From an optimization exercise on the open Yosys and OpenROAD flow, aimed at small area; shortcuts taken in it are not production practice. Only simulation tests tie the RTL to the original design; equivalence was not proved. Not every run is shown, and edits may drop behaviour that the tests do not exercise. Power is estimated from default activity; no workload was simulated.

**Run 1: routed clock nets over the placement**

Drawn at 1 px/um.
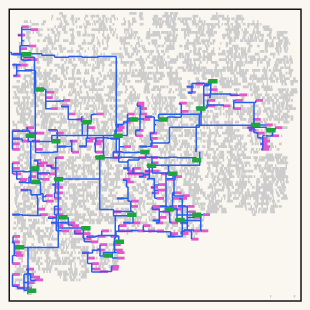
**Run 1: signal wires by layer**

Drawn at 1.5 px/um.
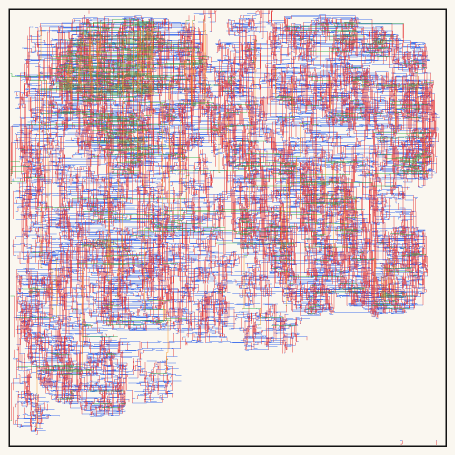
**Run 1: wires at chosen ports, followed through buffers**

Drawn at 1 px/um.
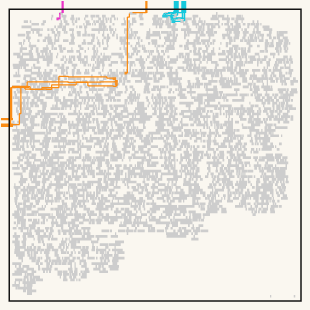
## config.mk

```make
export PLATFORM = sky130hd
export DESIGN_NAME = top
export DESIGN_NICKNAME = top
export VERILOG_FILES = /design/flow/design.v
export SDC_FILE = /design/flow/constraint.sdc
export NUM_CORES = 4
export LEC_CHECK = 0
export CAP_MARGIN = 20
export CORE_MARGIN = 2
export CORE_UTILIZATION = 40
export SLEW_MARGIN = 20
```

## constraint.sdc

```tcl
create_clock -name core_clock -period 16.0 [get_ports {clk}]
set_input_delay 3.2000 -clock core_clock [delete_from_list [all_inputs] [get_ports {clk}]]
set_output_delay 3.2000 -clock core_clock [all_outputs]
set_load 0.01 [all_outputs]
```

## design.v

```verilog
`timescale 1ns / 1ps
module debounce(
    input clk,
    input rst,
    input btn_in,
    output reg btn_out
    );
    reg [11:0] count;
    reg btn_prev;
    reg btn_stable;
    always @(posedge clk) begin
        if (rst) begin
            count <= 0;
            btn_prev <= 0;
            btn_stable <= 0;
            btn_out <= 0;
        end else begin
            if (btn_in != btn_stable) begin
                count <= count + 1;
                if (count == 12'd2400) begin
                    btn_stable <= btn_in;
                    count <= 0;
                end
            end else begin
                count <= 0;
            end
            btn_prev <= btn_stable;
            btn_out <= (btn_stable == 1'b1 && btn_prev == 1'b0) ? 1'b1 : 1'b0;
        end
    end
endmodule
`timescale 1ns / 1ps
module vga_display(
    input clk,               
    input rst,
    output hsync,
    output vsync,
    output video_on,
    output [9:0] x,          
    output [9:0] y,          
    output p_tick            
    );
    parameter HD = 640, HF = 16, HB = 48, HR = 96;
    parameter VD = 480, VF = 10, VB = 33, VR = 2;
    reg [1:0] clk_div;
    always @(posedge clk) begin
        if (rst)
            clk_div <= 0;
        else
            clk_div <= clk_div + 1;
    end
    assign p_tick = (clk_div == 0);  
    reg [9:0] h_count_reg, h_count_next;
    reg [9:0] v_count_reg, v_count_next;
    always @(posedge clk) begin
        if (rst) begin
            h_count_reg <= 0;
            v_count_reg <= 0;
        end else if (p_tick) begin
            h_count_reg <= h_count_next;
            v_count_reg <= v_count_next;
        end
    end
    always @(*) begin
        h_count_next = h_count_reg;
        v_count_next = v_count_reg;
        if (h_count_reg == (HD+HF+HB+HR-1)) begin
            h_count_next = 0;
            if (v_count_reg == (VD+VF+VB+VR-1))
                v_count_next = 0;
            else
                v_count_next = v_count_reg + 1;
        end else begin
            h_count_next = h_count_reg + 1;
        end
    end
    assign hsync = ~(h_count_reg >= (HD+HF) && h_count_reg < (HD+HF+HR));
    assign vsync = ~(v_count_reg >= (VD+VF) && v_count_reg < (VD+VF+VR));
    assign video_on = (h_count_reg < HD) && (v_count_reg < VD);
    assign x = h_count_reg;
    assign y = v_count_reg;
endmodule
`timescale 1ns / 1ps
module game_engine(
    input clk,
    input rst,
    input jump_btn,
    input start_btn,
    input video_on,
    input [9:0] pixel_x,
    input [9:0] pixel_y,
    output reg [11:0] rgb,
    output reg [13:0] score
    );
    reg [13:0] current_score_reg;
    reg [13:0] high_score;
    reg [9:0] bird_y;
    reg signed [9:0] velocity;
    parameter BIRD_X = 100;
    parameter BIRD_SIZE = 20;
    parameter PIPE_WIDTH = 50;
    parameter PIPE_GAP_SIZE = 120;
    reg [11:0] pipe1_x;
    reg [9:0] pipe1_gap_y;
    reg [11:0] pipe2_x;
    reg [9:0] pipe2_gap_y;
    wire [10:0] real_pipe1_x = pipe1_x[11:2];
    wire [10:0] real_pipe2_x = pipe2_x[11:2];
    reg [4:0] current_speed;
    reg [3:0] pipes_passed;
    reg [1:0] state;
    reg [3:0] gravity_counter;
    reg first_play;
    reg [5:0] timer_frame_tick;
    reg [2:0] countdown_val;
    reg [15:0] random_lfsr;
    always @(posedge clk) begin
        if (rst) random_lfsr <= 16'hACE1;
        else random_lfsr <= {random_lfsr[14:0], random_lfsr[15] ^ random_lfsr[13] ^ random_lfsr[12] ^ random_lfsr[10]};
    end
    reg [10:0] frame_counter;
    wire frame_tick = (frame_counter == 1999);
    reg jump_latched;
    always @(posedge clk) begin
        if (rst) jump_latched <= 0;
        else begin
            if (jump_btn) jump_latched <= 1;
            else if (frame_tick) jump_latched <= 0;
        end
    end
    reg start_latched;
    always @(posedge clk) begin
        if (rst) start_latched <= 0;
        else begin
            if (start_btn) start_latched <= 0;
            if (start_btn) start_latched <= 1;
            else if (frame_tick) start_latched <= 0;
        end
    end
    always @(*) score = current_score_reg;
    always @(posedge clk) begin
        if(rst) begin
            state <= 0;
            bird_y <= 240;
            velocity <= 0;
            current_score_reg <= 0;
            high_score <= 0;
            pipe1_x <= 320 * 4;
            pipe1_gap_y <= 200;
            pipe2_x <= (320 + 340) * 4;
            pipe2_gap_y <= 300;
            frame_counter <= 0;
            gravity_counter <= 0;
            current_speed <= 4;
            pipes_passed <= 0;
            first_play <= 1;
            timer_frame_tick <= 0;
            countdown_val <= 3;
        end else begin
            frame_counter <= (frame_counter >= 1999) ? 0 : frame_counter + 1;
            if (frame_tick) begin
                case (state)
                    0: begin
                        if (first_play) begin
                            if (pipe1_x < current_speed) begin
                                pipe1_x <= 640 * 4;
                                pipe1_gap_y <= (random_lfsr % 280) + 100;
                            end else begin
                                pipe1_x <= pipe1_x - current_speed;
                            end
                            if (pipe2_x < current_speed) begin
                                pipe2_x <= 640 * 4;
                                pipe2_gap_y <= (random_lfsr % 280) + 100;
                            end else begin
                                pipe2_x <= pipe2_x - current_speed;
                            end
                        end
                        if (start_latched) begin
                            state <= 1;  
                            current_score_reg <= 0;
                            first_play <= 0;
                            bird_y <= 240;
                            velocity <= 0;
                            gravity_counter <= 0;
                            current_speed <= 4;
                            pipes_passed <= 0;
                            pipe1_x <= 320 * 4;
                            pipe2_x <= (320 + 340) * 4;
                            pipe1_gap_y <= (random_lfsr[15:0] % 280) + 100;
                            pipe2_gap_y <= (random_lfsr[7:0] % 280) + 100;
                            countdown_val <= 3;
                            timer_frame_tick <= 0;
                        end
                    end
                    1: begin
                        if (timer_frame_tick >= 60) begin
                            timer_frame_tick <= 0;
                            if (countdown_val == 0) begin
                                state <= 2;  
                            end else begin
                                countdown_val <= countdown_val - 1;
                            end
                        end else begin
                            timer_frame_tick <= timer_frame_tick + 1;
                        end
                    end
                    2: begin
                        if (jump_latched) begin
                            velocity <= -3;
                            gravity_counter <= 0;
                        end
                        else begin
                            gravity_counter <= gravity_counter + 1;
                            if (gravity_counter == 8) begin
                                if (velocity < 10) velocity <= velocity + 1;
                                gravity_counter <= 0;
                            end
                        end
                        bird_y <= bird_y + velocity;
                        if (pipe1_x < current_speed) begin
                            pipe1_x <= 640 * 4;
                            pipe1_gap_y <= (random_lfsr % 280) + 100;
                            current_score_reg <= current_score_reg + 1;
                            pipes_passed <= pipes_passed + 1;
                            if (pipes_passed >= 1) begin
                                pipes_passed <= 0;
                                if (current_speed < 24) current_speed <= current_speed + 1;
                            end
                        end else begin
                            pipe1_x <= pipe1_x - current_speed;
                        end
                        if (pipe2_x < current_speed) begin
                            pipe2_x <= 640 * 4;
                            pipe2_gap_y <= (random_lfsr % 280) + 100;
                            current_score_reg <= current_score_reg + 1;
                            pipes_passed <= pipes_passed + 1;
                            if (pipes_passed >= 1) begin
                                pipes_passed <= 0;
                                if (current_speed < 24) current_speed <= current_speed + 1;
                            end
                        end else begin
                            pipe2_x <= pipe2_x - current_speed;
                        end
                        if (bird_y < 0 || bird_y > 480 ||
                           ((BIRD_X + BIRD_SIZE > real_pipe1_x) && (BIRD_X < real_pipe1_x + PIPE_WIDTH) && ((bird_y < pipe1_gap_y) || (bird_y + BIRD_SIZE > pipe1_gap_y + PIPE_GAP_SIZE))) ||
                           ((BIRD_X + BIRD_SIZE > real_pipe2_x) && (BIRD_X < real_pipe2_x + PIPE_WIDTH) && ((bird_y < pipe2_gap_y) || (bird_y + BIRD_SIZE > pipe2_gap_y + PIPE_GAP_SIZE))))
                        begin
                            state <= 3;  
                        end
                    end
                    3: begin
                         if (current_score_reg > high_score) begin
                             high_score <= current_score_reg;
                         end
                         state <= 0;  
                    end
                endcase
            end
        end
    end
    function [6:0] get_digit_seg(input [3:0] num);
        case(num)
            0: get_digit_seg = 7'b1111110; 1: get_digit_seg = 7'b0110000;
            2: get_digit_seg = 7'b1101101; 3: get_digit_seg = 7'b1111001;
            4: get_digit_seg = 7'b0110011; 5: get_digit_seg = 7'b1011011;
            6: get_digit_seg = 7'b1011111; 7: get_digit_seg = 7'b1110000;
            8: get_digit_seg = 7'b1111111; 9: get_digit_seg = 7'b1111011;
            default: get_digit_seg = 7'b0000000;
        endcase
    endfunction
    wire [3:0] cur_tens = (current_score_reg / 10) % 10;
    wire [3:0] cur_ones = current_score_reg % 10;
    wire in_cur_tens = (pixel_x >= 280 && pixel_x < 320 && pixel_y >= 280 && pixel_y < 340);
    wire in_cur_ones = (pixel_x >= 330 && pixel_x < 370 && pixel_y >= 280 && pixel_y < 340);
    wire in_high_text_y = (pixel_y >= 20 && pixel_y < 34);
    reg is_highest_text;
    always @(*) begin
        is_highest_text = 0;
        if (in_high_text_y) begin
            if (pixel_x>=20 && pixel_x<=28) begin
                if (pixel_x==20 || pixel_x==28 || pixel_y==27) is_highest_text = 1;
            end
            else if (pixel_x>=32 && pixel_x<=34) begin
                if (pixel_x==33 || pixel_y==20 || pixel_y==33) is_highest_text = 1;
            end
            else if (pixel_x>=38 && pixel_x<=46) begin
                if (pixel_y==20 || pixel_y==33 || pixel_x==38 || (pixel_x==46 && pixel_y>=27) || (pixel_y==27 && pixel_x>=42)) is_highest_text = 1;
            end
            else if (pixel_x>=50 && pixel_x<=58) begin
                if (pixel_x==50 || pixel_x==58 || pixel_y==27) is_highest_text = 1;
            end
            else if (pixel_x>=62 && pixel_x<=70) begin
                if (pixel_x==62 || pixel_y==20 || pixel_y==27 || pixel_y==33) is_highest_text = 1;
            end
            else if (pixel_x>=74 && pixel_x<=82) begin
                if (pixel_y==20 || pixel_y==27 || pixel_y==33 || (pixel_x==74 && pixel_y<27) || (pixel_x==82 && pixel_y>27)) is_highest_text = 1;
            end
            else if (pixel_x>=86 && pixel_x<=94) begin
                if (pixel_y==20 || pixel_x==90) is_highest_text = 1;
            end
            else if (pixel_x>=98 && pixel_x<=100) begin
                if (pixel_y==24 || pixel_y==30) is_highest_text = 1;
            end
        end
    end
    wire [3:0] hi_tens = (high_score / 10) % 10;
    wire [3:0] hi_ones = high_score % 10;
    wire in_hi_tens = (pixel_x >= 110 && pixel_x < 120 && pixel_y >= 15 && pixel_y < 35);
    wire in_hi_ones = (pixel_x >= 125 && pixel_x < 135 && pixel_y >= 15 && pixel_y < 35);
    wire in_countdown = (state == 1) && (pixel_x >= 300 && pixel_x < 340 && pixel_y >= 210 && pixel_y < 270);
    reg pixel_is_big_score;
    reg pixel_is_small_score;
    reg [9:0] dx, dy;
    reg [6:0] current_segs;
    reg is_seg_draw;
    always @(*) begin
        pixel_is_big_score = 0;
        pixel_is_small_score = 0;
        dx = 0; dy = 0; current_segs = 0;
        is_seg_draw = 0;
        if (state == 1 && in_countdown) begin
             dx = pixel_x - 300; dy = pixel_y - 210;
             current_segs = get_digit_seg({1'b0, countdown_val});
        end
        else if (state != 1) begin
            if (in_cur_tens) begin
                 dx = pixel_x - 280; dy = pixel_y - 280; current_segs = get_digit_seg(cur_tens);
            end
            else if (in_cur_ones) begin
                 dx = pixel_x - 330; dy = pixel_y - 280; current_segs = get_digit_seg(cur_ones);
            end
            if (state == 0 && !first_play) begin
                if (in_hi_tens) begin
                    dx = (pixel_x - 110) * 4;
                    dy = (pixel_y - 15) * 3;
                    current_segs = get_digit_seg(hi_tens);
                end
                else if (in_hi_ones) begin
                    dx = (pixel_x - 125) * 4;
                    dy = (pixel_y - 15) * 3;
                    current_segs = get_digit_seg(hi_ones);
                end
            end
        end
        if (current_segs != 0) begin
            if (current_segs[6] && dy >= 0 && dy < 6 && dx >= 6 && dx <= 33) is_seg_draw = 1;
            if (current_segs[5] && dx >= 34 && dx <= 39 && dy >= 6 && dy <= 26) is_seg_draw = 1;
            if (current_segs[4] && dx >= 34 && dx <= 39 && dy >= 33 && dy <= 53) is_seg_draw = 1;
            if (current_segs[3] && dy >= 54 && dy <= 59 && dx >= 6 && dx <= 33) is_seg_draw = 1;
            if (current_segs[2] && dx >= 0 && dx <= 5 && dy >= 33 && dy <= 53) is_seg_draw = 1;
            if (current_segs[1] && dx >= 0 && dx <= 5 && dy >= 6 && dy <= 26) is_seg_draw = 1;
            if (current_segs[0] && dy >= 27 && dy <= 32 && dx >= 6 && dx <= 33) is_seg_draw = 1;
            if (is_seg_draw) begin
                if (in_hi_tens || in_hi_ones) pixel_is_small_score = 1;
                else pixel_is_big_score = 1;
            end
        end
    end
    wire in_text_y = (pixel_y >= 200 && pixel_y <= 260);
    wire draw_M = in_text_y && ((pixel_x>=220 && pixel_x<=225) || (pixel_x>=255 && pixel_x<=260) || (pixel_x>=235 && pixel_x<=245 && pixel_y<=220));
    wire draw_E_menu = in_text_y && ((pixel_x>=270 && pixel_x<=275) || (pixel_x>=270 && pixel_x<=310 && (pixel_y<=205 || (pixel_y>=227 && pixel_y<=232) || pixel_y>=255)));
    wire draw_N = in_text_y && ((pixel_x>=320 && pixel_x<=325) || (pixel_x>=355 && pixel_x<=360) || (pixel_x>=320 && pixel_x<=360 && pixel_y<=205));
    wire draw_U = in_text_y && ((pixel_x>=370 && pixel_x<=375) || (pixel_x>=405 && pixel_x<=410) || (pixel_x>=370 && pixel_x<=410 && pixel_y>=255));
    wire text_MENU = (draw_M || draw_E_menu || draw_N || draw_U);
    wire draw_R1 = in_text_y && (pixel_x>=190 && pixel_x<=220) && ((pixel_x<=195) || (pixel_y<=205) || (pixel_y>=225 && pixel_y<=230) || (pixel_x>=215 && pixel_y<=230) || (pixel_x>=195 && pixel_y>=230 && (pixel_y - pixel_x >= 32) && (pixel_y - pixel_x <= 38)));
    wire draw_E_res = in_text_y && (pixel_x>=230 && pixel_x<=260) && ((pixel_x<=235) || (pixel_y<=205) || (pixel_y>=225 && pixel_y<=230) || (pixel_y>=255));
    wire draw_S  = in_text_y && (pixel_x>=270 && pixel_x<=300) && ((pixel_y<=205) || (pixel_y>=225 && pixel_y<=230) || (pixel_y>=255) || (pixel_x<=275 && pixel_y<=230) || (pixel_x>=295 && pixel_y>=230));
    wire draw_T1 = in_text_y && (pixel_x>=310 && pixel_x<=340) && ((pixel_y<=205) || (pixel_x>=322 && pixel_x<=327));
    wire draw_A  = in_text_y && (pixel_x>=350 && pixel_x<=380) && ((pixel_y<=205) || (pixel_x<=355) || (pixel_x>=375) || (pixel_y>=225 && pixel_y<=230));
    wire draw_R2 = in_text_y && (pixel_x>=390 && pixel_x<=420) && ((pixel_x<=395) || (pixel_y<=205) || (pixel_y>=225 && pixel_y<=230) || (pixel_x>=415 && pixel_y<=230) || (pixel_x>=395 && pixel_y>=230 && (pixel_y - pixel_x >= -168) && (pixel_y - pixel_x <= -162)));
    wire draw_T2 = in_text_y && (pixel_x>=430 && pixel_x<=460) && ((pixel_y<=205) || (pixel_x>=442 && pixel_x<=447));
    wire text_RESTART = (draw_R1 || draw_E_res || draw_S || draw_T1 || draw_A || draw_R2 || draw_T2);
    wire cloud1 = (pixel_x >= 60 && pixel_x <= 110 && pixel_y >= 60 && pixel_y <= 85) || (pixel_x >= 75 && pixel_x <= 100 && pixel_y >= 50 && pixel_y <= 60);
    wire cloud2 = (pixel_x >= 400 && pixel_x <= 460 && pixel_y >= 150 && pixel_y <= 175) || (pixel_x >= 415 && pixel_x <= 445 && pixel_y >= 140 && pixel_y <= 150);
    wire cloud3 = (pixel_x >= 250 && pixel_x <= 310 && pixel_y >= 350 && pixel_y <= 375) || (pixel_x >= 265 && pixel_x <= 295 && pixel_y >= 340 && pixel_y <= 350);
    wire is_cloud = (cloud1 || cloud2 || cloud3);
    always @(*) begin
        if (!video_on) rgb = 12'h000;
        else begin
            if (state == 0) begin  
                if (first_play) begin
                    if (text_MENU) rgb = 12'hFF0;
                    else draw_background_with_pipes();
                end else begin
                    if (text_RESTART) rgb = 12'hF00;
                    else if (pixel_is_big_score) rgb = 12'hF00;
                    else if (is_highest_text || pixel_is_small_score) rgb = 12'hF00;
                    else draw_frozen_crash_with_filter();
                end
            end
            else if (state == 1) begin
                 if (pixel_is_big_score) rgb = 12'hFF0;
                 else draw_background_with_bird_pipes();
            end
            else begin  
                draw_background_with_bird_pipes();
            end
        end
    end
    task draw_background_with_pipes;
    begin
         if (pixel_x >= real_pipe1_x && pixel_x < real_pipe1_x+PIPE_WIDTH && (pixel_y < pipe1_gap_y || pixel_y > pipe1_gap_y+PIPE_GAP_SIZE)) rgb = 12'h444;
         else if (pixel_x >= real_pipe2_x && pixel_x < real_pipe2_x+PIPE_WIDTH && (pixel_y < pipe2_gap_y || pixel_y > pipe2_gap_y+PIPE_GAP_SIZE)) rgb = 12'h444;
         else begin
             if (is_cloud) rgb = 12'hFFF;
             else rgb = 12'h8CE;
         end
    end
    endtask
    task draw_background_with_bird_pipes;
    begin
        if (pixel_x >= BIRD_X && pixel_x < BIRD_X+BIRD_SIZE && pixel_y >= bird_y && pixel_y < bird_y+BIRD_SIZE) rgb = 12'hFF0;
        else if (pixel_x >= real_pipe1_x && pixel_x < real_pipe1_x+PIPE_WIDTH && (pixel_y < pipe1_gap_y || pixel_y > pipe1_gap_y+PIPE_GAP_SIZE)) rgb = 12'h444;
        else if (pixel_x >= real_pipe2_x && pixel_x < real_pipe2_x+PIPE_WIDTH && (pixel_y < pipe2_gap_y || pixel_y > pipe2_gap_y+PIPE_GAP_SIZE)) rgb = 12'h444;
        else begin
            if (is_cloud) rgb = 12'hFFF;
            else rgb = 12'h8CE;
        end
    end
    endtask
    task draw_frozen_crash_with_filter;
    begin
        if (pixel_x >= BIRD_X && pixel_x < BIRD_X+BIRD_SIZE && pixel_y >= bird_y && pixel_y < bird_y+BIRD_SIZE) rgb = 12'hF40;
        else if (pixel_x >= real_pipe1_x && pixel_x < real_pipe1_x+PIPE_WIDTH && (pixel_y < pipe1_gap_y || pixel_y > pipe1_gap_y+PIPE_GAP_SIZE)) rgb = 12'h622;
        else if (pixel_x >= real_pipe2_x && pixel_x < real_pipe2_x+PIPE_WIDTH && (pixel_y < pipe2_gap_y || pixel_y > pipe2_gap_y+PIPE_GAP_SIZE)) rgb = 12'h622;
        else begin
            if (is_cloud) rgb = 12'hFBB;
            else rgb = 12'hD66;
        end
    end
    endtask
endmodule
`timescale 1ns / 1ps
module seg7_control(
    input clk,
    input rst,
    input [13:0] number,
    output reg [3:0] an,  
    output reg [6:0] seg  
    );
    reg [3:0] digit_val;
    reg [19:0] refresh_counter;
    wire [1:0] digit_sel = refresh_counter[19:18];
    always @(posedge clk) begin
        if (rst) refresh_counter <= 0;
        else refresh_counter <= refresh_counter + 1;
    end
    integer val;
    always @(*) begin
        case(digit_sel)
            2'b00: begin an = 4'b1110; val = number % 10; end
            2'b01: begin an = 4'b1101; val = (number / 10) % 10; end
            default: begin an = 4'b1111; val = 0; end
        endcase
    end
    always @(*) begin
        case(val)
            0: seg = 7'b1000000;  
            1: seg = 7'b1111001;  
            2: seg = 7'b0100100;  
            3: seg = 7'b0110000;  
            4: seg = 7'b0011001;  
            5: seg = 7'b0010010;  
            6: seg = 7'b0000010;  
            7: seg = 7'b1111000;  
            8: seg = 7'b0000000;  
            9: seg = 7'b0010000;  
            default: seg = 7'b1111111;
        endcase
    end
endmodule
`timescale 1ns / 1ps
module top(
    input clk,           
    input btnC,          
    input btnL,          
    input sw0,           
    output [3:0] vgaRed,
    output [3:0] vgaGreen,
    output [3:0] vgaBlue,
    output Hsync,
    output Vsync,
    output [6:0] seg,    
    output [3:0] an      
    );
    wire clean_jump;     
    wire clean_start;    
    wire video_on;
    wire [9:0] x, y;
    wire [11:0] rgb_out;
    wire [13:0] score;
    wire p_tick;
    debounce db_jump (
        .clk(clk),
        .rst(sw0),
        .btn_in(btnC),
        .btn_out(clean_jump)
    );
    debounce db_start (
        .clk(clk),
        .rst(sw0),
        .btn_in(btnL),
        .btn_out(clean_start)
    );
    vga_display vga_inst (
        .clk(clk),
        .rst(sw0),
        .hsync(Hsync),
        .vsync(Vsync),
        .video_on(video_on),
        .x(x),
        .y(y),
        .p_tick(p_tick)
    );
    game_engine game_inst (
        .clk(clk),
        .rst(sw0),
        .jump_btn(clean_jump),
        .start_btn(clean_start),  
        .video_on(video_on),
        .pixel_x(x),
        .pixel_y(y),
        .rgb(rgb_out),
        .score(score)
    );
    seg7_control seg_inst (
        .clk(clk),
        .rst(sw0),
        .number(score),
        .an(an),
        .seg(seg)
    );
    assign vgaRed   = rgb_out[11:8];
    assign vgaGreen = rgb_out[7:4];
    assign vgaBlue  = rgb_out[3:0];
endmodule
```

## run.sh

```bash
#!/bin/bash
# synth_recipe.tcl (not shown) runs the flow's synth.tcl, then flattens the netlist and writes it again
# the make line also repeats each setting of config.mk as NAME=value (left out here)
make -C /OpenROAD-flow-scripts/flow DESIGN_CONFIG=/design/flow/config.mk WORK_HOME=/design/flow/orfs CLKGATE_MAP_FILE= SYNTH_SCRIPT=/design/flow/synth_recipe.tcl finish
```

==> metrics.csv, run 1 <==
stage;metric;value;unit
floorplanning;coreArea;81580;sq um
setup_path;cp-start-kind;flop;
power;peakVddDrop;0.09460;mV
synth;ys.flop_type;dfxtp_1;
sta;relSlewSlack;25.95;%
place;place.gp.congestion;0.9773;
clocking;numCtsBuffers;30;
floorplanning;rows;105;
setup_path;path_delay_family;compound AO/OA/AOI/OAI gates;
worst_hold_path;holdCritStartpoint;db_start.btn_prev;
sta;fin_crit;15500;ps
place;io_buffers;26;
finish;drive_gt1_share;8.681;%
synth;synth_edf_count;0;
clocking;clkSinkCount;225;
setup_path;path_buf_inv;5;
route;wirelength;108.3;mm
synth;ys_async_sr_fraction;0;%
clocking;clk_path_buf_depth;3;
route;wire_per_inst;19.00;um
power;p_per_area;48.16;nW/um^2
finish;largest_reg_flops;20;
synth;synth.avg_cell_area;7.004;sq um
setup_path;arrival;12300;ps
sta;hold_violations;0;
finish;regMostFlops;seg_inst.refresh_counter;
grt;grt_max_degree;73;
floorplanning;initial_core_util;40.19;%
synth;postSynthCellCount;4682;
floorplanning;die_area;84290;sq um
finish;regArea;4504;sq um
place;dp.cells;5632;
finish;largestRegisters;seg_inst.refresh_counter x20, game_inst.random_lfsr x16;
clocking;clk_latency;630;ps
floorplanning;ios;29;
setup_path;worstSetupPathType;flop to output port;
place;dp_hpwl;81.10;mm
finish;multi_input_area;26820;sq um
route;viasPerCell;6.149;
setup_path;r2r-start;game_inst.random_lfsr[11];
synth;netlist_top_cells_area;dfxtp_1 (14%), ha_1 (11%), nor2_1 (5.8%), a21oi_1 (5.6%), xnor2_1 (5.6%);
grt;track_usage;24.31;%
sta;slew_violations;0;
finish;stdcell_area;35660;sq um
synth;yosys_register_bits;225;
synth;yosysTopAreaCellShare;13.74;%
setup_path;cpPeakStageDelay;620;ps
route;ant_nets;0;
setup_path;required;12800;ps
route;firstDrtPassIters;6;
sta;finalCritPeriodShare;96.86;%
power;p_leak;14.13;nW
sta;finalSetupViolations;0;
worst_hold_path;min_path_type;flop to flop;
clocking;h-tree-depth;1;
clocking;cts_root_buf;clkbuf_16;
route;dr.first_iter.drc_count;3095;
grt;grt_pass1_vias;32430;
floorplanning;die_w;290.3;um
synth;seq_area_frac_synth;13.74;%
sta;fin_skew;69.58;ps
synth;synth_area;32790;sq um
setup_path;crit_slowest_cell;clkdlybuf4s50_1;
setup_path;crit_start;game_inst.current_score_reg[11];
sta;worstMarginPinSlew;1101;ps
setup_path;end_kind;output port;
finish;n_fill_cell;8431;
finish;syn_to_final_growth;8.734;%
synth;yosysTopAreaCell;dfxtp_1;
finish;postLayoutCoreUtil;43.70;%
grt;antenna_found_initial;0;
synth;post_synth_num_cell_types;137;
flow_run;drv_cap;0;
route;num_vias;35060;
sta;fmax;64.52;MHz
place;placedInstanceArea;34110;sq um
outcome;status;finished clean;
route;drcViolationCount;0;
grt;grt_pass1_wl;173.7;mm
clocking;cts_tree;yes;
finish;stdcell_count;5702;
clocking;clk_pin_slew;60;ps
floorplanning;die_y;290.3;um
synth;ys_warn_count;4;
grt;overflow;0;
setup_path;crit_fanout;8;
finish;fin_nets;4907;
## Picture notes: 'routed clock nets over the placement'
legend:
  green:
    item: clock drivers
    count: 30
  blue:
    item: clock wires
    length: 3820 um
  magenta:
    item: flip-flops
    count: 225
routed clock nets: 31

## Picture notes: 'signal wires by layer'
legend:
  orange:
    layer: metal 4
    wire_length: 2970 um
  blue:
    layer: metal 1
    wire_length: 49.5 mm
  green:
    layer: metal 3
    wire_length: 7370 um
  red:
    layer: metal 2
    wire_length: 48.5 mm

## Picture notes: 'wires at chosen ports, followed through buffers'
legend:
  cyan:
    port: seg
    bits: 7
    direction: output
    edge: north
    end_cells: 7
    buffers: 7
    wire: 104 um
  magenta:
    port: Hsync
    bits: 1
    direction: output
    edge: north
    end_cells: 1
    buffers: 1
    wire: 9.90 um
  orange:
    port: vgaBlue
    bits: 4
    direction: output
    edge: 3 west, 1 north
    end_cells: 4
    buffers: 4
    wire: 553 um

-- run 1: cell type report --
cell class	count	area share [%]
Multi-Input combinational cell	3992	75.21
Tap cell	1070	3.755
Inverter	220	2.323
Clock buffer	35	2.242
Sequential cell	225	12.63
Timing Repair Buffer	141	3.162
Clock inverter	18	0.6632
Antenna cell	1	0.007018
-- run 1: placed cells by master, fill, tap and decap left out, types with 59 or more instances in the layout --
cell,n
nor2_1,499
nand2_1,423
a21oi_1,364
ha_1,288
o21ai_0,270
dfxtp_1,225
xnor2_1,203
inv_1,200
nand3_1,182
nor3_1,146
buf_4,115
nand4_1,91
nand2b_1,84
xor2_1,78
a31oi_1,76
nor2b_1,70
and3_1,59
-- run 1: cell families after synthesis --
| logic type | Yosys count | synth area share [%] |
|---|---|---|
| buffers and inverters | 466 | 5.666 |
| AOI/OAI and AO/OA | 1436 | 29.99 |
| other | 1 | 0.01144 |
| DFF | 225 | 13.74 |
| adders and majority gates | 306 | 11.70 |
| xor gates and xnor gates | 286 | 7.639 |
| and+or+nand+nor | 1885 | 28.77 |
| muxes | 77 | 2.495 |
-- run 1: final timing paths --
check                                                end  slack (ps)  depth (start not counted)
worst max-delay path                          vgaBlue[1]         500                         43
worst max register to register  game_inst.pipe2_gap_y[8]        4330                         38
worst min register to register          db_start.btn_out         380                          1
worst min-delay path                    db_start.btn_out         380                          1
-- run 1: stage by stage --
stage / setup WS [ps] / hold slack, ps / power [mW] / TNS (ps)
finish: 501.9 / 380.9 / 1.717 / 0
global route: -141.1 / 399.9 / 1.805 / -473.2
CTS: 5.470 / 382.4 / 1.727 / 0
detailed placement: 329.8 / 373.9 / 1.016 / 0
global placement: 570.5 / 377.3 / 1.014 / 0
floorplan: 2198 / 367.4 / 0.9254 / 0
-- run 1: synth_stat cells (all sizes together), types with 62 or more instances --
master	number
and3	62
a31oi	77
xor2	78
o21ai	309
nand2b	85
nor3	152
inv	207
buf	67
a211oi	62
a21oi	374
dfxtp	225
nor2b	71
clkbuf	179
ha	288
nand4	93
nand2	428
nor2	510
xnor2	208
nand3	184
-- run 1: power by group --
part	total (mW)	leakage (nW)	switching, mW	internal (mW)
combinational	0.431	11.8	0.273	0.157
clock	0.706	0.510	0.283	0.423
sequential	0.581	1.82	0.0144	0.567
total	1.72	14.1	0.571	1.15
-- run 1: routing by layer --
metal | global-route usage, % | share of wire, %
met5 | 0 | 0
met4 | 6.606 | 2.7
met3 | 3.418 | 6.8
met2 | 39.48 | 45
met1 | 33.50 | 46
-- run 1: what timing repair did --
action                                  in CTS  in global routing
pin swaps                                    1                 15
hold buffers                                 0                  0
endpoints found under the setup margin       4                 12
setup buffers                                1                 15
resized for setup                            3                 78
**Run 1: the worst timing path**

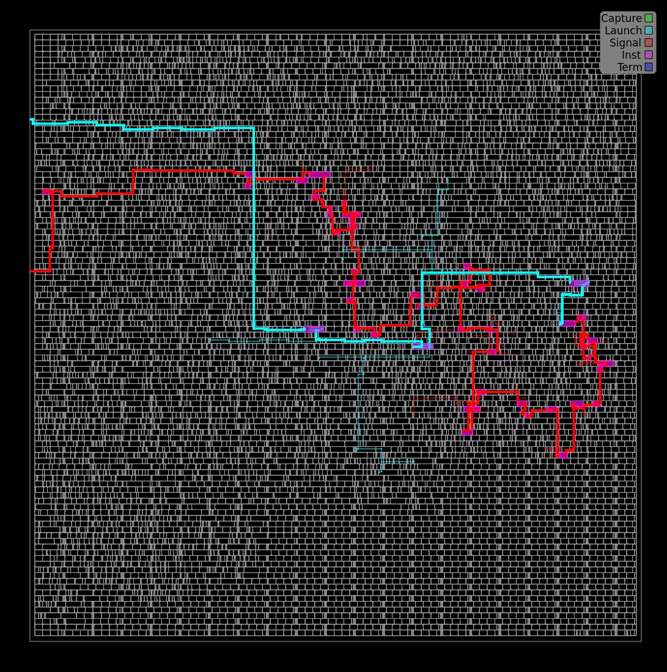

==> run 2: a larger rewrite; changed files in full <==
==> design.v <==
`timescale 1ns / 1ps
module debounce(
    input clk,
    input rst,
    input btn_in,
    output reg btn_out
    );
    reg [11:0] count;
    reg btn_prev;
    reg btn_stable;
    wire diff = btn_in ^ btn_stable;
    wire hit = (count == 12'b111110100101);
    always @(posedge clk) begin
        if (rst) begin
            count <= 0;
            btn_prev <= 0;
            btn_stable <= 0;
            btn_out <= 0;
        end else begin
            if (diff && !hit) count <= {count[10:0], ~(count[11] ^ count[0])};
            else count <= 0;
            if (diff && hit) btn_stable <= btn_in;
            btn_prev <= btn_stable;
            btn_out <= btn_stable & ~btn_prev;
        end
    end
endmodule
`timescale 1ns / 1ps
module vga_display(
    input clk,
    input rst,
    input [3:0] tb,
    output hsync,
    output vsync,
    output video_on,
    output [9:0] x,
    output [9:0] y
    );
    function [15:0] inc16(input [15:0] a);
        integer i;
        reg c;
        begin
            c = 1'b1;
            for (i = 0; i < 16; i = i + 1) begin
                inc16[i] = a[i] ^ c;
                c = c & a[i];
            end
        end
    endfunction
    reg [9:0] h, v;
    wire p_tick = (tb[1:0] == 2'd0);
    always @(posedge clk) begin
        if (rst) begin
            h <= 0;
            v <= 0;
        end else if (p_tick) begin
            if (h == 10'd799) begin
                h <= 0;
                v <= (v == 10'd524) ? 10'd0 : inc16({6'd0, v});
            end else begin
                h <= inc16({6'd0, h});
            end
        end
    end
    assign hsync = ~(h >= 656 && h < 752);
    assign vsync = ~(v >= 490 && v < 492);
    assign video_on = (h < 640) && (v < 480);
    assign x = h;
    assign y = v;
endmodule
`timescale 1ns / 1ps
module game_engine(
    input clk,
    input rst,
    input jump_btn,
    input start_btn,
    input video_on,
    input [9:0] pixel_x,
    input [9:0] pixel_y,
    output reg [11:0] rgb,
    output [3:0] ones,
    output [3:0] tens,
    output [3:0] tb
    );
    function lt12(input [11:0] a, input [11:0] b);
        integer i;
        reg l;
        begin
            l = 1'b0;
            for (i = 0; i < 12; i = i + 1)
                l = (~a[i] & b[i]) | ((~a[i] | b[i]) & l);
            lt12 = l;
        end
    endfunction
    function [12:0] sub12(input [11:0] a, input [11:0] b);
        integer i;
        reg c;
        reg [11:0] d;
        begin
            c = 1'b1;
            for (i = 0; i < 12; i = i + 1) begin
                d[i] = a[i] ^ ~b[i] ^ c;
                c = (a[i] & ~b[i]) | (c & (a[i] | ~b[i]));
            end
            sub12 = {~c, d};
        end
    endfunction
    function [12:0] add12(input [11:0] a, input [11:0] b, input cin);
        integer i;
        reg c;
        reg [11:0] d;
        begin
            c = cin;
            for (i = 0; i < 12; i = i + 1) begin
                d[i] = a[i] ^ b[i] ^ c;
                c = (a[i] & b[i]) | (c & (a[i] | b[i]));
            end
            add12 = {c, d};
        end
    endfunction
    function [11:0] inc12(input [11:0] a);
        integer i;
        reg c;
        begin
            c = 1'b1;
            for (i = 0; i < 12; i = i + 1) begin
                inc12[i] = a[i] ^ c;
                c = c & a[i];
            end
        end
    endfunction
    reg [3:0] fc_lo;
    reg [6:0] fc_hi;
    wire fc_hi_end = (fc_hi == 7'b1110000);
    wire frame_tick = fc_hi_end && (fc_lo == 4'd15);
    assign tb = fc_lo;
    always @(posedge clk) begin
        if (rst) begin
            fc_lo <= 0;
            fc_hi <= 0;
        end else begin
            fc_lo <= inc12({8'd0, fc_lo});
            if (fc_lo == 4'd15) fc_hi <= fc_hi_end ? 7'd0 : {fc_hi[5:0], ~(fc_hi[6] ^ fc_hi[0])};
        end
    end
    reg [15:0] lfsr;
    wire fb = lfsr[15] ^ lfsr[13] ^ lfsr[12] ^ lfsr[10];
    always @(posedge clk) begin
        if (rst) lfsr <= 16'hACE1;
        else lfsr <= {lfsr[14:0], fb};
    end
    reg [5:0] rq;
    wire rq_start = fc_hi_end && (fc_lo == 4'd2);
    wire [6:0] rq_t = {(rq_start ? 6'd0 : rq), lfsr[2]};
    always @(posedge clk)
        rq <= (rq_t >= 7'd35) ? rq_t - 7'd35 : rq_t[5:0];
    wire [8:0] rnd = {rq, lfsr[2:0]};
    reg jump_latched, start_latched;
    always @(posedge clk) begin
        if (rst) begin
            jump_latched <= 0;
            start_latched <= 0;
        end else begin
            if (jump_btn) jump_latched <= 1;
            else if (frame_tick) jump_latched <= 0;
            if (start_btn) start_latched <= 1;
            else if (frame_tick) start_latched <= 0;
        end
    end
    reg [1:0] state;
    reg first_play;
    reg [9:0] bird_y;
    reg signed [4:0] velocity;
    reg [3:0] gravity_counter;         
    reg [11:0] pipe1_x, pipe2_x;
    reg [8:0] gap1, gap2;              
    reg [4:0] speed;
    reg pipes_passed;
    reg [5:0] timer;                   
    reg [1:0] countdown;
    reg [7:0] cs_h, hs_h;
    reg [3:0] cs_t, cs_o, hs_t, hs_o;
    assign ones = cs_o;
    assign tens = cs_t;
    wire [9:0] rp1 = pipe1_x[11:2];
    wire [9:0] rp2 = pipe2_x[11:2];
    wire [12:0] p1_sub = sub12(pipe1_x, {7'd0, speed});
    wire [12:0] p2_sub = sub12(pipe2_x, {7'd0, speed});
    wire w1 = p1_sub[12];
    wire w2 = p2_sub[12];
    wire [11:0] p1_next = p1_sub[11:0];
    wire [11:0] p2_next = p2_sub[11:0];
    wire [12:0] bm100 = sub12({2'd0, bird_y}, 12'd100);
    wire [12:0] bm200 = sub12({2'd0, bird_y}, 12'd200);
    wire hit1 = (rp1 > 10'd50) && (rp1 < 10'd120) &&
                (bm100[12] || lt12(bm100[11:0], {3'd0, gap1}) ||
                 (!bm200[12] && lt12({3'd0, gap1}, bm200[11:0])));
    wire hit2 = (rp2 > 10'd50) && (rp2 < 10'd120) &&
                (bm100[12] || lt12(bm100[11:0], {3'd0, gap2}) ||
                 (!bm200[12] && lt12({3'd0, gap2}, bm200[11:0])));
    wire dead = (bird_y > 10'd480) || hit1 || hit2;
    wire cs_max = (cs_h == 8'd163) && (cs_t == 4'd8) && (cs_o == 4'd3);
    wire cs_gt = lt12({hs_h, hs_t}, {cs_h, cs_t}) || ({hs_h, hs_t} == {cs_h, cs_t} && lt12({8'd0, hs_o}, {8'd0, cs_o}));
    always @(posedge clk) begin
        if (rst) begin
            state <= 0;
            bird_y <= 240;
            velocity <= 0;
            cs_h <= 0; cs_t <= 0; cs_o <= 0;
            hs_h <= 0; hs_t <= 0; hs_o <= 0;
            pipe1_x <= 320 * 4;
            gap1 <= 100;
            pipe2_x <= (320 + 340) * 4;
            gap2 <= 200;
            gravity_counter <= 0;
            speed <= 4;
            pipes_passed <= 0;
            first_play <= 1;
            timer <= 0;
            countdown <= 3;
        end else if (frame_tick) begin
            case (state)
                2'd0: begin
                    if (start_latched) begin
                        state <= 1;
                        cs_h <= 0; cs_t <= 0; cs_o <= 0;
                        first_play <= 0;
                        bird_y <= 240;
                        velocity <= 0;
                        gravity_counter <= 0;
                        speed <= 4;
                        pipes_passed <= 0;
                        pipe1_x <= 320 * 4;
                        pipe2_x <= (320 + 340) * 4;
                        gap1 <= rnd;
                        gap2 <= {1'b0, lfsr[7:0]};
                        countdown <= 3;
                        timer <= 0;
                    end else if (first_play) begin
                        if (w1) begin pipe1_x <= 640 * 4; gap1 <= rnd; end
                        else pipe1_x <= p1_next;
                        if (w2) begin pipe2_x <= 640 * 4; gap2 <= rnd; end
                        else pipe2_x <= p2_next;
                    end
                end
                2'd1: begin
                    if (timer == 6'b111000) begin
                        timer <= 0;
                        if (countdown == 0) state <= 2;
                        else countdown <= countdown - 1'b1;
                    end else begin
                        timer <= {timer[4:0], ~(timer[5] ^ timer[0])};
                    end
                end
                2'd2: begin
                    if (jump_latched) begin
                        velocity <= -3;
                        gravity_counter <= 0;
                    end else if (gravity_counter == 4'b0110) begin
                        if (velocity < 10) velocity <= inc12({7'd0, velocity});
                        gravity_counter <= 0;
                    end else begin
                        gravity_counter <= {gravity_counter[2:0], ~(gravity_counter[3] ^ gravity_counter[0])};
                    end
                    bird_y <= add12({2'd0, bird_y}, {{7{velocity[4]}}, velocity}, 1'b0);
                    if (w1) begin pipe1_x <= 640 * 4; gap1 <= rnd; end
                    else pipe1_x <= p1_next;
                    if (w2) begin pipe2_x <= 640 * 4; gap2 <= rnd; end
                    else pipe2_x <= p2_next;
                    if (w1 || w2) begin
                        if (cs_max) begin
                            cs_h <= 0; cs_t <= 0; cs_o <= 0;
                        end else if (cs_o == 9) begin
                            cs_o <= 0;
                            if (cs_t == 9) begin
                                cs_t <= 0;
                                cs_h <= inc12({4'd0, cs_h});
                            end else cs_t <= inc12({8'd0, cs_t});
                        end else cs_o <= inc12({8'd0, cs_o});
                        pipes_passed <= ~pipes_passed;
                        if (pipes_passed && speed < 24) speed <= inc12({7'd0, speed});
                    end
                    if (dead) state <= 3;
                end
                2'd3: begin
                    if (cs_gt) begin
                        hs_h <= cs_h; hs_t <= cs_t; hs_o <= cs_o;
                    end
                    state <= 0;
                end
            endcase
        end
    end
    wire [9:0] x = pixel_x;
    wire [9:0] y = pixel_y;
    function [6:0] digit_seg(input [3:0] n);
        case (n)
            4'd0: digit_seg = 7'b1111110; 4'd1: digit_seg = 7'b0110000;
            4'd2: digit_seg = 7'b1101101; 4'd3: digit_seg = 7'b1111001;
            4'd4: digit_seg = 7'b0110011; 4'd5: digit_seg = 7'b1011011;
            4'd6: digit_seg = 7'b1011111; 4'd7: digit_seg = 7'b1110000;
            4'd8: digit_seg = 7'b1111111; 4'd9: digit_seg = 7'b1111011;
            default: digit_seg = 7'b0000000;
        endcase
    endfunction
    reg [3:0] dsel;
    reg in_digit, cL, cM, cR, rT, rU, rC, rW, rB;
    always @(*) begin
        dsel = 4'd0; in_digit = 0;
        cL = 0; cM = 0; cR = 0; rT = 0; rU = 0; rC = 0; rW = 0; rB = 0;
        if (state == 2'd1) begin
            if (x >= 300 && x < 340 && y >= 210 && y < 270) begin
                in_digit = 1;
                dsel = {2'b00, countdown};
                cL = x <= 305; cR = x >= 334; cM = !cL && !cR;
                rT = y <= 215; rU = y >= 216 && y <= 236; rC = y >= 237 && y <= 242;
                rW = y >= 243 && y <= 263; rB = y >= 264;
            end
        end else if (state == 2'd0) begin
            if (y >= 280 && y < 340) begin
                rT = y <= 285; rU = y >= 286 && y <= 306; rC = y >= 307 && y <= 312;
                rW = y >= 313 && y <= 333; rB = y >= 334;
                if (x >= 280 && x < 320) begin
                    in_digit = 1; dsel = cs_t;
                    cL = x <= 285; cR = x >= 314; cM = !cL && !cR;
                end else if (x >= 330 && x < 370) begin
                    in_digit = 1; dsel = cs_o;
                    cL = x <= 335; cR = x >= 364; cM = !cL && !cR;
                end
            end else if (y >= 15 && y < 35) begin
                rT = y <= 16; rU = y >= 17 && y <= 23; rC = y >= 24 && y <= 25;
                rW = y >= 26 && y <= 32; rB = y >= 33;
                if (x >= 110 && x < 120) begin
                    in_digit = 1; dsel = hs_t;
                    cL = x <= 111; cR = x == 119; cM = !cL && !cR;
                end else if (x >= 125 && x < 135) begin
                    in_digit = 1; dsel = hs_o;
                    cL = x <= 126; cR = x == 134; cM = !cL && !cR;
                end
            end
        end
    end
    wire [6:0] sg = digit_seg(dsel);
    wire digit_hit = in_digit && (
        (sg[6] && rT && cM) || (sg[5] && cR && rU) || (sg[4] && cR && rW) ||
        (sg[3] && rB && cM) || (sg[2] && cL && rW) || (sg[1] && cL && rU) ||
        (sg[0] && rC && cM));
    wire in_high_text_y = (y >= 20 && y < 34);
    reg is_highest_text;
    always @(*) begin
        is_highest_text = 0;
        if (in_high_text_y) begin
            if (x>=20 && x<=28) begin
                if (x==20 || x==28 || y==27) is_highest_text = 1;
            end else if (x>=32 && x<=34) begin
                if (x==33 || y==20 || y==33) is_highest_text = 1;
            end else if (x>=38 && x<=46) begin
                if (y==20 || y==33 || x==38 || (x==46 && y>=27) || (y==27 && x>=42)) is_highest_text = 1;
            end else if (x>=50 && x<=58) begin
                if (x==50 || x==58 || y==27) is_highest_text = 1;
            end else if (x>=62 && x<=70) begin
                if (x==62 || y==20 || y==27 || y==33) is_highest_text = 1;
            end else if (x>=74 && x<=82) begin
                if (y==20 || y==27 || y==33 || (x==74 && y<27) || (x==82 && y>27)) is_highest_text = 1;
            end else if (x>=86 && x<=94) begin
                if (y==20 || x==90) is_highest_text = 1;
            end else if (x>=98 && x<=100) begin
                if (y==24 || y==30) is_highest_text = 1;
            end
        end
    end
    wire in_text_y = (y >= 200 && y <= 260);
    wire draw_M = in_text_y && ((x>=220 && x<=225) || (x>=255 && x<=260) || (x>=235 && x<=245 && y<=220));
    wire draw_E_menu = in_text_y && ((x>=270 && x<=275) || (x>=270 && x<=310 && (y<=205 || (y>=227 && y<=232) || y>=255)));
    wire draw_N = in_text_y && ((x>=320 && x<=325) || (x>=355 && x<=360) || (x>=320 && x<=360 && y<=205));
    wire draw_U = in_text_y && ((x>=370 && x<=375) || (x>=405 && x<=410) || (x>=370 && x<=410 && y>=255));
    wire text_MENU = draw_M || draw_E_menu || draw_N || draw_U;
    wire [10:0] ymx = {1'b0, y} - {1'b0, x};
    wire draw_R1 = in_text_y && (x>=190 && x<=220) && ((x<=195) || (y<=205) || (y>=225 && y<=230) || (x>=215 && y<=230) || (x>=195 && y>=230 && ymx >= 11'd32 && ymx <= 11'd38));
    wire draw_E_res = in_text_y && (x>=230 && x<=260) && ((x<=235) || (y<=205) || (y>=225 && y<=230) || (y>=255));
    wire draw_S  = in_text_y && (x>=270 && x<=300) && ((y<=205) || (y>=225 && y<=230) || (y>=255) || (x<=275 && y<=230) || (x>=295 && y>=230));
    wire draw_T1 = in_text_y && (x>=310 && x<=340) && ((y<=205) || (x>=322 && x<=327));
    wire draw_A  = in_text_y && (x>=350 && x<=380) && ((y<=205) || (x<=355) || (x>=375) || (y>=225 && y<=230));
    wire draw_R2 = in_text_y && (x>=390 && x<=420) && ((x<=395) || (y<=205) || (y>=225 && y<=230) || (x>=415 && y<=230) || (x>=395 && y>=230 && ymx >= 11'd1880 && ymx <= 11'd1886));
    wire draw_T2 = in_text_y && (x>=430 && x<=460) && ((y<=205) || (x>=442 && x<=447));
    wire text_RESTART = draw_R1 || draw_E_res || draw_S || draw_T1 || draw_A || draw_R2 || draw_T2;
    wire cloud1 = (x >= 60 && x <= 110 && y >= 60 && y <= 85) || (x >= 75 && x <= 100 && y >= 50 && y <= 60);
    wire cloud2 = (x >= 400 && x <= 460 && y >= 150 && y <= 175) || (x >= 415 && x <= 445 && y >= 140 && y <= 150);
    wire cloud3 = (x >= 250 && x <= 310 && y >= 350 && y <= 375) || (x >= 265 && x <= 295 && y >= 340 && y <= 350);
    wire is_cloud = cloud1 || cloud2 || cloud3;
    wire [12:0] ym20 = sub12({2'd0, y}, 12'd20);
    wire bird_px = (x >= 100) && (x < 120) && !lt12({2'd0, y}, {2'd0, bird_y}) &&
                   (ym20[12] || lt12(ym20[11:0], {2'd0, bird_y}));
    wire [12:0] xm50 = sub12({2'd0, x}, 12'd50);
    wire [12:0] ym100 = sub12({2'd0, y}, 12'd100);
    wire [12:0] ym220 = sub12({2'd0, y}, 12'd220);
    wire pipe1_px = !lt12({2'd0, x}, {2'd0, rp1}) && (xm50[12] || lt12(xm50[11:0], {2'd0, rp1})) &&
                    (ym100[12] || lt12(ym100[11:0], {3'd0, gap1}) ||
                     (!ym220[12] && lt12({3'd0, gap1}, ym220[11:0])));
    wire pipe2_px = !lt12({2'd0, x}, {2'd0, rp2}) && (xm50[12] || lt12(xm50[11:0], {2'd0, rp2})) &&
                    (ym100[12] || lt12(ym100[11:0], {3'd0, gap2}) ||
                     (!ym220[12] && lt12({3'd0, gap2}, ym220[11:0])));
    wire pipe_px = pipe1_px || pipe2_px;
    always @(*) begin
        if (!video_on) rgb = 12'h000;
        else if (state == 2'd0 && first_play) begin
            if (text_MENU) rgb = 12'hFF0;
            else if (pipe_px) rgb = 12'h444;
            else if (is_cloud) rgb = 12'hFFF;
            else rgb = 12'h8CE;
        end else if (state == 2'd0) begin
            if (text_RESTART || digit_hit || is_highest_text) rgb = 12'hF00;
            else if (bird_px) rgb = 12'hF40;
            else if (pipe_px) rgb = 12'h622;
            else if (is_cloud) rgb = 12'hFBB;
            else rgb = 12'hD66;
        end else begin
            if (digit_hit || bird_px) rgb = 12'hFF0;
            else if (pipe_px) rgb = 12'h444;
            else if (is_cloud) rgb = 12'hFFF;
            else rgb = 12'h8CE;
        end
    end
endmodule
`timescale 1ns / 1ps
module seg7_control(
    input clk,
    input rst,
    input [3:0] tb,
    input [3:0] ones,
    input [3:0] tens,
    output reg [3:0] an,
    output reg [6:0] seg
    );
    function [15:0] inc16(input [15:0] a);
        integer i;
        reg c;
        begin
            c = 1'b1;
            for (i = 0; i < 16; i = i + 1) begin
                inc16[i] = a[i] ^ c;
                c = c & a[i];
            end
        end
    endfunction
    reg [15:0] rc;
    always @(posedge clk) begin
        if (rst) rc <= 0;
        else if (tb == 4'd15) rc <= inc16(rc);
    end
    reg [3:0] val;
    always @(*) begin
        case (rc[15:14])
            2'b00: begin an = 4'b1110; val = ones; end
            2'b01: begin an = 4'b1101; val = tens; end
            default: begin an = 4'b1111; val = 4'd0; end
        endcase
    end
    always @(*) begin
        case (val)
            4'd0: seg = 7'b1000000;
            4'd1: seg = 7'b1111001;
            4'd2: seg = 7'b0100100;
            4'd3: seg = 7'b0110000;
            4'd4: seg = 7'b0011001;
            4'd5: seg = 7'b0010010;
            4'd6: seg = 7'b0000010;
            4'd7: seg = 7'b1111000;
            4'd8: seg = 7'b0000000;
            4'd9: seg = 7'b0010000;
            default: seg = 7'b1111111;
        endcase
    end
endmodule
`timescale 1ns / 1ps
module top(
    input clk,
    input btnC,
    input btnL,
    input sw0,
    output [3:0] vgaRed,
    output [3:0] vgaGreen,
    output [3:0] vgaBlue,
    output Hsync,
    output Vsync,
    output [6:0] seg,
    output [3:0] an
    );
    wire clean_jump, clean_start;
    wire video_on;
    wire [9:0] x, y;
    wire [11:0] rgb_out;
    wire [3:0] ones, tens;
    wire [3:0] tb;       
    debounce db_jump  (.clk(clk), .rst(sw0), .btn_in(btnC), .btn_out(clean_jump));
    debounce db_start (.clk(clk), .rst(sw0), .btn_in(btnL), .btn_out(clean_start));
    vga_display vga_inst (
        .clk(clk), .rst(sw0), .tb(tb),
        .hsync(Hsync), .vsync(Vsync), .video_on(video_on), .x(x), .y(y));
    game_engine game_inst (
        .clk(clk), .rst(sw0),
        .jump_btn(clean_jump), .start_btn(clean_start),
        .video_on(video_on), .pixel_x(x), .pixel_y(y),
        .rgb(rgb_out), .ones(ones), .tens(tens), .tb(tb));
    seg7_control seg_inst (
        .clk(clk), .rst(sw0), .tb(tb), .ones(ones), .tens(tens), .an(an), .seg(seg));
    assign vgaRed   = rgb_out[11:8];
    assign vgaGreen = rgb_out[7:4];
    assign vgaBlue  = rgb_out[3:0];
endmodule
**Run 2: the worst timing path**

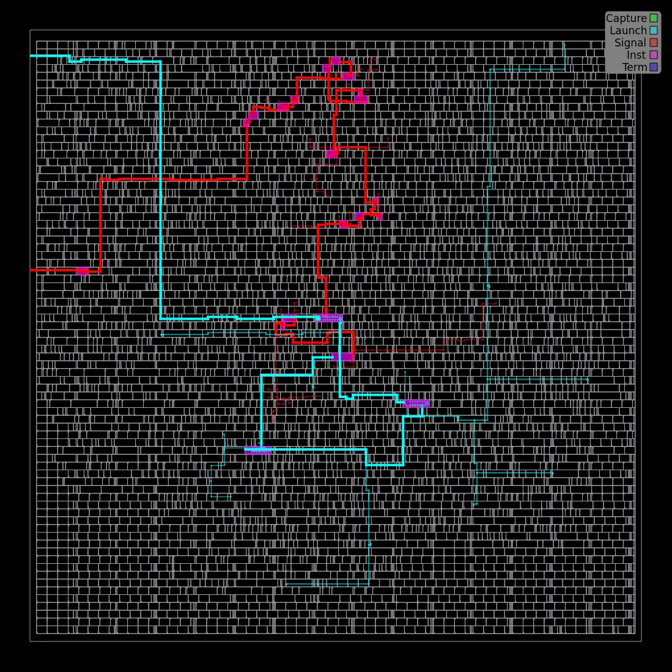
Final Worst Setup Slack: 6249 ps
Final Non-Filler Cells: 2833

**Run 2: wires at chosen ports, followed through buffers**

Drawn at 2 px/um.
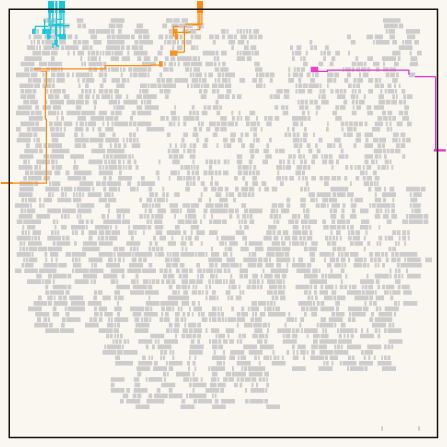
legend:
  orange:
    port: vgaBlue
    bits: 4
    direction: output
    edge: 3 north, 1 west
    end_cells: 4
    buffers: 4
    wire: 213 um
  magenta:
    port: Hsync
    bits: 1
    direction: output
    edge: east
    end_cells: 1
    buffers: 1
    wire: 99.1 um
  cyan:
    port: seg
    bits: 7
    direction: output
    edge: north
    end_cells: 7
    buffers: 7
    wire: 125 um

==> metrics.csv, run 2 <==
stage;metric;value;unit;change
place;post-place-ws;6940;ps;was 329.8 ps
worst_hold_path;min_path_type;flop to flop;;unchanged
clocking;cts_setup_buffers;0;;was 1
place;dp.cells;2784;;was 5632
setup_path;r2r_cells;21;;was 38
floorplanning;die_area;45510;sq um;was 84290 sq um
sta;fin_crit;9751;ps;was 15500 ps
sta;fin_skew;23.31;ps;was 69.58 ps
synth;yosysTopAreaCell;dfxtp_1;;unchanged
clocking;clk_pin_slew;60;ps;about the same
clocking;ctsHoldBuffers;0;;unchanged
setup_path;arrival;6550;ps;was 12300 ps
finish;syn_to_final_growth;8.895;%;was 8.734%
clocking;cts_root_buf;clkbuf_16;;unchanged
finish;largestRegisters;game_inst.lfsr x16, seg_inst.rc x16;;was seg_inst.refresh_counter x20, game_inst.random_lfsr x16
synth;netlist_top_cells_area;dfxtp_1 (24%), ha_1 (12%), a21oi_1 (4.9%), nand2_1 (4.7%), nor2_1 (3.8%);;was dfxtp_1 (14%), ha_1 (11%), nor2_1 (5.8%), a21oi_1 (5.6%), xnor2_1 (5.6%)
power;p_per_area;66.09;nW/um^2;was 48.16 nW/um^2
finish;n_fill_cell;4311;;was 8431
floorplanning;die_y;213.3;um;was 290.3 um
floorplanning;initial_core_util;40.60;%;was 40.19%
sta;holdWs;380.1;ps;was 380.9 ps
grt;grt_max_degree;90;;was 73
power;total_power;1.261;mW;was 1.717 mW
place;dp_hpwl;42.74;mm;was 81.10 mm
floorplanning;rows;76;;was 105
setup_path;worstSetupPathType;flop to output port;;unchanged
setup_path;cp-start-kind;flop;;unchanged
synth;post_synth_num_cell_types;104;;was 137
power;peakVddDrop;0.09457;mV;was 0.09460 mV
clocking;numCtsBuffers;27;;was 30
finish;stdcell_area;19090;sq um;was 35660 sq um
setup_path;required;12800;ps;about the same
synth;postSynthCellCount;2288;;was 4682
setup_path;r2r_setup_slack;10400;ps;was 4330 ps
setup_path;end_kind;output port;;unchanged
finish;layout_common_cells;nand2_1 (219), dfxtp_1 (211), nor2_1 (179);;was nor2_1 (499), nand2_1 (423), a21oi_1 (364)
route;drcViolationCount;0;;unchanged
place;io_buffers;26;;unchanged
synth;ys_async_sr_fraction;0;%;unchanged
grt;overflow;0;;unchanged
worst_hold_path;holdPathStages;1;;unchanged
grt;grt_pass1_vias;16360;;was 32430
grt;track_usage;25.34;%;was 24.31%
power;p_leak;7.184;nW;was 14.13 nW
synth;ys_warn_count;4;;unchanged
route;wirelength;58.22;mm;was 108.3 mm
synth;yosysTopAreaCellShare;24.10;%;was 13.74%
floorplanning;die_w;213.3;um;was 290.3 um
sta;finalCritPeriodShare;60.94;%;was 96.86%
finish;postLayoutCoreUtil;44.21;%;was 43.70%
synth;synth.most_common_cell;nand2_1;;was nor2_1
flow_run;drv_cap;0;;unchanged
finish;multi_input_area;12230;sq um;was 26820 sq um
sta;fmax;102.6;MHz;was 64.52 MHz
sta;fin_setup_tns;0;ps;unchanged
clocking;h-tree-depth;1;;unchanged
floorplanning;coreArea;43170;sq um;was 81580 sq um
route;num_vias;17530;;was 35060
finish;fin_nets;2414;;was 4907
sta;hold_violations;0;;unchanged
clocking;cts_tree;yes;;unchanged
synth;yosys_register_bits;211;;was 225
route;firstDrtPassIters;6;;unchanged
outcome;status;finished clean;;unchanged
clocking;clkSinkCount;211;;was 225
place;placedInstanceArea;18210;sq um;was 34110 sq um
sta;worstMarginPinSlew;1164;ps;was 1101 ps
clocking;post_cts_resized;0;;was 3
sta;relSlewSlack;21.45;%;was 25.95%
clocking;clk_path_buf_depth;3;;unchanged
floorplanning;ios;29;;unchanged
finish;regArea;4224;sq um;was 4504 sq um
synth;seq_area_frac_synth;24.10;%;was 13.74%
finish;drive_gt1_share;5.785;%;was 8.681%
synth;ys.flop_type;dfxtp_1;;unchanged
synth;synth_edf_count;0;;unchanged
synth;synth.avg_cell_area;7.660;sq um;was 7.004 sq um
route;wire_per_inst;20.55;um;was 19.00 um
sta;slew_violations;0;;unchanged
synth;synth.top_cells.by_count;nand2_1 (219), dfxtp_1 (211), nor2_1 (179);;was nor2_1 (505), nand2_1 (425), a21oi_1 (369)
place;place.gp.congestion;1.015;;was 0.9773
route;ant_nets;0;;unchanged
**Run 2: wire density map**

Drawn at 2 px/um. 21 x 21 tiles, from dark blue (low) to red (high), scaled to the fullest tile. Values are wire area over tile area, all layers added.
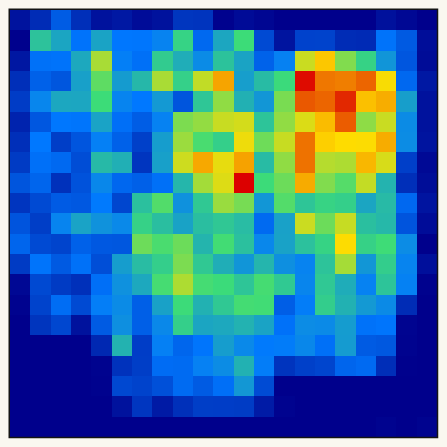
mean over tiles: 0.21
tiles over half the peak: 18%
densest ninth of the die: centre

## run 2: cell count changes after synthesis, moves of 67 or more
| cell | previous run | this run |
|---|---|---|
| nand2_1 | 425 | 219 |
| o21ai_0 | 276 | 98 |
| ha_1 | 288 | 165 |
| a21oi_1 | 369 | 170 |
| nor3_1 | 148 | 66 |
| nand3_1 | 183 | 62 |
| nor2_1 | 505 | 179 |
| xor2_1 | 78 | 11 |
| xnor2_1 | 208 | 17 |
## run 2: cells by family (layout without fill, tap and decap cells)
group | Yosys count | after routing | synth area share (%)
AO/OA/AOI/OAI | 647 | 647 | 25.50
XOR/XNOR | 28 | 28 | 1.399
adder cells (fa/ha/maj) | 200 | 200 | 14.75
buffers and inverters | 288 | 246 | 6.289
flip-flops | 211 | 211 | 24.10
multiplexers | 48 | 48 | 2.748
other | 1 | 3 | 0.02140
AND/OR/NAND/NOR | 865 | 865 | 25.19
## run 2: worst paths after layout
check                       to                from
max                  vgaRed[3]       vga_inst.v[2]
max reg2reg  game_inst.cs_h[1]  game_inst.speed[0]
min           db_start.btn_out   db_start.btn_prev
min reg2reg   db_start.btn_out   db_start.btn_prev
## run 2: where the power goes
group	leakage (nW)	total (mW)	switching, mW	internal [mW]
clock	0.412	0.606	0.254	0.352
combinational	5.06	0.0995	0.0599	0.0397
sequential	1.71	0.555	0.0162	0.539
## run 2: routing by layer
layer	GRT usage (%)	routed length, um
met5	0	0
met4	9.028	2227
met3	3.501	4957
met1	35.24	25700
met2	40.01	25330
## run 2: layout make-up
class                           instances  share of cell area, %
Antenna cell                            1                0.01311
Clock buffer                           34                  3.730
Clock inverter                         14                 0.8719
Inverter                              140                  2.753
Multi-Input combinational cell       1790                  64.06
Sequential cell                       211                  22.13
Tap cell                              585                  3.835
Timing Repair Buffer                   58                  2.609
## run 2: worst max-delay path, cell delays in order, from the launching register on
cell and delay, ps:
dfxtp_1 820, inv_1 240, ha_1 400, a21boi_1 270, o211ai_1 160, nand2_1 130, nor2_1 130, a222oi_1 920
inv_1 150, ha_1 290, o211ai_1 100, a211oi_1 100, a2111oi_1 550, or3_2 290, nor3_2 90, o31a_1 310
a21oi_1 370, clkdlybuf4s50_1 640
**Run 2: signal wires by layer**

Drawn at 2 px/um.
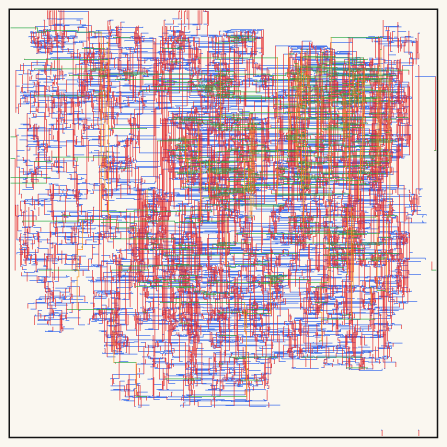

--- run 3 (changed files replaced; the others as in run 2) ---
==> design.v <==
`timescale 1ns / 1ps
module debounce(
    input clk,
    input rst,
    input btn_in,
    output reg btn_out
    );
    reg [11:0] count;
    reg btn_prev;
    reg btn_stable;
    wire diff = btn_in ^ btn_stable;
    wire hit = (count == 12'b111110100101);
    always @(posedge clk) begin
        if (rst) begin
            count <= 0;
            btn_prev <= 0;
            btn_stable <= 0;
            btn_out <= 0;
        end else begin
            if (diff && !hit) count <= {count[10:0], ~(count[11] ^ count[0])};
            else count <= 0;
            if (diff && hit) btn_stable <= btn_in;
            btn_prev <= btn_stable;
            btn_out <= btn_stable & ~btn_prev;
        end
    end
endmodule
`timescale 1ns / 1ps
module vga_display(
    input clk,
    input rst,
    input [3:0] tb,
    output hsync,
    output vsync,
    output video_on,
    output [9:0] x,
    output [9:0] y
    );
    function [9:0] inc10(input [9:0] a, input cin);
        integer i;
        reg c;
        begin
            c = cin;
            for (i = 0; i < 10; i = i + 1) begin
                inc10[i] = a[i] ^ c;
                c = c & a[i];
            end
        end
    endfunction
    reg [9:0] h, v;
    wire p_tick = (tb[1:0] == 2'd0);
    wire h_end = p_tick && (h == 10'd799);
    wire v_end = (v == 10'd524);
    always @(posedge clk) begin
        h <= (rst || h_end) ? 10'd0 : inc10(h, p_tick);
        v <= (rst || (h_end && v_end)) ? 10'd0 : inc10(v, h_end);
    end
    assign hsync = ~(h >= 656 && h < 752);
    assign vsync = ~(v >= 490 && v < 492);
    assign video_on = (h < 640) && (v < 480);
    assign x = h;
    assign y = v;
endmodule
`timescale 1ns / 1ps
module game_engine(
    input clk,
    input rst,
    input jump_btn,
    input start_btn,
    input video_on,
    input [9:0] pixel_x,
    input [9:0] pixel_y,
    output reg [11:0] rgb,
    output [3:0] ones,
    output [3:0] tens,
    output [3:0] tb
    );
    function lt12(input [11:0] a, input [11:0] b);
        integer i;
        reg l;
        begin
            l = 1'b0;
            for (i = 0; i < 12; i = i + 1)
                l = (~a[i] & b[i]) | ((~a[i] | b[i]) & l);
            lt12 = l;
        end
    endfunction
    function [12:0] sub12(input [11:0] a, input [11:0] b);
        integer i;
        reg c;
        reg [11:0] d;
        begin
            c = 1'b1;
            for (i = 0; i < 12; i = i + 1) begin
                d[i] = a[i] ^ ~b[i] ^ c;
                c = (a[i] & ~b[i]) | (c & (a[i] | ~b[i]));
            end
            sub12 = {~c, d};
        end
    endfunction
    function [11:0] add12(input [11:0] a, input [11:0] b, input cin);
        integer i;
        reg c;
        begin
            c = cin;
            for (i = 0; i < 12; i = i + 1) begin
                add12[i] = a[i] ^ b[i] ^ c;
                c = (a[i] & b[i]) | (c & (a[i] | b[i]));
            end
        end
    endfunction
    function [11:0] inc12(input [11:0] a, input cin);
        integer i;
        reg c;
        begin
            c = cin;
            for (i = 0; i < 12; i = i + 1) begin
                inc12[i] = a[i] ^ c;
                c = c & a[i];
            end
        end
    endfunction
    reg [3:0] fc_lo;
    reg [6:0] fc_hi;                          
    wire lo_end = (fc_lo == 4'd15);
    wire fc_hi_end = (fc_hi == 7'b1110000);
    wire tick = fc_hi_end && lo_end;          
    assign tb = fc_lo;
    always @(posedge clk) begin
        fc_lo <= rst ? 4'd0 : inc12({8'd0, fc_lo}, 1'b1);
        if (rst || (lo_end && fc_hi_end)) fc_hi <= 7'd0;
        else if (lo_end) fc_hi <= {fc_hi[5:0], ~(fc_hi[6] ^ fc_hi[0])};
    end
    reg [15:0] lfsr;
    always @(posedge clk) begin
        if (rst) lfsr <= 16'hACE1;
        else lfsr <= {lfsr[14:0], lfsr[15] ^ lfsr[13] ^ lfsr[12] ^ lfsr[10]};
    end
    reg [5:0] rq;
    wire rq_start = fc_hi_end && (fc_lo == 4'd2);
    wire [6:0] rq_t = {(rq_start ? 6'd0 : rq), lfsr[2]};
    always @(posedge clk)
        rq <= (rq_t >= 7'd35) ? rq_t - 7'd35 : rq_t[5:0];
    wire [8:0] rnd = {rq, lfsr[2:0]};         
    reg jump_latched, start_latched;
    always @(posedge clk) begin
        jump_latched  <= !rst && (jump_btn  || (jump_latched  && !tick));
        start_latched <= !rst && (start_btn || (start_latched && !tick));
    end
    reg [1:0] state;
    reg first_play;
    reg [9:0] bird_y;
    reg [4:0] velocity;                       
    reg [3:0] gcount;                         
    reg [11:0] pipe1_x, pipe2_x;
    reg [8:0] gap1, gap2;                     
    reg [4:0] speed;
    reg passed;
    reg [5:0] timer;                          
    reg [1:0] countdown;
    reg [7:0] cs_h, hs_h;
    reg [3:0] cs_t, cs_o, hs_t, hs_o;
    assign ones = cs_o;
    assign tens = cs_t;
    wire s0 = (state == 2'd0);
    wire s1 = (state == 2'd1);
    wire s2 = (state == 2'd2);
    wire s3 = (state == 2'd3);
    wire start = tick && s0 && start_latched;
    wire init  = rst || start;
    wire move  = tick && (s2 || (s0 && first_play && !start_latched));
    wire play  = tick && s2;
    wire [4:0] dspeed = move ? speed : 5'd0;
    wire [12:0] p1_sub = sub12(pipe1_x, {7'd0, dspeed});
    wire [12:0] p2_sub = sub12(pipe2_x, {7'd0, dspeed});
    wire w1 = p1_sub[12];
    wire w2 = p2_sub[12];
    wire scored = play && (w1 || w2);
    always @(posedge clk) begin
        if (init) pipe1_x <= 12'd1280;
        else if (w1) pipe1_x <= 12'd2560;
        else pipe1_x <= p1_sub[11:0];
        if (init) pipe2_x <= 12'd2640;
        else if (w2) pipe2_x <= 12'd2560;
        else pipe2_x <= p2_sub[11:0];
        if (rst) gap1 <= 9'd100;
        else if (start || w1) gap1 <= rnd;
        if (rst) gap2 <= 9'd200;
        else if (start) gap2 <= {1'b0, lfsr[7:0]};
        else if (w2) gap2 <= rnd;
    end
    wire sp_inc = scored && passed && (speed != 5'd24);
    always @(posedge clk) begin
        speed  <= init ? 5'd4 : inc12({7'd0, speed}, sp_inc);
        passed <= !init && (passed ^ scored);
    end
    wire [4:0] dvel = play ? velocity : 5'd0;
    wire g_end = (gcount == 4'b0110);
    always @(posedge clk) begin
        bird_y <= init ? 10'd240 : add12({2'd0, bird_y}, {{7{dvel[4]}}, dvel}, 1'b0);
        if (init) begin
            velocity <= 5'd0;
            gcount <= 4'd0;
        end else if (play) begin
            if (jump_latched) begin
                velocity <= 5'b11101;
                gcount <= 4'd0;
            end else if (g_end) begin
                if (velocity[4] || velocity < 5'd10) velocity <= velocity + 1'b1;
                gcount <= 4'd0;
            end else begin
                gcount <= {gcount[2:0], ~(gcount[3] ^ gcount[0])};
            end
        end
    end
    wire t_end = (timer == 6'b111000);
    always @(posedge clk) begin
        if (init) begin
            timer <= 6'd0;
            countdown <= 2'd3;
        end else if (tick && s1) begin
            if (t_end) begin
                timer <= 6'd0;
                if (countdown != 2'd0) countdown <= countdown - 1'b1;
            end else begin
                timer <= {timer[4:0], ~(timer[5] ^ timer[0])};
            end
        end
    end
    wire [12:0] bm100 = sub12({2'd0, bird_y}, 12'd100);
    wire [12:0] bm200 = sub12({2'd0, bird_y}, 12'd200);
    wire [9:0] rp1 = pipe1_x[11:2];
    wire [9:0] rp2 = pipe2_x[11:2];
    wire hit1 = (rp1 > 10'd50) && (rp1 < 10'd120) &&
                (bm100[12] || lt12(bm100[11:0], {3'd0, gap1}) ||
                 (!bm200[12] && lt12({3'd0, gap1}, bm200[11:0])));
    wire hit2 = (rp2 > 10'd50) && (rp2 < 10'd120) &&
                (bm100[12] || lt12(bm100[11:0], {3'd0, gap2}) ||
                 (!bm200[12] && lt12({3'd0, gap2}, bm200[11:0])));
    wire dead = (bird_y > 10'd480) || hit1 || hit2;
    always @(posedge clk) begin
        if (rst) begin
            state <= 2'd0;
            first_play <= 1'b1;
        end else if (tick) begin
            if (start) begin
                state <= 2'd1;
                first_play <= 1'b0;
            end else if (s1 && t_end && countdown == 2'd0) state <= 2'd2;
            else if (s2 && dead) state <= 2'd3;
            else if (s3) state <= 2'd0;
        end
    end
    wire cs_max = (cs_h == 8'd163) && (cs_t == 4'd8) && (cs_o == 4'd3);
    wire o_nine = (cs_o == 4'd9);
    wire t_nine = (cs_t == 4'd9);
    wire c_o = scored && o_nine;
    wire c_t = c_o && t_nine;
    wire cs_clr = init || (scored && cs_max);
    always @(posedge clk) begin
        cs_o <= (cs_clr || c_o) ? 4'd0 : inc12({8'd0, cs_o}, scored);
        cs_t <= (cs_clr || c_t) ? 4'd0 : inc12({8'd0, cs_t}, c_o);
        cs_h <= cs_clr ? 8'd0 : inc12({4'd0, cs_h}, c_t);
    end
    wire cs_gt = lt12({hs_h, hs_t}, {cs_h, cs_t}) ||
                 ({hs_h, hs_t} == {cs_h, cs_t} && lt12({8'd0, hs_o}, {8'd0, cs_o}));
    always @(posedge clk) begin
        if (rst) begin
            hs_h <= 0; hs_t <= 0; hs_o <= 0;
        end else if (tick && s3 && cs_gt) begin
            hs_h <= cs_h; hs_t <= cs_t; hs_o <= cs_o;
        end
    end
    wire [9:0] x = pixel_x;
    wire [9:0] y = pixel_y;
    function [6:0] digit_seg(input [3:0] n);
        case (n)
            4'd0: digit_seg = 7'b1111110; 4'd1: digit_seg = 7'b0110000;
            4'd2: digit_seg = 7'b1101101; 4'd3: digit_seg = 7'b1111001;
            4'd4: digit_seg = 7'b0110011; 4'd5: digit_seg = 7'b1011011;
            4'd6: digit_seg = 7'b1011111; 4'd7: digit_seg = 7'b1110000;
            4'd8: digit_seg = 7'b1111111; 4'd9: digit_seg = 7'b1111011;
            default: digit_seg = 7'b0000000;
        endcase
    endfunction
    reg [3:0] dsel;
    reg in_digit, cL, cM, cR, rT, rU, rC, rW, rB;
    always @(*) begin
        dsel = 4'd0; in_digit = 0;
        cL = 0; cM = 0; cR = 0; rT = 0; rU = 0; rC = 0; rW = 0; rB = 0;
        if (s1) begin
            if (x >= 300 && x < 340 && y >= 210 && y < 270) begin
                in_digit = 1;
                dsel = {2'b00, countdown};
                cL = x <= 305; cR = x >= 334; cM = !cL && !cR;
                rT = y <= 215; rU = y >= 216 && y <= 236; rC = y >= 237 && y <= 242;
                rW = y >= 243 && y <= 263; rB = y >= 264;
            end
        end else if (s0) begin
            if (y >= 280 && y < 340) begin
                rT = y <= 285; rU = y >= 286 && y <= 306; rC = y >= 307 && y <= 312;
                rW = y >= 313 && y <= 333; rB = y >= 334;
                if (x >= 280 && x < 320) begin
                    in_digit = 1; dsel = cs_t;
                    cL = x <= 285; cR = x >= 314; cM = !cL && !cR;
                end else if (x >= 330 && x < 370) begin
                    in_digit = 1; dsel = cs_o;
                    cL = x <= 335; cR = x >= 364; cM = !cL && !cR;
                end
            end else if (y >= 15 && y < 35) begin
                rT = y <= 16; rU = y >= 17 && y <= 23; rC = y >= 24 && y <= 25;
                rW = y >= 26 && y <= 32; rB = y >= 33;
                if (x >= 110 && x < 120) begin
                    in_digit = 1; dsel = hs_t;
                    cL = x <= 111; cR = x == 119; cM = !cL && !cR;
                end else if (x >= 125 && x < 135) begin
                    in_digit = 1; dsel = hs_o;
                    cL = x <= 126; cR = x == 134; cM = !cL && !cR;
                end
            end
        end
    end
    wire [6:0] sg = digit_seg(dsel);
    wire digit_hit = in_digit && (
        (sg[6] && rT && cM) || (sg[5] && cR && rU) || (sg[4] && cR && rW) ||
        (sg[3] && rB && cM) || (sg[2] && cL && rW) || (sg[1] && cL && rU) ||
        (sg[0] && rC && cM));
    wire in_high_text_y = (y >= 20 && y < 34);
    reg is_highest_text;
    always @(*) begin
        is_highest_text = 0;
        if (in_high_text_y) begin
            if (x>=20 && x<=28) begin
                if (x==20 || x==28 || y==27) is_highest_text = 1;
            end else if (x>=32 && x<=34) begin
                if (x==33 || y==20 || y==33) is_highest_text = 1;
            end else if (x>=38 && x<=46) begin
                if (y==20 || y==33 || x==38 || (x==46 && y>=27) || (y==27 && x>=42)) is_highest_text = 1;
            end else if (x>=50 && x<=58) begin
                if (x==50 || x==58 || y==27) is_highest_text = 1;
            end else if (x>=62 && x<=70) begin
                if (x==62 || y==20 || y==27 || y==33) is_highest_text = 1;
            end else if (x>=74 && x<=82) begin
                if (y==20 || y==27 || y==33 || (x==74 && y<27) || (x==82 && y>27)) is_highest_text = 1;
            end else if (x>=86 && x<=94) begin
                if (y==20 || x==90) is_highest_text = 1;
            end else if (x>=98 && x<=100) begin
                if (y==24 || y==30) is_highest_text = 1;
            end
        end
    end
    wire in_text_y = (y >= 200 && y <= 260);
    wire draw_M = in_text_y && ((x>=220 && x<=225) || (x>=255 && x<=260) || (x>=235 && x<=245 && y<=220));
    wire draw_E_menu = in_text_y && ((x>=270 && x<=275) || (x>=270 && x<=310 && (y<=205 || (y>=227 && y<=232) || y>=255)));
    wire draw_N = in_text_y && ((x>=320 && x<=325) || (x>=355 && x<=360) || (x>=320 && x<=360 && y<=205));
    wire draw_U = in_text_y && ((x>=370 && x<=375) || (x>=405 && x<=410) || (x>=370 && x<=410 && y>=255));
    wire text_MENU = draw_M || draw_E_menu || draw_N || draw_U;
    wire [10:0] ymx = {1'b0, y} - {1'b0, x};
    wire draw_R1 = in_text_y && (x>=190 && x<=220) && ((x<=195) || (y<=205) || (y>=225 && y<=230) || (x>=215 && y<=230) || (x>=195 && y>=230 && ymx >= 11'd32 && ymx <= 11'd38));
    wire draw_E_res = in_text_y && (x>=230 && x<=260) && ((x<=235) || (y<=205) || (y>=225 && y<=230) || (y>=255));
    wire draw_S  = in_text_y && (x>=270 && x<=300) && ((y<=205) || (y>=225 && y<=230) || (y>=255) || (x<=275 && y<=230) || (x>=295 && y>=230));
    wire draw_T1 = in_text_y && (x>=310 && x<=340) && ((y<=205) || (x>=322 && x<=327));
    wire draw_A  = in_text_y && (x>=350 && x<=380) && ((y<=205) || (x<=355) || (x>=375) || (y>=225 && y<=230));
    wire draw_R2 = in_text_y && (x>=390 && x<=420) && ((x<=395) || (y<=205) || (y>=225 && y<=230) || (x>=415 && y<=230) || (x>=395 && y>=230 && ymx >= 11'd1880 && ymx <= 11'd1886));
    wire draw_T2 = in_text_y && (x>=430 && x<=460) && ((y<=205) || (x>=442 && x<=447));
    wire text_RESTART = draw_R1 || draw_E_res || draw_S || draw_T1 || draw_A || draw_R2 || draw_T2;
    wire cloud1 = (x >= 60 && x <= 110 && y >= 60 && y <= 85) || (x >= 75 && x <= 100 && y >= 50 && y <= 60);
    wire cloud2 = (x >= 400 && x <= 460 && y >= 150 && y <= 175) || (x >= 415 && x <= 445 && y >= 140 && y <= 150);
    wire cloud3 = (x >= 250 && x <= 310 && y >= 350 && y <= 375) || (x >= 265 && x <= 295 && y >= 340 && y <= 350);
    wire is_cloud = cloud1 || cloud2 || cloud3;
    wire [12:0] ym20 = sub12({2'd0, y}, 12'd20);
    wire bird_px = (x >= 100) && (x < 120) && !lt12({2'd0, y}, {2'd0, bird_y}) &&
                   (ym20[12] || lt12(ym20[11:0], {2'd0, bird_y}));
    wire [12:0] xm50 = sub12({2'd0, x}, 12'd50);
    wire [12:0] ym100 = sub12({2'd0, y}, 12'd100);
    wire [12:0] ym220 = sub12({2'd0, y}, 12'd220);
    wire pipe1_px = !lt12({2'd0, x}, {2'd0, rp1}) && (xm50[12] || lt12(xm50[11:0], {2'd0, rp1})) &&
                    (ym100[12] || lt12(ym100[11:0], {3'd0, gap1}) ||
                     (!ym220[12] && lt12({3'd0, gap1}, ym220[11:0])));
    wire pipe2_px = !lt12({2'd0, x}, {2'd0, rp2}) && (xm50[12] || lt12(xm50[11:0], {2'd0, rp2})) &&
                    (ym100[12] || lt12(ym100[11:0], {3'd0, gap2}) ||
                     (!ym220[12] && lt12({3'd0, gap2}, ym220[11:0])));
    wire pipe_px = pipe1_px || pipe2_px;
    always @(*) begin
        if (!video_on) rgb = 12'h000;
        else if (s0 && first_play) begin
            if (text_MENU) rgb = 12'hFF0;
            else if (pipe_px) rgb = 12'h444;
            else if (is_cloud) rgb = 12'hFFF;
            else rgb = 12'h8CE;
        end else if (s0) begin
            if (text_RESTART || digit_hit || is_highest_text) rgb = 12'hF00;
            else if (bird_px) rgb = 12'hF40;
            else if (pipe_px) rgb = 12'h622;
            else if (is_cloud) rgb = 12'hFBB;
            else rgb = 12'hD66;
        end else begin
            if (digit_hit || bird_px) rgb = 12'hFF0;
            else if (pipe_px) rgb = 12'h444;
            else if (is_cloud) rgb = 12'hFFF;
            else rgb = 12'h8CE;
        end
    end
endmodule
`timescale 1ns / 1ps
module seg7_control(
    input clk,
    input rst,
    input [3:0] tb,
    input [3:0] ones,
    input [3:0] tens,
    output reg [3:0] an,
    output reg [6:0] seg
    );
    function [15:0] inc16(input [15:0] a, input cin);
        integer i;
        reg c;
        begin
            c = cin;
            for (i = 0; i < 16; i = i + 1) begin
                inc16[i] = a[i] ^ c;
                c = c & a[i];
            end
        end
    endfunction
    reg [15:0] rc;
    always @(posedge clk)
        rc <= rst ? 16'd0 : inc16(rc, tb == 4'd15);
    reg [3:0] val;
    always @(*) begin
        case (rc[15:14])
            2'b00: begin an = 4'b1110; val = ones; end
            2'b01: begin an = 4'b1101; val = tens; end
            default: begin an = 4'b1111; val = 4'd0; end
        endcase
    end
    always @(*) begin
        case (val)
            4'd0: seg = 7'b1000000;
            4'd1: seg = 7'b1111001;
            4'd2: seg = 7'b0100100;
            4'd3: seg = 7'b0110000;
            4'd4: seg = 7'b0011001;
            4'd5: seg = 7'b0010010;
            4'd6: seg = 7'b0000010;
            4'd7: seg = 7'b1111000;
            4'd8: seg = 7'b0000000;
            4'd9: seg = 7'b0010000;
            default: seg = 7'b1111111;
        endcase
    end
endmodule
`timescale 1ns / 1ps
module top(
    input clk,
    input btnC,
    input btnL,
    input sw0,
    output [3:0] vgaRed,
    output [3:0] vgaGreen,
    output [3:0] vgaBlue,
    output Hsync,
    output Vsync,
    output [6:0] seg,
    output [3:0] an
    );
    wire clean_jump, clean_start;
    wire video_on;
    wire [9:0] x, y;
    wire [11:0] rgb_out;
    wire [3:0] ones, tens;
    wire [3:0] tb;       
    debounce db_jump  (.clk(clk), .rst(sw0), .btn_in(btnC), .btn_out(clean_jump));
    debounce db_start (.clk(clk), .rst(sw0), .btn_in(btnL), .btn_out(clean_start));
    vga_display vga_inst (
        .clk(clk), .rst(sw0), .tb(tb),
        .hsync(Hsync), .vsync(Vsync), .video_on(video_on), .x(x), .y(y));
    game_engine game_inst (
        .clk(clk), .rst(sw0),
        .jump_btn(clean_jump), .start_btn(clean_start),
        .video_on(video_on), .pixel_x(x), .pixel_y(y),
        .rgb(rgb_out), .ones(ones), .tens(tens), .tb(tb));
    seg7_control seg_inst (
        .clk(clk), .rst(sw0), .tb(tb), .ones(ones), .tens(tens), .an(an), .seg(seg));
    assign vgaRed   = rgb_out[11:8];
    assign vgaGreen = rgb_out[7:4];
    assign vgaBlue  = rgb_out[3:0];
endmodule
**Run 3: signal wires by layer**

Drawn at 2 px/um.
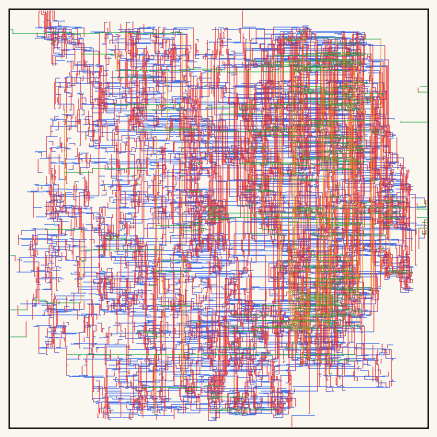
routed wire length: 56.76 mm
WL per Instance: 21.48 um
via count: 16420

**Run 3: the worst timing path**

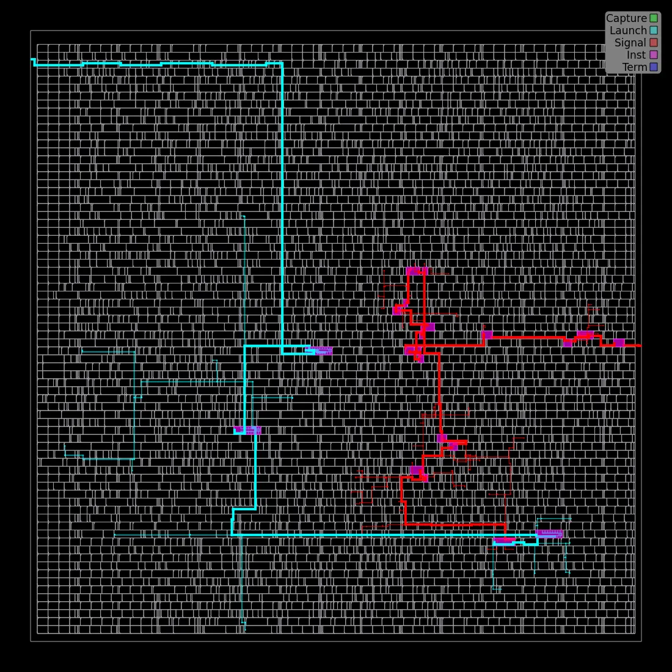
fin util: 44.05%
post-route minimum period: 10110 ps
Final Worst Setup Slack: 5887 ps

==> metrics.csv, run 3 <==
stage;metric;value;unit;change
grt;grt_pass1_vias;15190;;was 16360
floorplanning;die_y;208.7;um;was 213.3 um
route;dr.first_iter.drc_count;1692;;was 2082
floorplanning;die_area;43560;sq um;was 45510 sq um
clocking;clk_pin_slew;60;ps;about the same
clocking;h-tree-depth;1;;unchanged
synth;synth_area;16760;sq um;was 17530 sq um
clocking;cts_setup_buffers;0;;unchanged
place;io_buffers;26;;unchanged
finish;syn_to_final_growth;8.032;%;was 8.895%
setup_path;r2r-end;game_inst.cs_h[6];;was game_inst.cs_h[1]
power;p_per_area;62.42;nW/um^2;was 66.09 nW/um^2
synth;synth.avg_cell_area;7.832;sq um;was 7.660 sq um
grt;grt_max_degree;47;;was 90
setup_path;required;12800;ps;about the same
synth;seq_area_frac_synth;25.20;%;was 24.10%
setup_path;r2r-start;game_inst.fc_lo[0];;was game_inst.speed[0]
sta;hold_violations;0;;unchanged
sta;slew_violations;0;;unchanged
sta;fmax;98.88;MHz;was 102.6 MHz
synth;synth.top_cells.by_count;dfxtp_1 (211), nand2_1 (171), ha_1 (163);;was nand2_1 (219), dfxtp_1 (211), nor2_1 (179)
grt;antenna_found_initial;1;;unchanged
synth;yosysTopAreaCell;dfxtp_1;;unchanged
sta;holdWs;379.8;ps;was 380.1 ps
finish;drive_gt1_share;6.253;%;was 5.785%
place;place.gp.congestion;1.020;;was 1.015
setup_path;r2r_cells;31;;was 21
floorplanning;coreArea;41110;sq um;was 43170 sq um
place;dp_hpwl;42.61;mm;was 42.74 mm
power;p_leak;6.917;nW;was 7.184 nW
synth;post_synth_num_cell_types;104;;unchanged
setup_path;end_kind;output port;;unchanged
flow_run;drv_cap;0;;unchanged
finish;largestRegisters;game_inst.lfsr x16, seg_inst.rc x16;;unchanged
floorplanning;rows;74;;was 76
clocking;ctsHoldBuffers;0;;unchanged
route;ant_nets;0;;unchanged
outcome;status;finished clean;;unchanged
clocking;cts_tree;yes;;unchanged
route;firstDrtPassIters;6;;unchanged
clocking;numCtsBuffers;23;;was 27
synth;synth.most_common_cell;dfxtp_1;;was nand2_1
sta;finalSetupViolations;0;;unchanged
clocking;clk_path_buf_depth;3;;unchanged
synth;postSynthCellCount;2140;;was 2288
grt;overflow;0;;unchanged
power;peakVddDrop;0.06669;mV;was 0.09457 mV
route;viasPerCell;6.213;;was 6.187
setup_path;cp_cell_sequence;inv_1 > ha_1 > a21boi_0 > a2bb2oi_1 > nor3_1 > a211oi_2 > nor2_1 > a22oi_1 > ha_1 > inv_1 > a21oi_1 > o21ai_0 > o2111ai_1 > a221o_1 > or4_1 > a221oi_2 > clkdlybuf4s50_1;;was inv_1 > ha_1 > a21boi_1 > o211ai_1 > nand2_1 > nor2_1 > a222oi_1 > inv_1 > ha_1 > o211ai_1 > a211oi_1 > a2111oi_1 > or3_2 > nor3_2 > o31a_1 > a21oi_1 > clkdlybuf4s50_1
setup_path;arrival;6910;ps;was 6550 ps
clocking;cts_root_buf;clkbuf_16;;unchanged
synth;synth_edf_count;0;;unchanged
floorplanning;die_w;208.7;um;was 213.3 um
sta;fin_skew;31.98;ps;was 23.31 ps
finish;layout_common_cells;dfxtp_1 (211), nand2_1 (171), ha_1 (163);;was nand2_1 (219), dfxtp_1 (211), nor2_1 (179)
worst_hold_path;holdCritStartpoint;db_jump.btn_prev;;was db_start.btn_prev
sta;fin_setup_tns;0;ps;unchanged
finish;diodes;0;;was 1
setup_path;r2r_setup_slack;8700;ps;was 10400 ps
grt;use_met2;41.51;%;was 40.01%
floorplanning;initial_core_util;40.77;%;was 40.60%
grt;grt_pass1_wl;88.29;mm;was 92.36 mm
synth;yosys_register_bits;211;;unchanged
worst_hold_path;min_path_type;flop to flop;;unchanged
setup_path;worstSetupPathType;flop to output port;;unchanged
setup_path;crit_slowest_cell;dfxtp_1;;was a222oi_1
worst_hold_path;holdPathStages;1;;unchanged
sta;finalCritPeriodShare;63.21;%;was 60.94%
clocking;clk_latency;530;ps;was 580 ps
clocking;clkSinkCount;211;;unchanged
finish;fin_nets;2281;;was 2414
grt;busiest_layer;met2;;unchanged
**Run 3: wire density map**

Drawn at 2 px/um. 21 x 21 tiles, from dark blue (low) to red (high), scaled to the fullest tile. Values are wire area over tile area, all layers added.
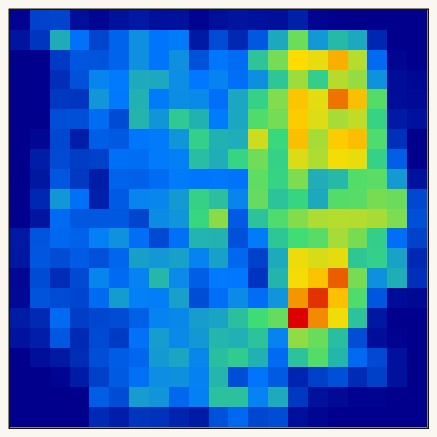
GRT Total Usage: 25.37%

==> run 3: changes by cell type in the layout (fill, tap and decap cells not counted), sizes merged, moves of 9 or more <==
cell,previous run,this run
nand2,219,171
mux2i,47,18
a221oi,5,18
nand2b,76,23
nor3,69,49
a21oi,171,160
o311ai,14,5
nor2b,49,68
and2,39,83
a22oi,26,10
a31oi,31,43
nor2,179,156
maj3,18,30
==> run 3: cell families (layout without fill, tap and decap cells) <==
kind of cell	count (synthesis)	count (layout)	synth area share (%)
AOI/OAI and AO/OA	601	601	24.34
xor gates and xnor gates	25	25	1.306
adders and majority gates	210	210	15.99
buffers and inverters	270	240	6.323
DFF	211	211	25.20
muxes	19	19	1.142
other	1	2	0.02237
and+or+nand+nor	803	803	25.67
==> run 3: area by class of cell <==
| cell class | instances | area (sq um) |
|---|---|---|
| multi-input cells | 1660 | 11500 |
| repair buffers | 58 | 495.5 |
| clock buffers | 34 | 656.9 |
| fillers | 4183 | 23000 |
| flip-flops and latches | 211 | 4224 |
| inverters | 143 | 536.8 |
| clock inverters | 5 | 31.28 |
| well taps | 532 | 665.6 |
==> run 3: through the flow <==
stage	util (%)	setup WS, ps	area [sq um]	cells
final	44.05	5887	18110	2643
after detailed placement	42.36	6719	17420	2604
after floorplan	-	8191	16760	2141
after global placement	42.36	6809	17420	2604
after CTS	44.04	6110	18100	2643
after global routing	44.05	5638	18110	2643
==> run 3: worst max-delay path: cells and delay by family, from the launching register on <==
| family | cells | cell delay [ps] |
|---|---|---|
| AOI/OAI and AO/OA | 9 | 2870 |
| DFF | 1 | 930 |
| and+or+nand+nor | 3 | 920 |
| buffers and inverters | 3 | 900 |
| adders and majority gates | 2 | 740 |
==> run 3: per-layer routing <==
metal  vias to the layer above  part of all wire [%]
met5                         -                     0
met4                         0                   5.6
met1                      7841                    42
met2                       673                    45
li1                       7749                     -
met3                       157                   6.5
==> run 3: power by group <==
part | internal (mW) | switching, mW
Combinational | 0.0332 | 0.0587
Sequential | 0.539 | 0.0151
Clock | 0.282 | 0.202
==> run 3: worst max-delay path by stage <==
stage | startpoint | to | depth (start not counted)
4_1_cts | vga_inst.v[2] | vgaGreen[3] | 17
3_3_place_gp | vga_inst.v[2] | vgaGreen[3] | 17
2_1_floorplan | vga_inst.v[3] | vgaGreen[3] | 18
5_1_grt | vga_inst.v[2] | vgaGreen[3] | 17
3_5_place_dp | vga_inst.v[2] | vgaGreen[3] | 17
6_report | vga_inst.v[2] | vgaGreen[3] | 17

==> what the ideal ports hide <==
The results above use ideal ports. As a check the final layouts listed here were re-extracted and re-timed, cells and wires unchanged.
Step 1 sets driving cells, clkbuf_16 on the clock port and buf_2 on the other inputs (assumed; they add their load-dependent delay and slew).
Step 2 adds t to the input delays and takes it off the output delays; t is the mean of the earliest and latest rising clock arrival at the registers after step 1. Input paths then give back, and output paths get back, about the clock's delay inside the block.
Slacks: ideal ports / drivers / drivers and shift; pairs: ideal ports / drivers.
run | t (ns) | slack for setup (ns) | worst setup path at the end | worst slew at a driven data input, ns | pins driven straight from the clock port
run 1 | 0.660 | 0.502 / 0.436 / 1.096 | register to output | 0.05 | 1
run 2 | 0.623 | 6.249 / 6.191 / 6.814 | register to output | 0.05 | 1
run 3 | 0.573 | 5.887 / 5.826 / 6.399 | register to output | 0.03 | 1
After both steps every run listed still meets setup and hold.
